Context: an optimization exercise on an open-source flow, tuned for small area. The choices shown serve that exercise and are no tape-out recipe.
The RTL was checked by simulation tests, not by an equivalence proof against the original design.
Not every run is shown, and edits may drop behaviour that the tests do not exercise.
The flow treats the clock pin as an ideal source, which a real chip does not have.

run_1/placed.png
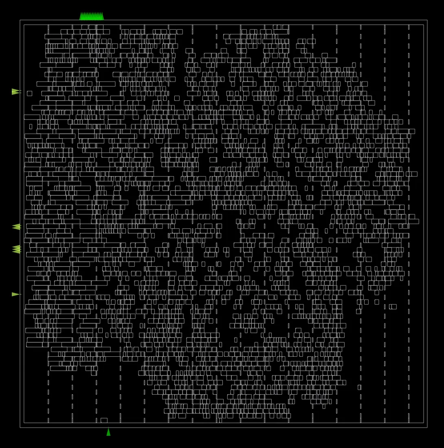
run_1/port_trees.png
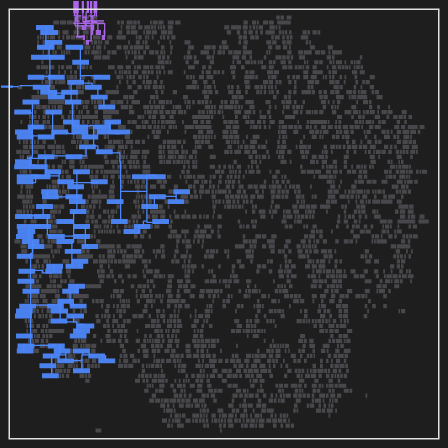
run_1/ff_map.png
Other sequential cells in the stronger grey, the rest of the logic in the fainter grey.
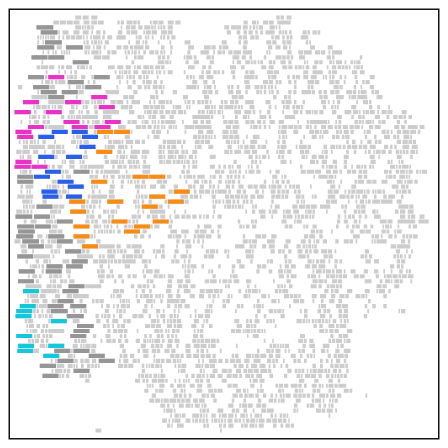
[flow/design.v]
module key_debouce(
    input wire clk,
	 input wire rst_n,
	 input wire key,
	 output reg flag,
	 output reg key_value
);
parameter  cnt_max = 10'd1_000;
reg [9:0] cnt_delay;
reg key_reg;
always@(posedge clk or negedge rst_n)begin
   if(!rst_n)begin
	  key_reg<=1'b1;
	  cnt_delay<=10'd0;
	end
	else begin
	  key_reg <=key; 
   if(key_reg == 1'b1 && key ==1'b0)begin
	  cnt_delay<=cnt_max;
    end
	 else if(cnt_delay<=10'd0)begin
	   cnt_delay<=10'd0;
    end
	 else begin
	 cnt_delay<=cnt_delay - 1'd1;
    end
  end
end
always@(posedge clk or negedge rst_n)begin
  if(!rst_n)begin
  flag<=1'b0;
  end
  else if(cnt_delay == 10'd1)begin
  flag<=1'b1;
  end
  else begin
    flag<=1'b0;
  end
end
always@(posedge clk or negedge rst_n)begin
  if(!rst_n)begin
    key_value<=1'd1;
	 end
	else if(cnt_delay ==10'd1)begin
	  key_value<=key;
	  end
	else begin
	  key_value<=key_value;
 end
end
endmodule
module key_count(
   input wire clk,
	input wire rst_n,
	input wire [1:0] key,
	output reg [19:0] number,
	output reg [1:0] number_zhuangtai
);
always@(posedge clk or negedge rst_n)begin
  if(!rst_n)begin
  number<=20'd0;
  end
  else if(key[0])begin
  number<=number+3'd5;
  end
  else if(key[1])begin
  number<=number+4'd10;
  end
  else if(number>=5'd30)begin
  number<=3'd5;
  end
  else if(number==5'd25)begin
  number<=20'd0;
  end
  else begin
  number<=number;
  end
end
reg[16:0] cnt;
always @(posedge clk or negedge rst_n)begin
if(!rst_n)begin
    cnt<=1'b0;
	 number_zhuangtai<=1'b0;
end
else if (number == 5'd25)begin
        cnt<=1'b0;
		  number_zhuangtai<=1'b1;
end
else if (number == 5'd30)begin
        cnt<=1'b0;
		  number_zhuangtai<=2'b11;
end
else if(cnt==17'd100_000 -1)begin
	     cnt<=1'b0;
		  number_zhuangtai<=1'b0;
end
else begin
	     cnt<=cnt+1'b1;
		  number_zhuangtai<=number_zhuangtai;
end
end
endmodule
module seg_decode(
  input wire clk,
  input wire rst_n,
  input wire [5:0] sel,
  input wire [19:0] number,
  output reg [7:0] seg
);
reg [3:0] seg_value;
always@(*)begin
  case(sel)
     6'b011111: seg_value = number%10;
     6'b101111: seg_value = (number%100)/10;
	  default:seg_value=4'd0;
	  endcase
  end
always@(*)begin
if (sel==6'b011111)begin
  case(seg_value)
			4'd0:		   seg <= 8'b1100_0000; 
			4'd1:		   seg <= 8'b1111_1001; 
			4'd2: 		seg <= 8'b1010_0100; 
			4'd3: 		seg <= 8'b1011_0000; 
			4'd4: 		seg <= 8'b1001_1001; 
			4'd5: 		seg <= 8'b1001_0010; 
			4'd6: 		seg <= 8'b1000_0010; 
			4'd7: 		seg <= 8'b1111_1000; 
			4'd8: 		seg <= 8'b1000_0000; 
			4'd9:    	seg <= 8'b1001_0000; 
        default:     seg <= 8'b1100_0000;
  endcase
  end
  else if(sel==6'b101111)begin
    case(seg_value)
			4'd0:		   seg <= 8'b0100_0000; 
			4'd1:		   seg <= 8'b0111_1001; 
			4'd2: 		seg <= 8'b0010_0100; 
			4'd3: 		seg <= 8'b1011_0000; 
			4'd4: 		seg <= 8'b1001_1001; 
			4'd5: 		seg <= 8'b1001_0010; 
			4'd6: 		seg <= 8'b1000_0010; 
			4'd7: 		seg <= 8'b1111_1000; 
			4'd8: 		seg <= 8'b1000_0000; 
			4'd9:    	seg <= 8'b1001_0000; 
        default:     seg <= 8'b1100_0000;
  endcase
 end
 else begin
     seg<= 8'b0100_0000;
 end
end
endmodule
module sel_driver(
    input wire clk,
	 input wire rst_n,
	 output reg [5:0]sel
);
parameter max_num=10'd999;
reg[9:0] cnt;
always@(posedge clk or negedge rst_n)begin
    if(!rst_n)begin
	   cnt<=10'd0;
	 end
	 else if(cnt==max_num)begin
	   cnt<=10'd0;
	 end
	 else begin
	   cnt<=cnt +1'd1;
		end
end
always@(posedge clk or negedge rst_n)begin
  if(!rst_n)begin
  sel<=6'b011111;
 end
 else if(cnt==max_num)begin
   sel<={sel[0],sel[5:1]};
	end
  else begin
    sel<=sel;
	end
end
endmodule
module led(
       input wire clk,  
		 input wire rst_n,
		 input wire [1:0] number_zhuangtai,
		 output reg [3:0] led
);
reg[13:0] cnt;
reg [1:0]  flag;
always @(posedge clk or negedge rst_n)begin
if(!rst_n)
    cnt<=1'b0;
else
    if(cnt==14'd10_000 -1)
	     cnt<=1'b0;
	 else 
	     cnt<=cnt+1'b1;
end
always @(posedge clk or negedge rst_n)begin
      if(!rst_n)
		   flag<=1'b0;
		else if(cnt==14'd10_000 -1)
		    flag<=flag+1'b1;
		else 
		     flag<=flag;
end
always @(posedge clk or negedge rst_n)begin
      if(!rst_n)
		    led<=4'b1111;
		else if(number_zhuangtai==2'b11)begin
		    case(flag) 
			      2'b00: led<=4'b0001;
					2'b01: led<=4'b0010;
					2'b10: led<=4'b0100;
					2'b11: led<=4'b1000;
					default : led<=4'b1111;
			 endcase
		end
		else if(number_zhuangtai == 1'b1) begin
		    case(flag) 
			      2'b00: led<=4'b1111;
					2'b01: led<=4'b0000;
					2'b10: led<=4'b1111;
					2'b11: led<=4'b0000;
			 default : led<=4'b1111;
			 endcase
		end
		else begin
		    led <=4'b0000;
		end
end
endmodule 
module beep(
     input wire clk,
	  input wire rst_n,
	  input wire [1:0] number_zhuangtai,
	  output reg beep
);
reg[13:0] cnt;
reg [1:0]  flag;
always @(posedge clk or negedge rst_n)begin
if(!rst_n)
    cnt<=1'b0;
else
    if(cnt==14'd10_000 -1)
	     cnt<=1'b0;
	 else 
	     cnt<=cnt+1'b1;
end
always @(posedge clk or negedge rst_n)begin
      if(!rst_n)
		   flag<=1'b0;
		else if(cnt==14'd10_000 -1)
		    flag<=flag+1'b1;
		else 
		     flag<=flag;
end
always @(posedge clk or negedge rst_n)begin
      if(!rst_n)begin
		   beep<=1'b1;
		end
		else if(number_zhuangtai ==1'b1)begin
		case(flag) 
			      2'b00: beep<=1'b1;
					2'b01: beep<=1'b0;
					2'b10: beep<=1'b1;
					2'b11: beep<=1'b0;
					default : beep<=1'b0;
			 endcase
		end
		else if(number_zhuangtai ==2'b11)begin
		case(flag) 
			      2'b00: beep<=1'b0;
					2'b01: beep<=1'b0;
					2'b10: beep<=1'b1;
					2'b11: beep<=1'b1;
					default : beep<=1'b0;
			 endcase
		end
		else begin
		   beep<=1'b1;
		end
end
endmodule 
module key_counter_top(
   input wire clk,
	input wire rst_n,
	input wire [1:0] key,
	output wire [5:0] sel,
	output wire [7:0] seg,
	output wire [3:0] numberled,
	output wire number_beep
);
wire [1:0] flag;
wire [1:0] key_value;
wire [19:0] number;
wire [1:0] number_zhuangtai;
key_count key_count_inst(
.clk(clk),
.rst_n(rst_n),
.key({flag[1]&&~key_value[1],flag[0]&&~key_value[0]}),
.number(number),
.number_zhuangtai(number_zhuangtai)
);
seg_decode seg_decode_inst(
.clk(clk),
.rst_n(rst_n),
.sel(sel),
.number(number),
.seg(seg)
);
sel_driver sel_driver_inst(
.clk(clk),
.rst_n(rst_n),
.sel(sel)
);
key_debouce key_debouce1(
.clk(clk),
.rst_n(rst_n),
.key(key[0]),
.flag(flag[0]),
.key_value(key_value[0])
);
key_debouce key_debouce2(
.clk(clk),
.rst_n(rst_n),
.key(key[1]),
.flag(flag[1]),
.key_value(key_value[1])
);
led number_led(
.clk(clk),
.rst_n(rst_n),
.number_zhuangtai(number_zhuangtai),
.led(numberled)
);
beep numberbeep(
.clk(clk),
.rst_n(rst_n),
.number_zhuangtai(number_zhuangtai),
.beep(number_beep)
);
endmodule
[flow/config.mk]
export PLATFORM = sky130hd
export DESIGN_NAME = key_counter_top
export DESIGN_NICKNAME = key_counter_top
export VERILOG_FILES = /design/flow/design.v
export SDC_FILE = /design/flow/constraint.sdc
export NUM_CORES = 4
export LEC_CHECK = 0
export CAP_MARGIN = 20
export CORE_MARGIN = 2
export CORE_UTILIZATION = 40
export SLEW_MARGIN = 20
[flow/constraint.sdc]
create_clock -name core_clock -period 70.0 [get_ports {clk}]
set_input_delay 14.0000 -clock core_clock [delete_from_list [all_inputs] [get_ports {clk}]]
set_output_delay 14.0000 -clock core_clock [all_outputs]
set_load 0.01 [all_outputs]
[flow/run.sh]
#!/bin/bash
# synth_recipe.tcl (not shown) runs the flow's synth.tcl, then flattens the netlist and writes it again
# the make line also repeats each setting of config.mk as NAME=value (left out here)
make -C /OpenROAD-flow-scripts/flow DESIGN_CONFIG=/design/flow/config.mk WORK_HOME=/design/flow/orfs CLKGATE_MAP_FILE= SYNTH_SCRIPT=/design/flow/synth_recipe.tcl finish
==> reports/qor.csv, run 1 <==
metric,value,unit
final_cell_mix,"nand2_1 (302), nor2_1 (301), xnor2_1 (173)",
outcome,no timing/DRC/antenna violations,
num_vias,24100,
insertion_delay,0.41,ns
ys_seq_area_frac,0.140,
cts.sinks,118,
registers.top_by_ff_count,key_count_inst.number,
final_common_cell,nand2_1,
relSlewSlack,0.221,
routed_wirelength,77.8,mm
antenna_found_initial,1,
period_needed,38.56,ns
slowest_stage,a2111oi_0,
cp_data_arrival_time,24.56,ns
start_util,0.403,
wl_met1,34.5,mm
largest_registers,"key_count_inst.number (20), key_count_inst.cnt (17)",
cts_tree,done,
place_inst,3578,
top_layer,met4,
rsz0062_at_grt,no,
dieHeight,234,um
rows,84,
cts_root_buf,clkbuf_16,
yosysUniqueCellTypes,140,
worstRegToRegCells,39,
first_iter_violations,2365,
drv_slew,0,
synth_edf_count,0,
fmax,25.9,MHz
slowest_delay,0.98,ns
crit_start,key_count_inst.number[2],
synth-simple-area-share,0.308,
endpoint,seg[7],
r2r-start,key_count_inst.number[2],
crit_type,reg -> out,
drv_cap,0,
synth_ff_type,dfrtp_1,
cp-end-kind,primary output,
dpl.hpwl,59.5,mm
setup_tns,0,ns
clockBufferDepth,2,
cts_resized,0,
-- placed.png (at the start) --
tap cell count: 688
Non-Filler Instances: 3611
Std-Cell Core Area: 52400 um^2

-- port_trees.png (at the start) --
blue -> rst_n  # direction input, end cells 118, buffers 2, wire 872 um
purple -> seg  # direction output, end cells 8, buffers 8, wire 151 um

-- ff_map.png (at the start) --
magenta -> key_count_inst.cnt  # flops 17, where upper left
orange -> key_count_inst.number  # flops 20, where middle left
cyan -> key_debouce2.cnt_delay  # flops 10, where lower left
blue -> number_led.cnt  # flops 14
not coloured = 57
final core utilization: 0.428
FF/Latch Area: 2970 um^2
Seq area share: 0.132

-- run 1: worst max-delay path, delay by kind of cell, from the launching register on --
kind	cells	cell delay, ns
buf+inv	4	1.45
fa+ha+maj	3	0.96
flops	1	0.80
simple gates	16	6.30
xor+xnor	2	1.02
compound gates	32	11.26
mux	6	2.31
-- run 1: how the worst min path moves through the flow --
stage	from	to	depth (start not counted)
final	sel_driver_inst.sel[3]	sel_driver_inst.sel[2]	2
after global routing	sel_driver_inst.sel[1]	sel_driver_inst.sel[0]	2
after CTS	sel_driver_inst.sel[3]	sel_driver_inst.sel[2]	2
after detailed placement	sel_driver_inst.sel[3]	sel_driver_inst.sel[2]	2
after global placement	sel_driver_inst.sel[3]	sel_driver_inst.sel[2]	2
after floorplan	key_count_inst.number_zhuangtai[0]	numberbeep.beep	1
-- run 1: Yosys cell counts, drive strengths merged, types with 62 or more instances --
library cell,number,area share
a21oi,174,0.043
a31oi,69,0.021
clkbuf,85,0.015
dfrtp,104,0.12
inv,62,0.011
nand2,304,0.054
nand3,151,0.036
nor2,303,0.054
nor3,105,0.027
o211ai,72,0.027
o21ai,204,0.049
xnor2,177,0.075
xor2,65,0.028
-- run 1: layout make-up --
type                       instances  area (um^2)
multi-input combinational       2648        17300
sequential                       118         2970
fill                            5360        30000
timing repair buffer              58          488
tap                              688          861
antenna                            1         2.50
clock buffer                      27          503
clock inverter                     5         25.0
inverter                          66          248
-- run 1: logic make-up (layout without fill, tap and decap cells) --
group                    Yosys count  after routing
AND/OR/NAND/NOR                 1279           1279
AO/OA/AOI/OAI                   1012           1012
XOR/XNOR                         242            242
buffers and inverters            209            156
flip-flops                       118            118
multiplexers                      81             81
adder cells (fa/ha/maj)           34             34
other                              0              1
-- run 1: per-layer routing --
metal | GRT usage | vias to the layer above
met3 | 0.0333 | 156
met4 | 0.103 | 0
met2 | 0.441 | 1082
met1 | 0.381 | 11600
li1 | - | 11300
met5 | 0 | -
-- run 1: through the flow --
stage	hold slack [ns]	area [um^2]	setup slack, ns
2_1_floorplan	0.441	21100	38.63
3_3_place_gp	0.462	21900	32.47
3_5_place_dp	0.464	21900	32.47
4_1_cts	0.471	22400	31.96
5_1_grt	0.488	22400	29.82
6_report	0.473	22400	31.44
run_1/pinout.png
Pins as bars across the die edge, other pins in grey.
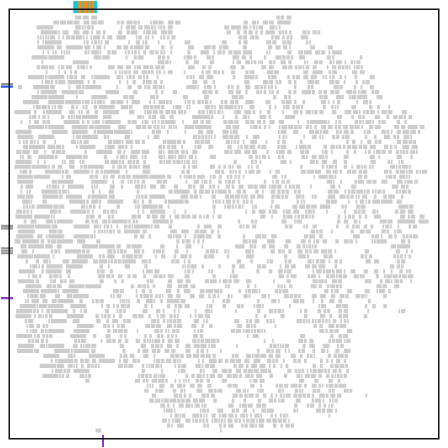

==> run 2: changes to the inputs <==
==> flow/design.v (replaced) <==
module key_debouce(
    input  wire clk,
    input  wire rst_n,
    input  wire key,
    output reg  press
);
localparam [9:0] WIDLE = 10'b1010101010;
localparam [9:0] WLAST = 10'b0010101010;
localparam [9:0] WLOAD = 10'b0010100110;
localparam [9:0] WMASK = 10'b1111011111;
reg key_reg;
reg [9:0] r;
wire fe   = key_reg & ~key;
wire last = (r & WMASK) == (WLAST & WMASK);
wire fb   = last ? WIDLE[0] : ~(r[9] ^ r[6]);
always @(posedge clk or negedge rst_n) begin
  if (!rst_n) begin
    key_reg <= 1'b1;
    r       <= WIDLE;
    press   <= 1'b0;
  end else begin
    key_reg <= key;
    r       <= fe ? WLOAD : {~r[8:0], fb};
    press   <= last & ~key;
  end
end
endmodule
module key_count(
    input  wire clk,
    input  wire rst_n,
    input  wire p0,           
    input  wire p1,           
    output reg  [3:0] n,
    output reg  [1:0] status
);
localparam [16:0] TLAST = 17'b00111001101000000;
wire ge30 = n[3] | (n[2] & n[1]);         
wire is25 = n[2] & ~n[1] & n[0];          
wire is30 = n[2] & n[1] & ~n[0];          
wire set  = is25 | is30;
reg [16:0] t;
wire tlast = (t == TLAST);
always @(posedge clk or negedge rst_n) begin
  if (!rst_n) begin
    n <= 4'd0;
  end else if (p0) begin
    n <= n + 4'd1;
  end else if (p1) begin
    n <= n + 4'd2;
  end else if (ge30) begin
    n <= 4'd1;
  end else if (is25) begin
    n <= 4'd0;
  end
end
always @(posedge clk) begin
  t <= set ? 17'd0 : {~t[15:0], t[16] ^ t[2]};
end
always @(posedge clk or negedge rst_n) begin
  if (!rst_n)
    status <= 2'b00;
  else if (is25)
    status <= 2'b01;
  else if (is30)
    status <= 2'b11;
  else if (tlast)
    status <= 2'b00;
end
endmodule
module seg_decode(
    input  wire [2:0] j,
    input  wire [3:0] n,
    output reg  [7:0] seg
);
always @(*) begin
  if (~j[2] & ~j[0])
    seg = n[0] ? 8'b1001_0010 : 8'b1100_0000;
  else if (~j[1] & j[0])
    case (n[3:1])
      3'd0: seg = 8'b0100_0000;
      3'd1: seg = 8'b0111_1001;
      3'd2: seg = 8'b0010_0100;
      3'd3: seg = 8'b1011_0000;
      default: seg = 8'b1001_1001;
    endcase
  else
    seg = 8'b0100_0000;
end
endmodule
module sel_driver(
    input  wire clk,
    input  wire rst_n,
    output wire ay,           
    output reg  [2:0] j,
    output wire [5:0] sel
);
localparam [9:0] AX = 10'b1000111000;
localparam [9:0] AY = 10'b0001110000;
reg [9:0] a;
wire ax = a[8:0] == AX[8:0];
assign ay = a[9:1] == AY[9:1];
always @(posedge clk or negedge rst_n) begin
  if (!rst_n) begin
    a <= AY;
    j <= 3'b000;
  end else begin
    a <= {a[8:0], a[9] ^ a[6] ^ ax};
    if (ax)
      j <= {j[1:0], ~j[2]};
  end
end
assign sel[5] = ~(~j[2] & ~j[0]);
assign sel[4] = ~(~j[1] &  j[0]);
assign sel[3] = ~(~j[2] &  j[1]);
assign sel[2] = ~( j[2] &  j[0]);
assign sel[1] = ~( j[1] & ~j[0]);
assign sel[0] = ~( j[2] & ~j[1]);
endmodule
module led(
    input  wire clk,
    input  wire rst_n,
    input  wire ay,
    input  wire [1:0] status,
    output reg  [3:0] led,
    output wire beep
);
reg [3:0] d;
reg [1:0] f;
reg [1:0] ps;
wire d9 = d[3] & d[0];
always @(posedge clk or negedge rst_n) begin
  if (!rst_n) begin
    d  <= 4'd9;
    f  <= 2'd3;
    ps <= 2'b10;
  end else begin
    ps <= status;
    if (ay) begin
      d <= d9 ? 4'd0 : d + 4'd1;
      if (d9)
        f <= f + 2'd1;
    end
  end
end
always @(*) begin
  case (ps)
    2'b11:   led = 4'b0001 << f;
    2'b01:   led = f[0] ? 4'b0000 : 4'b1111;
    2'b10:   led = 4'b1111;
    default: led = 4'b0000;
  endcase
end
beep beep_inst(.ps(ps), .f(f), .beep(beep));
endmodule
module beep(
    input  wire [1:0] ps,
    input  wire [1:0] f,
    output wire beep
);
assign beep = ~((ps == 2'b01 & f[0]) | (ps == 2'b11 & ~f[1]));
endmodule
module key_counter_top(
   input wire clk,
   input wire rst_n,
   input wire [1:0] key,
   output wire [5:0] sel,
   output wire [7:0] seg,
   output wire [3:0] numberled,
   output wire number_beep
);
wire [1:0] press;
wire [3:0] n;
wire [1:0] status;
wire [2:0] j;
wire ay;
key_debouce key_debouce1(.clk(clk), .rst_n(rst_n), .key(key[0]), .press(press[0]));
key_debouce key_debouce2(.clk(clk), .rst_n(rst_n), .key(key[1]), .press(press[1]));
key_count key_count_inst(.clk(clk), .rst_n(rst_n), .p0(press[0]), .p1(press[1]),
                         .n(n), .status(status));
sel_driver sel_driver_inst(.clk(clk), .rst_n(rst_n), .ay(ay), .j(j), .sel(sel));
seg_decode seg_decode_inst(.j(j), .n(n), .seg(seg));
led number_led(.clk(clk), .rst_n(rst_n), .ay(ay), .status(status),
               .led(numberled), .beep(number_beep));
endmodule
run_2/pinout.png
Pins as bars across the die edge, other pins in grey.
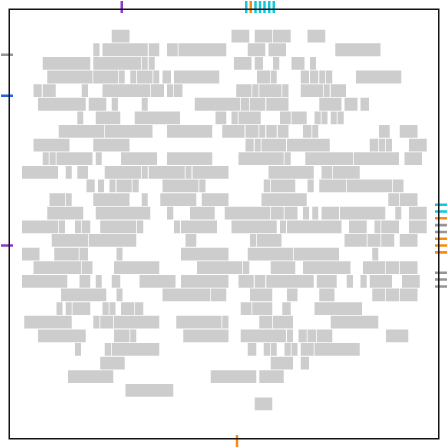
orange -> sel  # pins 6, direction output, edge 4 right, 1 bottom, 1 top
cyan -> seg  # pins 8, direction output, edge 6 top, 2 right
blue -> rst_n  # pins 1, direction input, edge left
purple -> key  # pins 2, direction input, edge 1 left, 1 top
all pins by edge = 11 right, 8 top, 3 left, 1 bottom
Die X: 85.5 um
IO buf count: 22
Die Span Y: 85.5 um

run_2/placed.png
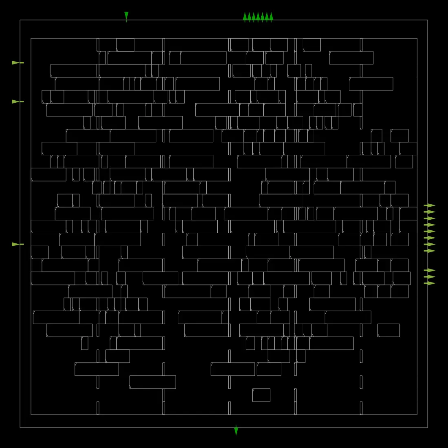
final core utilization: 0.496
seq_cells: 68

run_2/floorplan.png
Pins as bars on the die edge. Tap cells in grey.
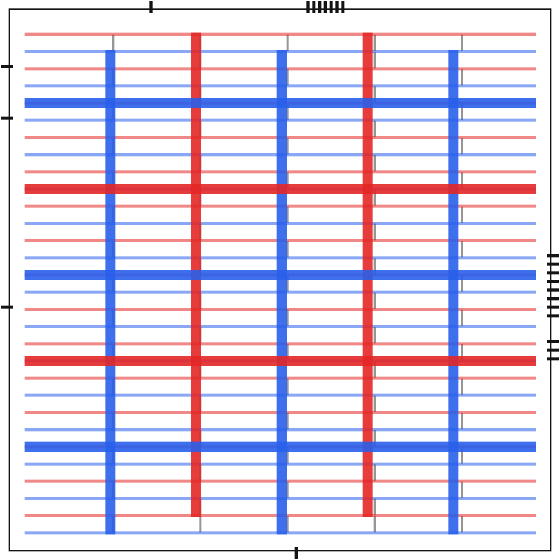
red -> VDD
blue -> VSS
met1 rails = 30
met5 straps = 5

==> run 2 against run 1 <==
Utilization is 6.8 points higher; die area shrank 87%; clock skew is 0.0031 ns lower.
==> reports/qor.csv, run 2 <==
metric,value,unit
outcome,no timing/DRC/antenna violations,
antenna_found_initial,0,
whs_path_depth,0,
cts.sinks,68,
crit_type,reg -> out,
synthTopCellsByArea,"dfrtp_1 (29%), dfstp_2 (20%), dfxtp_1 (13%)",
multiInputGateArea,938,um^2
register_area,1640,um^2
setup_slack,54.00,ns
relSlewSlack,0.588,
synth_edf_count,0,
cts_resized,0,
clockBufferDepth,2,
cts_tree,done,
fillers,560,
coreArea,6390,um^2
worstRegToRegCells,7,
final_cell_mix,"nor2_1 (39), dfrtp_1 (31), nand2_1 (22)",
crit_family,adder cells,
cp-end-kind,primary output,
synth_common_cells,"nor2_1 (39), dfrtp_1 (31), nand2_1 (22)",
drv_slew,0,
period_needed,16.00,ns
synth_top_cell_area_share,0.292,
yosysMostFrequentCell,nor2_1,
n_antenna_cell,0,
drv_cap,0,
min-delay-start,sel_driver_inst.a[4],
synth_ff_type,dfrtp_1,
place_ws,54.34,ns
synth-simple-area-share,0.192,
slowest_delay,0.48,ns
hold_end,sel_driver_inst.a[5],
rsz0062_at_grt,no,
final_common_cell,nor2_1,
fmax,62.5,MHz
slowest_stage,clkdlybuf4s50_1,
rows,29,
cts_root_buf,clkbuf_8,
==> run 2: cell types whose count changed after synthesis, moves of 148 or more <==
cell	delta
a21oi_1	-159
nand2_1	-280
nand3_1	-148
nor2_1	-262
o21ai_0	-156
xnor2_1	-169
==> run 2: layout make-up <==
class	instances	area share
Clock inverter	6	0.0280
Clock buffer	10	0.0403
Sequential cell	68	0.518
Timing Repair Buffer	23	0.0703
Tap cell	77	0.0304
Inverter	14	0.0166
Multi-Input combinational cell	146	0.296
==> run 2: metal layers <==
layer,vias up,part of all wire,global-route usage
met3,10,0.027,0.0321
li1,847,-,-
met2,23,0.43,0.196
met1,785,0.52,0.198
met5,-,0,0
met4,0,0.023,0.0866
==> run 2: kinds of logic after synthesis <==
logic type      after synthesis
simple gates                 97
flops                        68
mux                           6
xor+xnor                      4
compound gates               28
fa+ha+maj                    11
buf+inv                      18
==> run 2: through the flow <==
step	hold slack, ns	std cells	instance area, um^2
after floorplan	0.354	232	2650
after global placement	0.355	328	2950
after detailed placement	0.359	328	2950
after CTS	0.368	344	3170
after global routing	0.376	344	3170
final	0.367	344	3170
==> run 2: worst max-delay path by stage <==
stage,startpoint,end,slack (ns),depth (start not counted)
detailed placement,key_count_inst.n[1],seg[7],54.34,5
CTS,key_count_inst.n[1],seg[4],53.96,5
floorplan,key_count_inst.n[1],seg[4],54.87,4
global placement,key_count_inst.n[1],seg[4],54.36,5
global route,key_count_inst.n[2],seg[7],53.82,5
finish,key_count_inst.n[1],seg[4],54.00,5
==> run 2: worst reg2reg max path, cell delays in order (launching register included) <==
cell and delay (ns):
dfrtp_1 0.43, ha_1 0.28, inv_1 0.07, ha_1 0.15, inv_1 0.08, nor4b_4 0.29, a21oi_1 0.07, o221ai_1 0.21
run_2/ff_map.png
Other sequential cells in the stronger grey, the rest of the logic in the fainter grey.
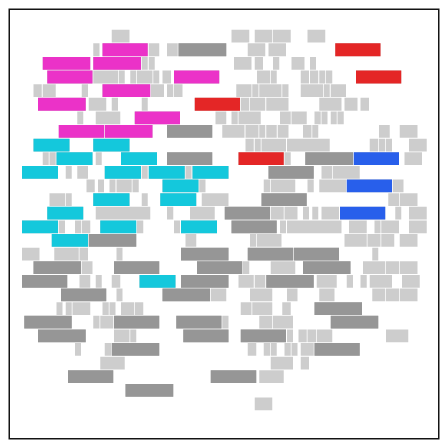

==> run 3: changes to the inputs <==
--- a/flow/config.mk
+++ b/flow/config.mk
@@ -5,6 +5,7 @@
 export SDC_FILE = /design/flow/constraint.sdc
 export NUM_CORES = 4
 export LEC_CHECK = 0
+export ABC_AREA = 1
 export CAP_MARGIN = 20
 export CORE_MARGIN = 2
 export CORE_UTILIZATION = 40
run_3/ff_map.png
Other sequential cells in the stronger grey, the rest of the logic in the fainter grey.
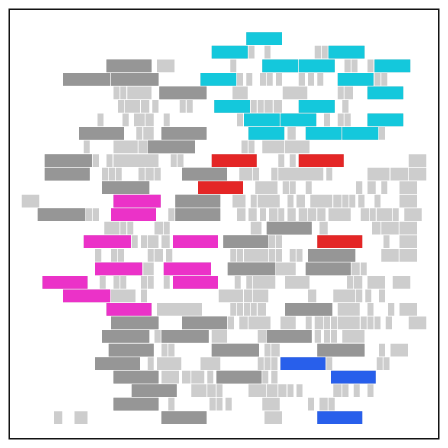
magenta -> key_debouce2.r  # flops 10
red -> key_count_inst.n  # flops 4
blue -> sel_driver_inst.j  # flops 3
cyan -> key_count_inst.t  # flops 17

run_3/pinout.png
Pins as bars across the die edge, other pins in grey.
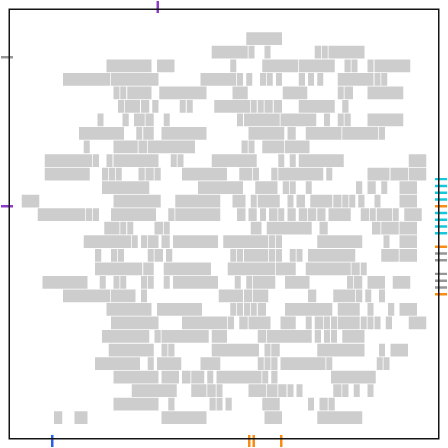
blue -> rst_n  # pins 1, direction input, edge bottom
purple -> key  # pins 2, direction input, edge 1 top, 1 left
orange -> sel  # pins 6, direction output, edge 3 bottom, 3 right
cyan -> seg  # pins 8, direction output, edge right

==> run 3 against run 2 <==
Clock-buffer cell count is 2 higher; utilization is 0.56 points higher; wire length hardly changed; design area is 1.7% higher; via count is 11% higher; global-route usage is 0.52 points lower; worst hold slack worse by 0.0045 ns.
==> reports/qor.csv, run 3 <==
metric,value,unit
n_antenna_cell,0,
rsz0062_at_grt,no,
start_util,0.419,
setup_tns,0,ns
grt_pass1_vias,1770,
crit_start,key_count_inst.n[1],
setup_slack,53.90,ns
routed_wirelength,4.31,mm
rows,29,
whs_path_depth,0,
cts_tree,done,
ys_seq_area_frac,0.610,
synth_largest_area_cell,dfrtp_1,
crit_type,reg -> out,
outcome,no timing/DRC/antenna violations,
num_vias,1847,
first_iter_violations,102,
synth_edf_count,0,
worstHoldPathType,reg -> reg,
registers.top_by_ff_count,key_count_inst.t,
drv_cap,0,
fmax,62.1,MHz
cts.sinks,68,
cts_resized,0,
dpl.hpwl,2.96,mm
port_buffers,22,
final_common_cell,nand2_1,
fillers,587,
insertion_delay,0.34,ns
clockBufferDepth,2,
cp_data_arrival_time,2.10,ns
relSlewSlack,0.587,
drv_slew,0,
r2r-start,key_count_inst.n[1],
cts_root_buf,clkbuf_8,
synthTopCellsByArea,"dfrtp_1 (29%), dfstp_2 (20%), dfxtp_1 (13%)",
coreArea,6420,um^2
yosysMostFrequentCell,nand2_1,
cp-end-kind,primary output,
synth_ff_type,dfrtp_1,
min-delay-start,sel_driver_inst.a[5],
place_ws,54.28,ns
yosysUniqueCellTypes,28,
cts.htree.levels,3,
final_cell_mix,"nand2_1 (62), nor2_1 (52), inv_1 (33)",
antenna_found_initial,0,
period_needed,16.10,ns
synth_common_cells,"nand2_1 (62), nor2_1 (52), inv_1 (33)",
run_3/floorplan.png
Pins as bars on the die edge. Tap cells in grey.
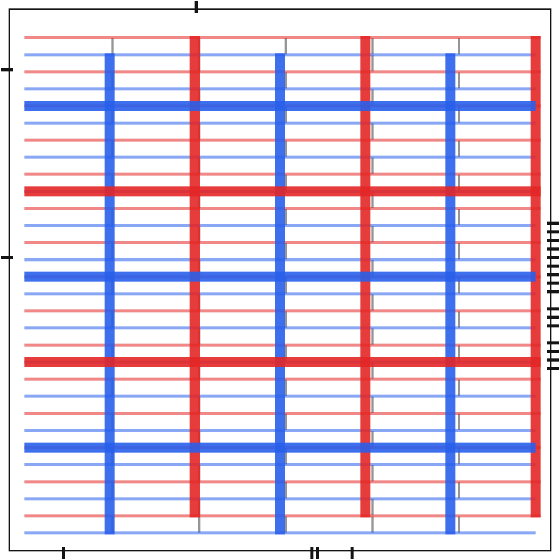
blue -> VSS
red -> VDD
rows = 29
signal pins = 23
met1 rails = 30
Die Span Y: 86.0 um
Die X: 86.0 um

-- run 3: cell count changes after synthesis, moves of 3 or more --
cell,delta
nand2b_1,-7
nor2b_1,-3
a211oi_1,-4
nand3_1,+14
nand4_1,-3
nor2_1,+13
nand2_1,+40
nor4b_1,-3
inv_1,+19
o21ai_1,+3
o21a_1,-4
or2_2,+3
-- run 3: critical path, cell delays in order (launching register included) --
cell             delay [ns]
dfrtp_1                0.44
ha_1                   0.27
ha_1                   0.19
o21ai_0                0.21
o221ai_1               0.15
clkdlybuf4s50_1        0.50
-- run 3: logic make-up (layout without fill, tap and decap cells) --
| kind of cell | after synthesis | after routing | share of synthesized area |
|---|---|---|---|
| AO/OA/AOI/OAI | 20 | 20 | 0.0437 |
| XOR/XNOR | 4 | 4 | 0.0130 |
| flip-flops | 68 | 68 | 0.610 |
| AND/OR/NAND/NOR | 145 | 145 | 0.226 |
| buffers and inverters | 37 | 74 | 0.0558 |
| adder cells (fa/ha/maj) | 11 | 11 | 0.0512 |
-- run 3: through the flow --
step                      utilization  hold WS, ns  cell area, um^2  cells
final                           0.502        0.362             3220    399
after global routing            0.502        0.370             3220    399
after CTS                       0.502        0.362             3220    399
after detailed placement        0.466        0.357             2990    383
after global placement          0.466        0.356             2990    383
after floorplan                     -        0.354             2690    285
-- run 3: area by class of cell --
cell class | instances | area (um^2) | share of cell area
multi-input combinational | 180 | 898 | 0.279
sequential | 68 | 1640 | 0.510
clock buffer | 12 | 199 | 0.0617
timing repair buffer | 23 | 223 | 0.0691
clock inverter | 4 | 32.5 | 0.0101
tap | 77 | 96.3 | 0.0299
inverter | 35 | 131 | 0.0408
-- run 3: final timing paths --
check	endpoint
setup / recovery	seg[4]
setup reg to reg	key_count_inst.n[2]
hold reg to reg	sel_driver_inst.a[6]
min in group asynchronous	sel_driver_inst.a[9]
max in group asynchronous	key_debouce2.r[6]
hold / removal	sel_driver_inst.a[6]
-- run 3: layer usage --
metal / GRT usage / up-vias / share of wire
met5: 0 / - / 0
met2: 0.199 / 33 / 0.44
met1: 0.175 / 851 / 0.49
li1: - / 955 / -
met3: 0.0529 / 8 / 0.049
met4: 0.0649 / 0 / 0.015
run_3/port_trees.png
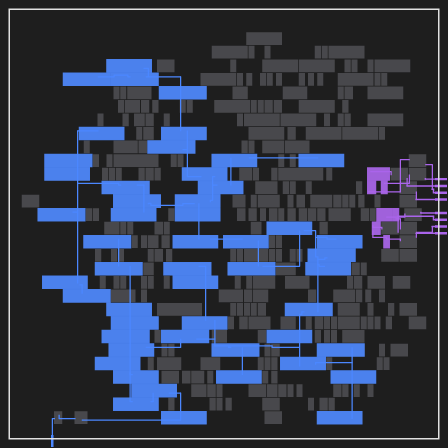

==> run 4: changes to the inputs <==
--- a/flow/config.mk
+++ b/flow/config.mk
@@ -5,8 +5,10 @@
 export SDC_FILE = /design/flow/constraint.sdc
 export NUM_CORES = 4
 export LEC_CHECK = 0
-export ABC_AREA = 1
 export CAP_MARGIN = 20
 export CORE_MARGIN = 2
 export CORE_UTILIZATION = 40
+export CTS_BUF_LIST = sky130_fd_sc_hd__clkbuf_8
+export CTS_CLUSTER_DIAMETER = 100
+export CTS_CLUSTER_SIZE = 40
 export SLEW_MARGIN = 20
run_4/port_trees.png
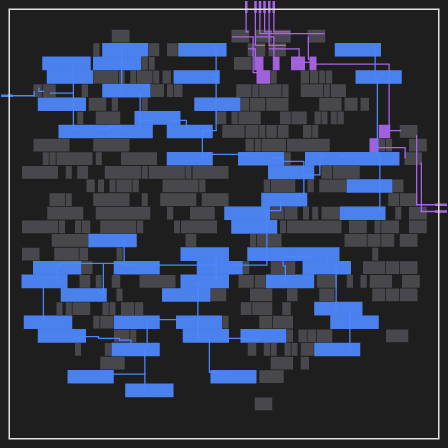
blue -> rst_n  # direction input, end cells 51, buffers 2, wire 344 um
purple -> seg  # direction output, end cells 7, buffers 8, wire 163 um

==> run 4 against run 3 <==
Still clean on timing, DRC and antenna; first-iteration DRC count rose by 6.9%; non-clock buffer count did not move; fmax rose by 0.62%; worst hold slack improved by 0.0045 ns; register-to-register slack got worse by 0.25 ns; synthesized cell count fell by 19%; clock-buffer cell count fell by 3; worst setup slack improved by 0.10 ns; wire length fell by 0.19%; utilization fell by 0.56 points; cell count fell by 14%; critical path type unchanged; critical endpoint unchanged; highest routed layer unchanged.
==> reports/qor.csv, run 4 <==
metric,value,unit
cp.depth,5,
ys_seq_area_frac,0.619,
final_common_cell,nor2_1,
cts_resized,0,
synth_top_cell_area_share,0.292,
synthTopCellsByArea,"dfrtp_1 (29%), dfstp_2 (20%), dfxtp_1 (13%)",
crit_start,key_count_inst.n[1],
dieHeight,85.5,um
worstRegToRegCells,7,
drv_slew,0,
placed_cell_area,2950,um^2
drv_cap,0,
cts.sinks,68,
rows,29,
antenna_found_initial,0,
worstReg2RegEnd,key_count_inst.n[3],
crit_family,adder cells,
crit_type,reg -> out,
first_iter_violations,109,
synth_largest_area_cell,dfrtp_1,
setup_tns,0,ns
routed_wirelength,4.30,mm
period_needed,16.00,ns
relSlewSlack,0.588,
cp_data_arrival_time,2.00,ns
outcome,no timing/DRC/antenna violations,
crit_chain,"ha_1, ha_1, nor3_1, o21bai_1, clkdlybuf4s50_1",
path_buf_inv,1,
fmax,62.5,MHz
grt_pass1_vias,1697,
dpl.hpwl,3.00,mm
yosysMostFrequentCell,nor2_1,
r2r-start,key_count_inst.n[1],
clockBufferDepth,2,
synth_common_cells,"nor2_1 (39), dfrtp_1 (31), nand2_1 (22)",
==> run 4: cell count changes after synthesis, sizes merged, moves of 5 or more <==
| cell | previous run | this run |
|---|---|---|
| nor4b | 0 | 5 |
| nor2 | 53 | 39 |
| inv | 35 | 14 |
| nand2 | 63 | 22 |
| nand3 | 17 | 2 |
| nand2b | 0 | 7 |
==> run 4: stage by stage <==
step / cells / util / hold WS, ns / worst slack, ns
global placement: 328 / 0.462 / 0.355 / 54.36
global route: 344 / 0.496 / 0.376 / 53.82
finish: 344 / 0.496 / 0.367 / 54.00
CTS: 344 / 0.496 / 0.368 / 53.96
detailed placement: 328 / 0.462 / 0.359 / 54.34
floorplan: 232 / - / 0.354 / 54.87
==> run 4: worst reg2reg max path, stage by stage (launching register included) <==
cell and delay [ns]:
dfrtp_1 0.43, ha_1 0.28, inv_1 0.07, ha_1 0.15, inv_1 0.08, nor4b_4 0.29
a21oi_1 0.07, o221ai_1 0.22
==> run 4: how the worst min path moves through the flow <==
stage	startpoint	end	slack, ns	cells after the start
2_1_floorplan	key_count_inst.status[0]	number_led.ps[0]	0.35	0
3_3_place_gp	sel_driver_inst.a[5]	sel_driver_inst.a[6]	0.36	0
3_5_place_dp	sel_driver_inst.a[4]	sel_driver_inst.a[5]	0.36	0
4_1_cts	sel_driver_inst.a[4]	sel_driver_inst.a[5]	0.37	0
5_1_grt	sel_driver_inst.a[5]	sel_driver_inst.a[6]	0.38	0
6_report	sel_driver_inst.a[4]	sel_driver_inst.a[5]	0.37	0
==> run 4: per-layer routing <==
layer / track usage / vias to the layer above / part of all wire
met2: 0.196 / 26 / 0.43
met1: 0.198 / 787 / 0.51
met4: 0.0866 / 0 / 0.022
met5: 0 / - / 0
li1: - / 845 / -
met3: 0.0321 / 9 / 0.032
==> run 4: layout make-up <==
type | count | area (um^2)
clock buffer | 9 | 124
clock inverter | 7 | 92.6
fill | 560 | 3220
inverter | 14 | 52.6
multi-input combinational | 146 | 938
sequential | 68 | 1640
tap | 77 | 96.3
timing repair buffer | 23 | 223
==> run 4: cells by family after synthesis <==
| logic type | after synthesis | synth area share |
|---|---|---|
| simple gates | 97 | 0.192 |
| mux | 6 | 0.0273 |
| fa+ha+maj | 11 | 0.0519 |
| compound gates | 28 | 0.0688 |
| buf+inv | 18 | 0.0278 |
| xor+xnor | 4 | 0.0132 |
| flops | 68 | 0.619 |
==> run 5: changes to the inputs <==
--- a/flow/config.mk
+++ b/flow/config.mk
@@ -8,7 +8,7 @@
 export CAP_MARGIN = 20
 export CORE_MARGIN = 2
 export CORE_UTILIZATION = 40
-export CTS_BUF_LIST = sky130_fd_sc_hd__clkbuf_8
-export CTS_CLUSTER_DIAMETER = 100
-export CTS_CLUSTER_SIZE = 40
+export CTS_BUF_LIST = sky130_fd_sc_hd__clkbuf_16
+export CTS_CLUSTER_DIAMETER = 500
+export CTS_CLUSTER_SIZE = 100
 export SLEW_MARGIN = 20
run_5/placed.png
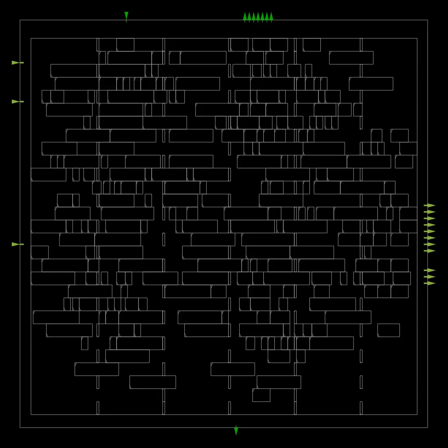
row count: 29
# fillers: 552
final core utilization: 0.512
Seq area share: 0.502
tap cell count: 77

run_5/port_trees.png
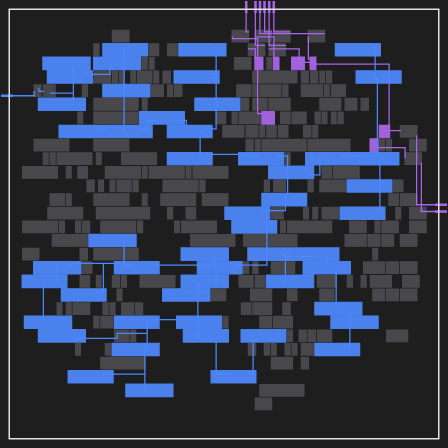
blue -> rst_n  # direction input, end cells 51, buffers 2, wire 342 um
purple -> seg  # direction output, end cells 7, buffers 8, wire 172 um
number of I/O pins: 23

==> run 5 against run 4 <==
Still clean on timing, DRC and antenna; worst setup slack better by 0.012 ns; flip-flop and latch count stayed put; worst hold slack worse by 0.0017 ns; sequential share of layout area down 1.6 points; largest cell class unchanged.
==> reports/qor.csv, run 5 <==
metric,value,unit
outcome,no timing/DRC/antenna violations,
met3WireLength,136,um
synthMuxAreaShare,0.0273,
clockBufferDepth,2,
n_antenna_cell,0,
insertion_delay,0.32,ns
rsz0062_at_grt,no,
yosysMostFrequentCell,nor2_1,
route.met2.wl,1.86,mm
period_needed,15.99,ns
die_w,85.5,um
cts.htree.levels,3,
synthAdderAreaFrac,0.0519,
synth_largest_area_cell,dfrtp_1,
wl_met1,2.19,mm
crit_type,reg -> out,
relSlewSlack,0.589,
cp.depth,5,
dpl.hpwl,3.00,mm
port_buffers,22,
hold_end,sel_driver_inst.a[5],
dieHeight,85.5,um
synthTopCellsByArea,"dfrtp_1 (29%), dfstp_2 (20%), dfxtp_1 (13%)",
final_common_cell,nor2_1,
whs_path_depth,0,
path_common_cell,ha_1,
slowest_stage,clkdlybuf4s50_1,
slowest_delay,0.57,ns
yosysUniqueCellTypes,41,
coreArea,6390,um^2
cts_resized,0,
r2r-start,key_count_inst.n[1],
registers.top_by_ff_count,key_count_inst.t,
ys_seq_area_frac,0.619,
crit_start,key_count_inst.n[1],
grt_pass1_vias,1669,
routed_wirelength,4.31,mm
crit_family,buffers and inverters,
worstRegToRegCells,7,
min-delay-start,sel_driver_inst.a[4],
synthXorXnorAreaFrac,0.0132,
cp_data_arrival_time,1.99,ns
synth_top_family_by_area,simple AND/OR/NAND/NOR gates,
drv_slew,0,
synth-simple-area-share,0.192,
crit_chain,"ha_1, ha_1, nor2_1, o21ai_0, clkdlybuf4s50_1",
start_util,0.416,
num_vias,1667,
run_5/pinout.png
Pins as bars across the die edge, other pins in grey.
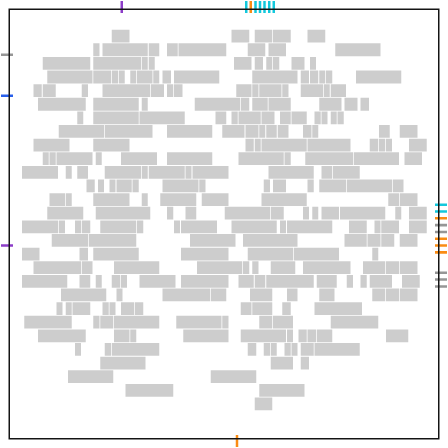
blue -> rst_n  # pins 1, direction input, edge left
cyan -> seg  # pins 8, direction output, edge 6 top, 2 right
purple -> key  # pins 2, direction input, edge 1 left, 1 top
orange -> sel  # pins 6, direction output, edge 4 right, 1 bottom, 1 top

[run 5: worst register-to-register path: stages (launching register included)]
cell and delay, ns:
dfrtp_1 0.43, ha_1 0.28, inv_1 0.07, ha_1 0.15
inv_1 0.08, nor4b_4 0.30, a21oi_1 0.08, o221ai_1 0.21
[run 5: logic make-up after synthesis]
group	Yosys count
xor gates and xnor gates	4
DFF	68
buffers and inverters	18
and+or+nand+nor	97
muxes	6
adders and majority gates	11
AOI/OAI and AO/OA	28
[run 5: worst max path at each step]
stage | to
detailed placement | seg[7]
CTS | seg[4]
global route | seg[7]
floorplan | seg[4]
global placement | seg[4]
finish | seg[7]
[run 5: cell type report]
class                   count  area (um^2)
clock buffers               9          225
flip-flops and latches     68         1640
well taps                  77         96.3
inverters                  14         52.6
repair buffers             23          223
fillers                   552         3120
clock inverters             7         92.6
multi-input cells         146          938
[run 5: per-layer routing]
metal  track usage  up-vias
met1         0.192      788
met4        0.0952        0
met5             0        -
li1              -      842
met2         0.195       28
met3        0.0321        9
[run 5: metrics by stage]
stage,setup slack [ns],cells,hold slack (ns),area (um^2)
after floorplan,54.87,232,0.354,2650
after global placement,54.36,328,0.355,2950
after detailed placement,54.34,328,0.359,2950
after CTS,53.99,344,0.367,3270
after global routing,53.84,344,0.373,3270
final,54.01,344,0.365,3270
run_5/ff_map.png
Other sequential cells in the stronger grey, the rest of the logic in the fainter grey.
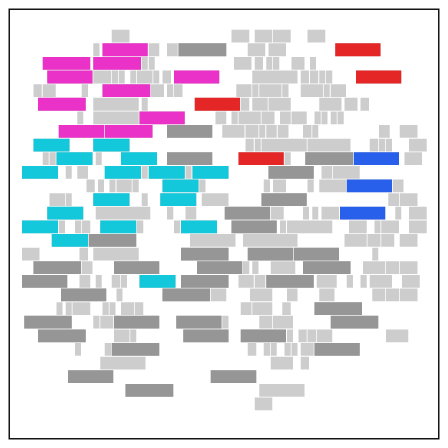

## Run 6: files that changed since run 5, shown whole
removed: flow/run.sh
==> flow/design.v <==
module key_debouce(
    input  wire clk,
    input  wire rst_n,
    input  wire key,
    output reg  press
);
localparam [9:0] WLAST = 10'b0001111111;
reg key_reg;
reg armed;
reg [9:0] r;
wire fe   = key_reg & ~key;
wire last = r == WLAST;
always @(posedge clk) begin
  r <= fe ? 10'd0 : {~r[8:0], r[9] ^ r[2]};
end
always @(posedge clk or negedge rst_n) begin
  if (!rst_n) begin
    key_reg <= 1'b1;
    armed   <= 1'b0;
    press   <= 1'b0;
  end else begin
    key_reg <= key;
    armed   <= fe | (armed & ~last);
    press   <= armed & last & ~key;
  end
end
endmodule
module key_count(
    input  wire clk,
    input  wire rst_n,
    input  wire p0,           
    input  wire p1,           
    output reg  [2:0] n,
    output reg  [1:0] status
);
localparam [16:0] TLAST = 17'b00111001101000000;
wire is25 = n[2] & ~n[1] &  n[0];
wire is30 = n[2] &  n[1] & ~n[0];
wire set  = n[2] & (n[1] ^ n[0]);
reg [16:0] t;
wire tlast = t == TLAST;
wire [2:0] n_inc1 = {(n[1] & n[0]) ? ~n[2] : n[2], n[0] ? ~n[1] : n[1], ~n[0]};
wire [2:0] n_inc2 = {n[1] ? ~n[2] : n[2], ~n[1], n[0]};
wire [2:0] n_hold = {n[2] & ~n[1] & ~n[0], n[1] & ~n[2], (n[0] & ~n[2]) | (n[2] & n[1])};
always @(posedge clk or negedge rst_n) begin
  if (!rst_n)
    n <= 3'd0;
  else
    n <= p0 ? n_inc1 : p1 ? n_inc2 : n_hold;
end
always @(posedge clk) begin
  t <= set ? 17'd0 : {~t[15:0], t[16] ^ t[2]};
end
always @(posedge clk or negedge rst_n) begin
  if (!rst_n)
    status <= 2'b00;
  else begin
    status[0] <= set | (status[0] & ~tlast);
    status[1] <= is30 | (status[1] & ~is25 & ~tlast);
  end
end
endmodule
module seg_decode(
    input  wire k0,
    input  wire k1,
    input  wire [2:0] n,
    output reg  [7:0] seg
);
always @(*) begin
  if (k0)
    seg = n[0] ? 8'b1001_0010 : 8'b1100_0000;
  else if (k1)
    case (n[2:1])
      2'd0: seg = 8'b0100_0000;
      2'd1: seg = 8'b0111_1001;
      2'd2: seg = 8'b0010_0100;
      default: seg = 8'b1011_0000;
    endcase
  else
    seg = 8'b0100_0000;
end
endmodule
module sel_driver(
    input  wire clk,
    input  wire rst_n,
    input  wire d0,
    output wire ay,
    output wire k0,           
    output wire k1,           
    output wire [5:0] sel
);
localparam [9:0] AX = 10'b1000111000;
localparam [9:0] AY = 10'b0001110000;
reg [9:0] a;
reg [1:0] m;
wire ax = a[8:0] == AX[8:0];
assign ay = a[9:1] == AY[9:1];
wire par = d0 ^ ay;
always @(posedge clk or negedge rst_n) begin
  if (!rst_n) begin
    a <= AY;
    m <= 2'b00;
  end else begin
    a <= {a[8:0], a[9] ^ a[6] ^ ax};
    if (ax)
      m <= {m[0], ~m[1] & ~m[0]};
  end
end
wire m0 = ~m[1] & ~m[0];
assign k0 = m0 & ~par;
assign k1 = m[0] & par;
assign sel[5] = ~k0;
assign sel[4] = ~k1;
assign sel[3] = ~(m[1] & ~par);
assign sel[2] = ~(m0 & par);
assign sel[1] = ~(m[0] & ~par);
assign sel[0] = ~(m[1] & par);
endmodule
module led(
    input  wire clk,
    input  wire rst_n,
    input  wire ay,
    input  wire [1:0] status,
    output wire d0,
    output reg  [3:0] led,
    output wire beep
);
reg [3:0] d;
reg [1:0] f;
reg [1:0] ps;
wire d9 = d[3] & d[0];
assign d0 = d[0];
always @(posedge clk or negedge rst_n) begin
  if (!rst_n) begin
    d  <= 4'd9;
    f  <= 2'd3;
    ps <= 2'b10;
  end else begin
    ps <= status;
    if (ay) begin
      d[0] <= ~d[0];
      d[1] <= (d[0] ? ~d[1] : d[1]) & ~d[3];
      d[2] <= (d[1] & d[0]) ? ~d[2] : d[2];
      d[3] <= d[3] ? ~d[0] : (d[2] & d[1] & d[0]);
      if (d9)
        f <= {f[0] ? ~f[1] : f[1], ~f[0]};
    end
  end
end
always @(*) begin
  case (ps)
    2'b11:   led = {f[1] & f[0], f[1] & ~f[0], ~f[1] & f[0], ~f[1] & ~f[0]};
    2'b01:   led = {4{~f[0]}};
    2'b10:   led = 4'b1111;
    default: led = 4'b0000;
  endcase
end
beep beep_inst(.ps(ps), .f(f), .beep(beep));
endmodule
module beep(
    input  wire [1:0] ps,
    input  wire [1:0] f,
    output wire beep
);
assign beep = ~((ps == 2'b01 & f[0]) | (ps == 2'b11 & ~f[1]));
endmodule
module key_counter_top(
   input wire clk,
   input wire rst_n,
   input wire [1:0] key,
   output wire [5:0] sel,
   output wire [7:0] seg,
   output wire [3:0] numberled,
   output wire number_beep
);
wire [1:0] press;
wire [2:0] n;
wire [1:0] status;
wire ay, d0, k0, k1;
key_debouce key_debouce1(.clk(clk), .rst_n(rst_n), .key(key[0]), .press(press[0]));
key_debouce key_debouce2(.clk(clk), .rst_n(rst_n), .key(key[1]), .press(press[1]));
key_count key_count_inst(.clk(clk), .rst_n(rst_n), .p0(press[0]), .p1(press[1]),
                         .n(n), .status(status));
sel_driver sel_driver_inst(.clk(clk), .rst_n(rst_n), .d0(d0), .ay(ay), .k0(k0), .k1(k1), .sel(sel));
seg_decode seg_decode_inst(.k0(k0), .k1(k1), .n(n), .seg(seg));
led number_led(.clk(clk), .rst_n(rst_n), .ay(ay), .status(status), .d0(d0),
               .led(numberled), .beep(number_beep));
endmodule
==> flow/flow/run.sh <==
#!/bin/bash
# Layout flow: the standard flow (standard.sh), changed in four ways:
#  - the port buffers are buf_1 (BUFFER_PORTS_ARGS);
#  - the buffers synthesis inserted are removed before placement (REMOVE_ABC_BUFFERS);
#  - before CTS, flow/pre_cts.tcl gives the clock CLKBUF_K clock buffers, each
#    driving the clock pins of a group of nearby flip-flops; CTS then finds the
#    clock already buffered and leaves it (no dummy loads either);
#  - (no power recovery: it undersizes the reset buffers).
# Each step's full output is in orfs/logs/; make's output in synth.log and layout.log.
set -euo pipefail
HERE=$(cd "$(dirname "$0")" && pwd)
export BUFFER_PORTS_ARGS="-buffer_cell sky130_fd_sc_hd__buf_1"
export REMOVE_ABC_BUFFERS=1
export PRE_CTS_TCL=$HERE/pre_cts.tcl
export CLKBUF_CELL=sky130_fd_sc_hd__clkbuf_8
export CLKBUF_K=4
export CTS_ARGS="-dont_use_dummy_load -sink_clustering_enable"
export RECOVER_POWER=0
bash standard.sh synth > synth.log 2>&1
bash standard.sh > layout.log 2>&1
==> flow/flow/pre_cts.tcl <==
# Clock distribution: the flip-flops are split into K groups by position
# (k-means), and one clock buffer at each group's centre drives its clock pins.
set cell $::env(CLKBUF_CELL)
set K $::env(CLKBUF_K)
set block [ord::get_db_block]
set dbu [$block getDbUnitsPerMicron]
set ffs {}
foreach inst [$block getInsts] {
  if {[[$inst getMaster] isSequential]} {
    set bb [$inst getBBox]
    lappend ffs [list $inst [expr {([$bb xMin] + [$bb xMax]) / 2.0 / $dbu}] [expr {([$bb yMin] + [$bb yMax]) / 2.0 / $dbu}]]
  }
}
set ffs [lsort -real -index 1 $ffs]
set n [llength $ffs]
# initial centres: spread along x
set cx {}; set cy {}
for {set k 0} {$k < $K} {incr k} {
  set f [lindex $ffs [expr {int(($k + 0.5) * $n / $K)}]]
  lappend cx [lindex $f 1]; lappend cy [lindex $f 2]
}
for {set it 0} {$it < 50} {incr it} {
  set sx [lrepeat $K 0.0]; set sy [lrepeat $K 0.0]; set cnt [lrepeat $K 0]
  set asg {}
  foreach f $ffs {
    set best 0; set bd 1e30
    for {set k 0} {$k < $K} {incr k} {
      set d [expr {abs([lindex $f 1] - [lindex $cx $k]) + abs([lindex $f 2] - [lindex $cy $k])}]
      if {$d < $bd} { set bd $d; set best $k }
    }
    lappend asg $best
    lset sx $best [expr {[lindex $sx $best] + [lindex $f 1]}]
    lset sy $best [expr {[lindex $sy $best] + [lindex $f 2]}]
    lset cnt $best [expr {[lindex $cnt $best] + 1}]
  }
  for {set k 0} {$k < $K} {incr k} {
    if {[lindex $cnt $k] > 0} {
      lset cx $k [expr {[lindex $sx $k] / [lindex $cnt $k]}]
      lset cy $k [expr {[lindex $sy $k] / [lindex $cnt $k]}]
    }
  }
}
for {set k 0} {$k < $K} {incr k} {
  set pins {}
  foreach f $ffs a $asg {
    if {$a == $k} {
      set inst [lindex $f 0]
      foreach it [$inst getITerms] {
        if {[[$it getMTerm] getSigType] == "CLOCK" || [[$it getMTerm] getName] == "CLK"} {
          lappend pins [get_pins -of_objects [get_cells [$inst getName]] -filter "name == CLK"]
        }
      }
    }
  }
  puts "clock buffer $k: [llength $pins] flip-flops at [lindex $cx $k] [lindex $cy $k]"
  insert_buffer -buffer_cell $cell -net clk -load_pins $pins -location [list [lindex $cx $k] [lindex $cy $k]] -buffer_name clkbuf_$k -net_name clknet_$k
}
==> flow/standard.sh <==
#!/bin/bash
# synth_recipe.tcl (not shown) runs the flow's synth.tcl, then flattens the netlist and writes it again
# the make line also repeats each setting of config.mk as NAME=value (left out here)
make -C /OpenROAD-flow-scripts/flow DESIGN_CONFIG=/design/flow/config.mk WORK_HOME=/design/flow/orfs CLKGATE_MAP_FILE= SYNTH_SCRIPT=/design/flow/synth_recipe.tcl "${@:-finish}"
==> flow/config.mk <==
export PLATFORM = sky130hd
export DESIGN_NAME = key_counter_top
export DESIGN_NICKNAME = key_counter_top
export VERILOG_FILES = /design/flow/design.v
export SDC_FILE = /design/flow/constraint.sdc
export NUM_CORES = 4
export LEC_CHECK = 0
export CAP_MARGIN = 20
export CORE_MARGIN = 2
export CORE_UTILIZATION = 70
export SLEW_MARGIN = 20
run_6/ff_map.png
Other sequential cells in the stronger grey, the rest of the logic in the fainter grey.
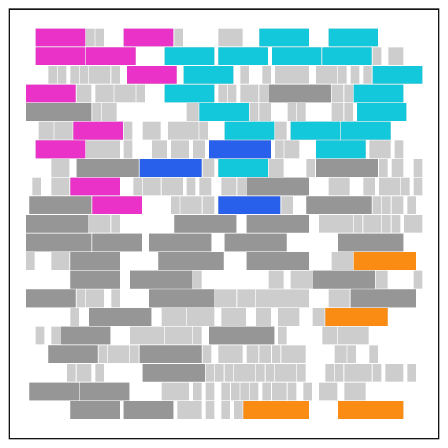
orange -> number_led.d  # flops 4, where lower right
cyan -> key_count_inst.t  # flops 17
blue -> key_count_inst.n  # flops 3
magenta -> key_debouce2.r  # flops 10, where upper left
FF/Latch Area: 1530 um^2
Seq area share: 0.598
final core utilization: 0.772

run_6/port_trees.png
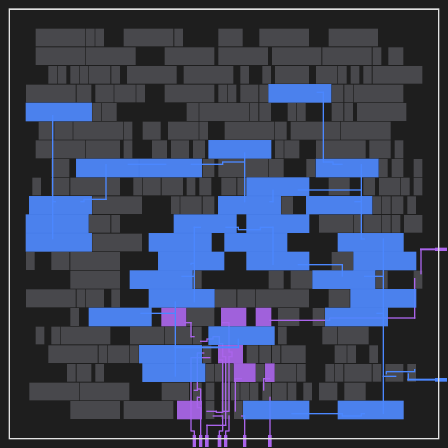
purple -> seg  # direction output, end cells 7, buffers 8, wire 140 um
blue -> rst_n  # direction input, end cells 31, buffers 2, wire 201 um

run_6/floorplan.png
Pins as bars on the die edge. Tap cells in grey.
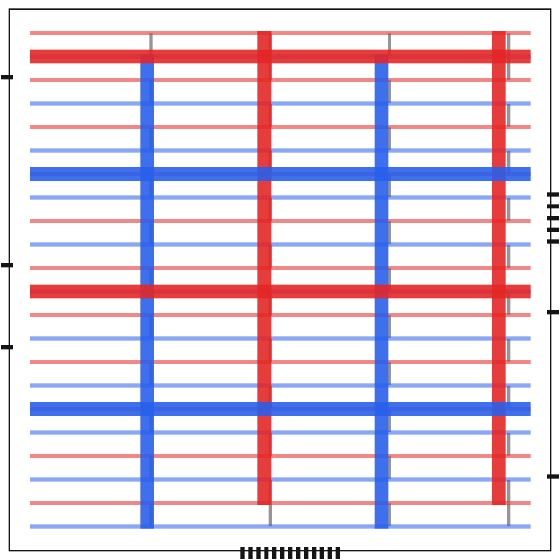
blue -> VSS
red -> VDD
met5 straps = 4
rows = 21
met1 rails = 22
signal pins = 23
Std-Cell Core Area: 3310 um^2
Die X: 62.5 um
Die Span Y: 62.5 um

==> run 6 against run 5 <==
Design area down 22%; highest routed layer unchanged; still clean on timing, DRC and antenna; worst hold slack better by 0.0091 ns; register-to-register slack worse by 0.20 ns; utilization up 26 points; fmax down 2.3%; die area down 46%; clock skew up 0.015 ns; critical path depth up 1.
==> reports/qor.csv, run 6 <==
metric,value,unit
fillers,223,
final_cell_mix,"nor2_1 (45), dfxtp_1 (37), buf_1 (22)",
use_met1,0.286,
yosysMostFrequentCell,nor2_1,
synth_common_cells,"nor2_1 (45), dfxtp_1 (37), dfrtp_1 (21)",
ioPinCount,23,
cp_data_arrival_time,2.37,ns
period_needed,16.37,ns
drv_cap,0,
synthTopCellsByArea,"dfxtp_1 (31%), dfrtp_1 (22%), dfstp_2 (11%)",
fmax,61.1,MHz
whs_path_depth,0,
outcome,no timing/DRC/antenna violations,
registers.top_by_ff_count,key_count_inst.t,
final_common_cell,nor2_1,
worstReg2RegEnd,number_led.d[0],
synth_ff_type,dfxtp_1,
port_buffers,22,
worstRegToRegCells,4,
relSlewSlack,0.518,
cp-end-kind,primary output,
slowest_delay,0.56,ns
insertion_delay,0.16,ns
cts_resized,0,
slowest_stage,dfstp_2,
n_antenna_cell,0,
min-delay-start,sel_driver_inst.a[4],
setup_tns,0,ns
met3_usage,0.0162,
crit_chain,"or3b_1, nor4_4, xnor2_1, clkinv_2, a32o_1, buf_1",
crit_start,sel_driver_inst.a[6],
grtUsageMet2,0.407,
yosysUniqueCellTypes,45,
drv_slew,0,
antenna_found_initial,0,
routed_wirelength,4.02,mm
[run 6: cell types whose count changed in the layout (fill, tap and decap cells not counted), moves of 8 or more]
cell / change
ha_1: -9
dfxtp_1: +20
clkbuf_16: -9
dfrtp_1: -10
dfstp_2: -10
buf_1: +22
nand2_1: -8
clkdlybuf4s50_1: -21
inv_1: -10
[run 6: cell families (layout without fill, tap and decap cells)]
group / after synthesis / after routing / share of synthesized area
adders and majority gates: 2 / 2 / 0.0104
xor gates and xnor gates: 8 / 8 / 0.0292
DFF: 68 / 68 / 0.638
muxes: 4 / 4 / 0.0183
and+or+nand+nor: 93 / 93 / 0.201
buffers and inverters: 16 / 33 / 0.0272
AOI/OAI and AO/OA: 27 / 27 / 0.0762
[run 6: routing by layer]
layer	wire length, um	vias to the layer above	part of all wire
li1	-	772	-
met1	1740	766	0.43
met2	2110	31	0.53
met3	114	6	0.028
met4	55	0	0.014
met5	0	-	0
[run 6: final cells by class, clock buffers not listed]
cell class              instances  area, um^2  area share
inverters                       6        23.8     0.00930
multi-input cells             134         802       0.314
flip-flops and latches         68        1530       0.598
well taps                      46        57.6      0.0225
repair buffers                 23        90.1      0.0352
[run 6: worst max path at each step]
stage              to  depth (start not counted)  slack (ns)
2_1_floorplan  seg[4]                          5       54.06
3_3_place_gp   seg[4]                          6       53.91
3_5_place_dp   seg[4]                          6       53.83
4_1_cts        seg[4]                          6       53.83
5_1_grt        seg[6]                          6       53.50
6_report       seg[4]                          6       53.63
[run 6: per-stage QoR]
stage               hold WS (ns)  std cells  cell area (um^2)
floorplan                  0.346        208              2350
global placement           0.354        277              2500
detailed placement         0.361        277              2500
CTS                        0.361        281              2560
global route               0.381        281              2560
finish                     0.374        281              2560
[run 6: critical path, delay by kind of cell (launching register included)]
kind	cells	cell delay, ns
AO/OA/AOI/OAI	1	0.30
flip-flops	1	0.56
XOR/XNOR	1	0.27
buffers and inverters	2	0.33
AND/OR/NAND/NOR	2	0.76
run_6/placed.png
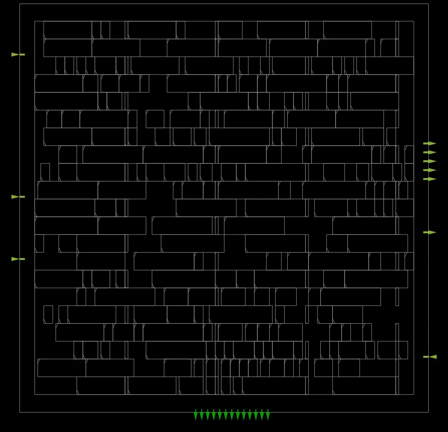

==> run 7: changes to the inputs <==
--- a/flow/flow/run.sh
+++ b/flow/flow/run.sh
@@ -12,8 +12,8 @@
 export BUFFER_PORTS_ARGS="-buffer_cell sky130_fd_sc_hd__buf_1"
 export REMOVE_ABC_BUFFERS=1
 export PRE_CTS_TCL=$HERE/pre_cts.tcl
-export CLKBUF_CELL=sky130_fd_sc_hd__clkbuf_8
-export CLKBUF_K=4
+export CLKBUF_CELL=sky130_fd_sc_hd__clkbuf_16
+export CLKBUF_K=2
 export CTS_ARGS="-dont_use_dummy_load -sink_clustering_enable"
 export RECOVER_POWER=0
 bash standard.sh synth > synth.log 2>&1
run_7/placed.png
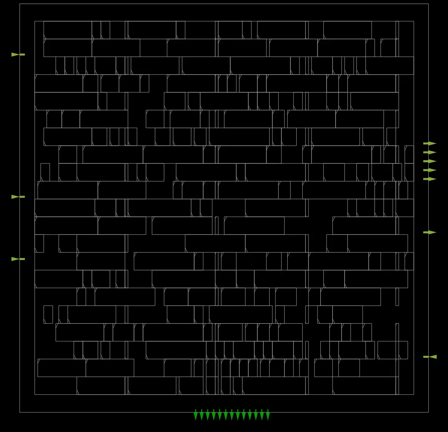
Non-Filler Instances: 279
Seq area share: 0.599

run_7/port_trees.png
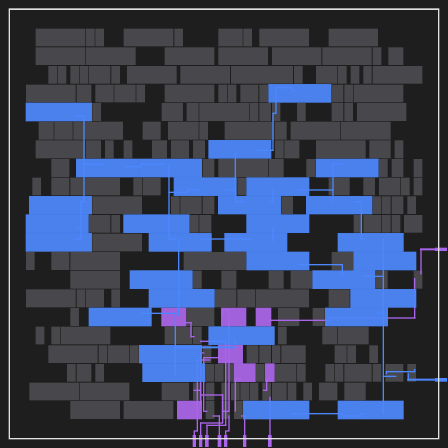
blue -> rst_n  # direction input, end cells 31, buffers 2, wire 198 um
purple -> seg  # direction output, end cells 7, buffers 8, wire 144 um

==> run 7 against run 6 <==
Global-route usage rose by 0.24 points; utilization shrank 0.15 points; register-to-register slack about the same; wire length up 0.80%; critical path type unchanged; first-iteration DRC count is 26% higher; sequential share of layout area grew 0.12 points; largest cell class unchanged.
==> reports/qor.csv, run 7 <==
metric,value,unit
ys_seq_area_frac,0.638,
port_buffers,22,
dpl.hpwl,2.97,mm
setup_tns,0,ns
synth_largest_area_cell,dfxtp_1,
outcome,no timing/DRC/antenna violations,
first_iter_violations,93,
cp_data_arrival_time,2.38,ns
relSlewSlack,0.522,
yosysUniqueCellTypes,45,
holdWs,0.380,ns
multiInputGateArea,802,um^2
ioPinCount,23,
start_util,0.724,
yosysMostFrequentCell,nor2_1,
register_area,1530,um^2
grt_pass1_vias,1586,
dieHeight,62.5,um
rsz0062_at_grt,no,
setup_slack,53.62,ns
synth_ff_type,dfxtp_1,
coreArea,3310,um^2
period_needed,16.38,ns
run_7/pinout.png
Pins as bars across the die edge, other pins in grey.
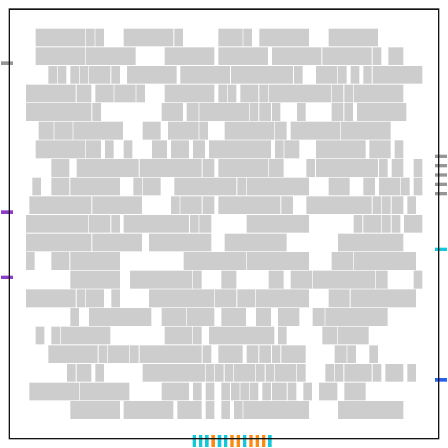
orange -> sel  # pins 6, direction output, edge bottom
cyan -> seg  # pins 8, direction output, edge 7 bottom, 1 right
purple -> key  # pins 2, direction input, edge left
blue -> rst_n  # pins 1, direction input, edge right
all pins by edge = 13 bottom, 7 right, 3 left

run 7: changes by cell type in the layout (fill, tap and decap cells not counted):
cell       change
clkbuf_8       -4
clkbuf_16      +2
run 7: how the worst min path moves through the flow:
stage                                       to  cells after the start                  from  slack (ns)
after floorplan           sel_driver_inst.a[1]                      0  sel_driver_inst.a[0]        0.35
after global placement    sel_driver_inst.a[3]                      0  sel_driver_inst.a[2]        0.35
after detailed placement  sel_driver_inst.a[5]                      0  sel_driver_inst.a[4]        0.36
after CTS                 sel_driver_inst.a[6]                      0  sel_driver_inst.a[5]        0.36
after global routing      sel_driver_inst.a[6]                      0  sel_driver_inst.a[5]        0.39
final                     sel_driver_inst.a[5]                      0  sel_driver_inst.a[4]        0.38
run 7: area by class of cell, clock buffers not listed:
type                       count  share of cell area
inverter                       6             0.00931
tap                           46              0.0225
sequential                    68               0.599
timing repair buffer          23              0.0353
multi-input combinational    134               0.314
run 7: cell families after synthesis:
logic type	share of synthesized area
adders and majority gates	0.0104
DFF	0.638
AOI/OAI and AO/OA	0.0762
and+or+nand+nor	0.201
muxes	0.0183
xor gates and xnor gates	0.0292
buffers and inverters	0.0272
run 7: critical path, cell delays in order (launching register included):
cell and delay, ns:
dfstp_2 0.56, or3b_1 0.38, nor4_4 0.35, xnor2_1 0.27, clkinv_2 0.21, a32o_1 0.30
buf_1 0.12
run 7: layer usage:
layer  share of wire  up-vias  global-route usage
met4          0.0091        0              0.0278
met1            0.43      797               0.296
li1                -      767                   -
met5               0        -                   0
met3           0.023        4             0.00901
met2            0.53       25               0.409
run 7: metrics by stage:
step           utilization
2_1_floorplan            -
3_3_place_gp         0.756
4_1_cts              0.771
5_1_grt              0.771
3_5_place_dp         0.756
6_report             0.771

==> port drivers added, routing unchanged <==
How much do the figures lean on ideal ports? The routed layouts below were timed once more, with nothing changed but the port constraints. Step 1, drivers: a clkbuf_16 drives clk and a buf_2 each remaining input, both assumed. Step 2 moves the port delays by t, midway between the first and last clock arrival at a register: inputs arrive t later, outputs are due t later. That takes back most of the time a late clock gives input paths. a / b / c = ideal / step 1 / step 2; a / b = the first two.
run | t, ns | setup WS [ns] | pins driven straight from the clock port
run 1 | 0.443 | 31.438 / 31.399 / 31.842 | 1
run 2 | 0.361 | 53.996 / 53.968 / 54.329 | 1
run 3 | 0.365 | 53.898 / 53.868 / 54.233 | 1
run 4 | 0.360 | 53.998 / 53.970 / 54.330 | 1
run 5 | 0.355 | 54.009 / 53.976 / 54.331 | 1
run 6 | 0.209 | 53.632 / 53.577 / 53.786 | 4
run 7 | 0.214 | 53.624 / 53.581 / 53.795 | 2
After both steps setup and hold are still met in every run listed.
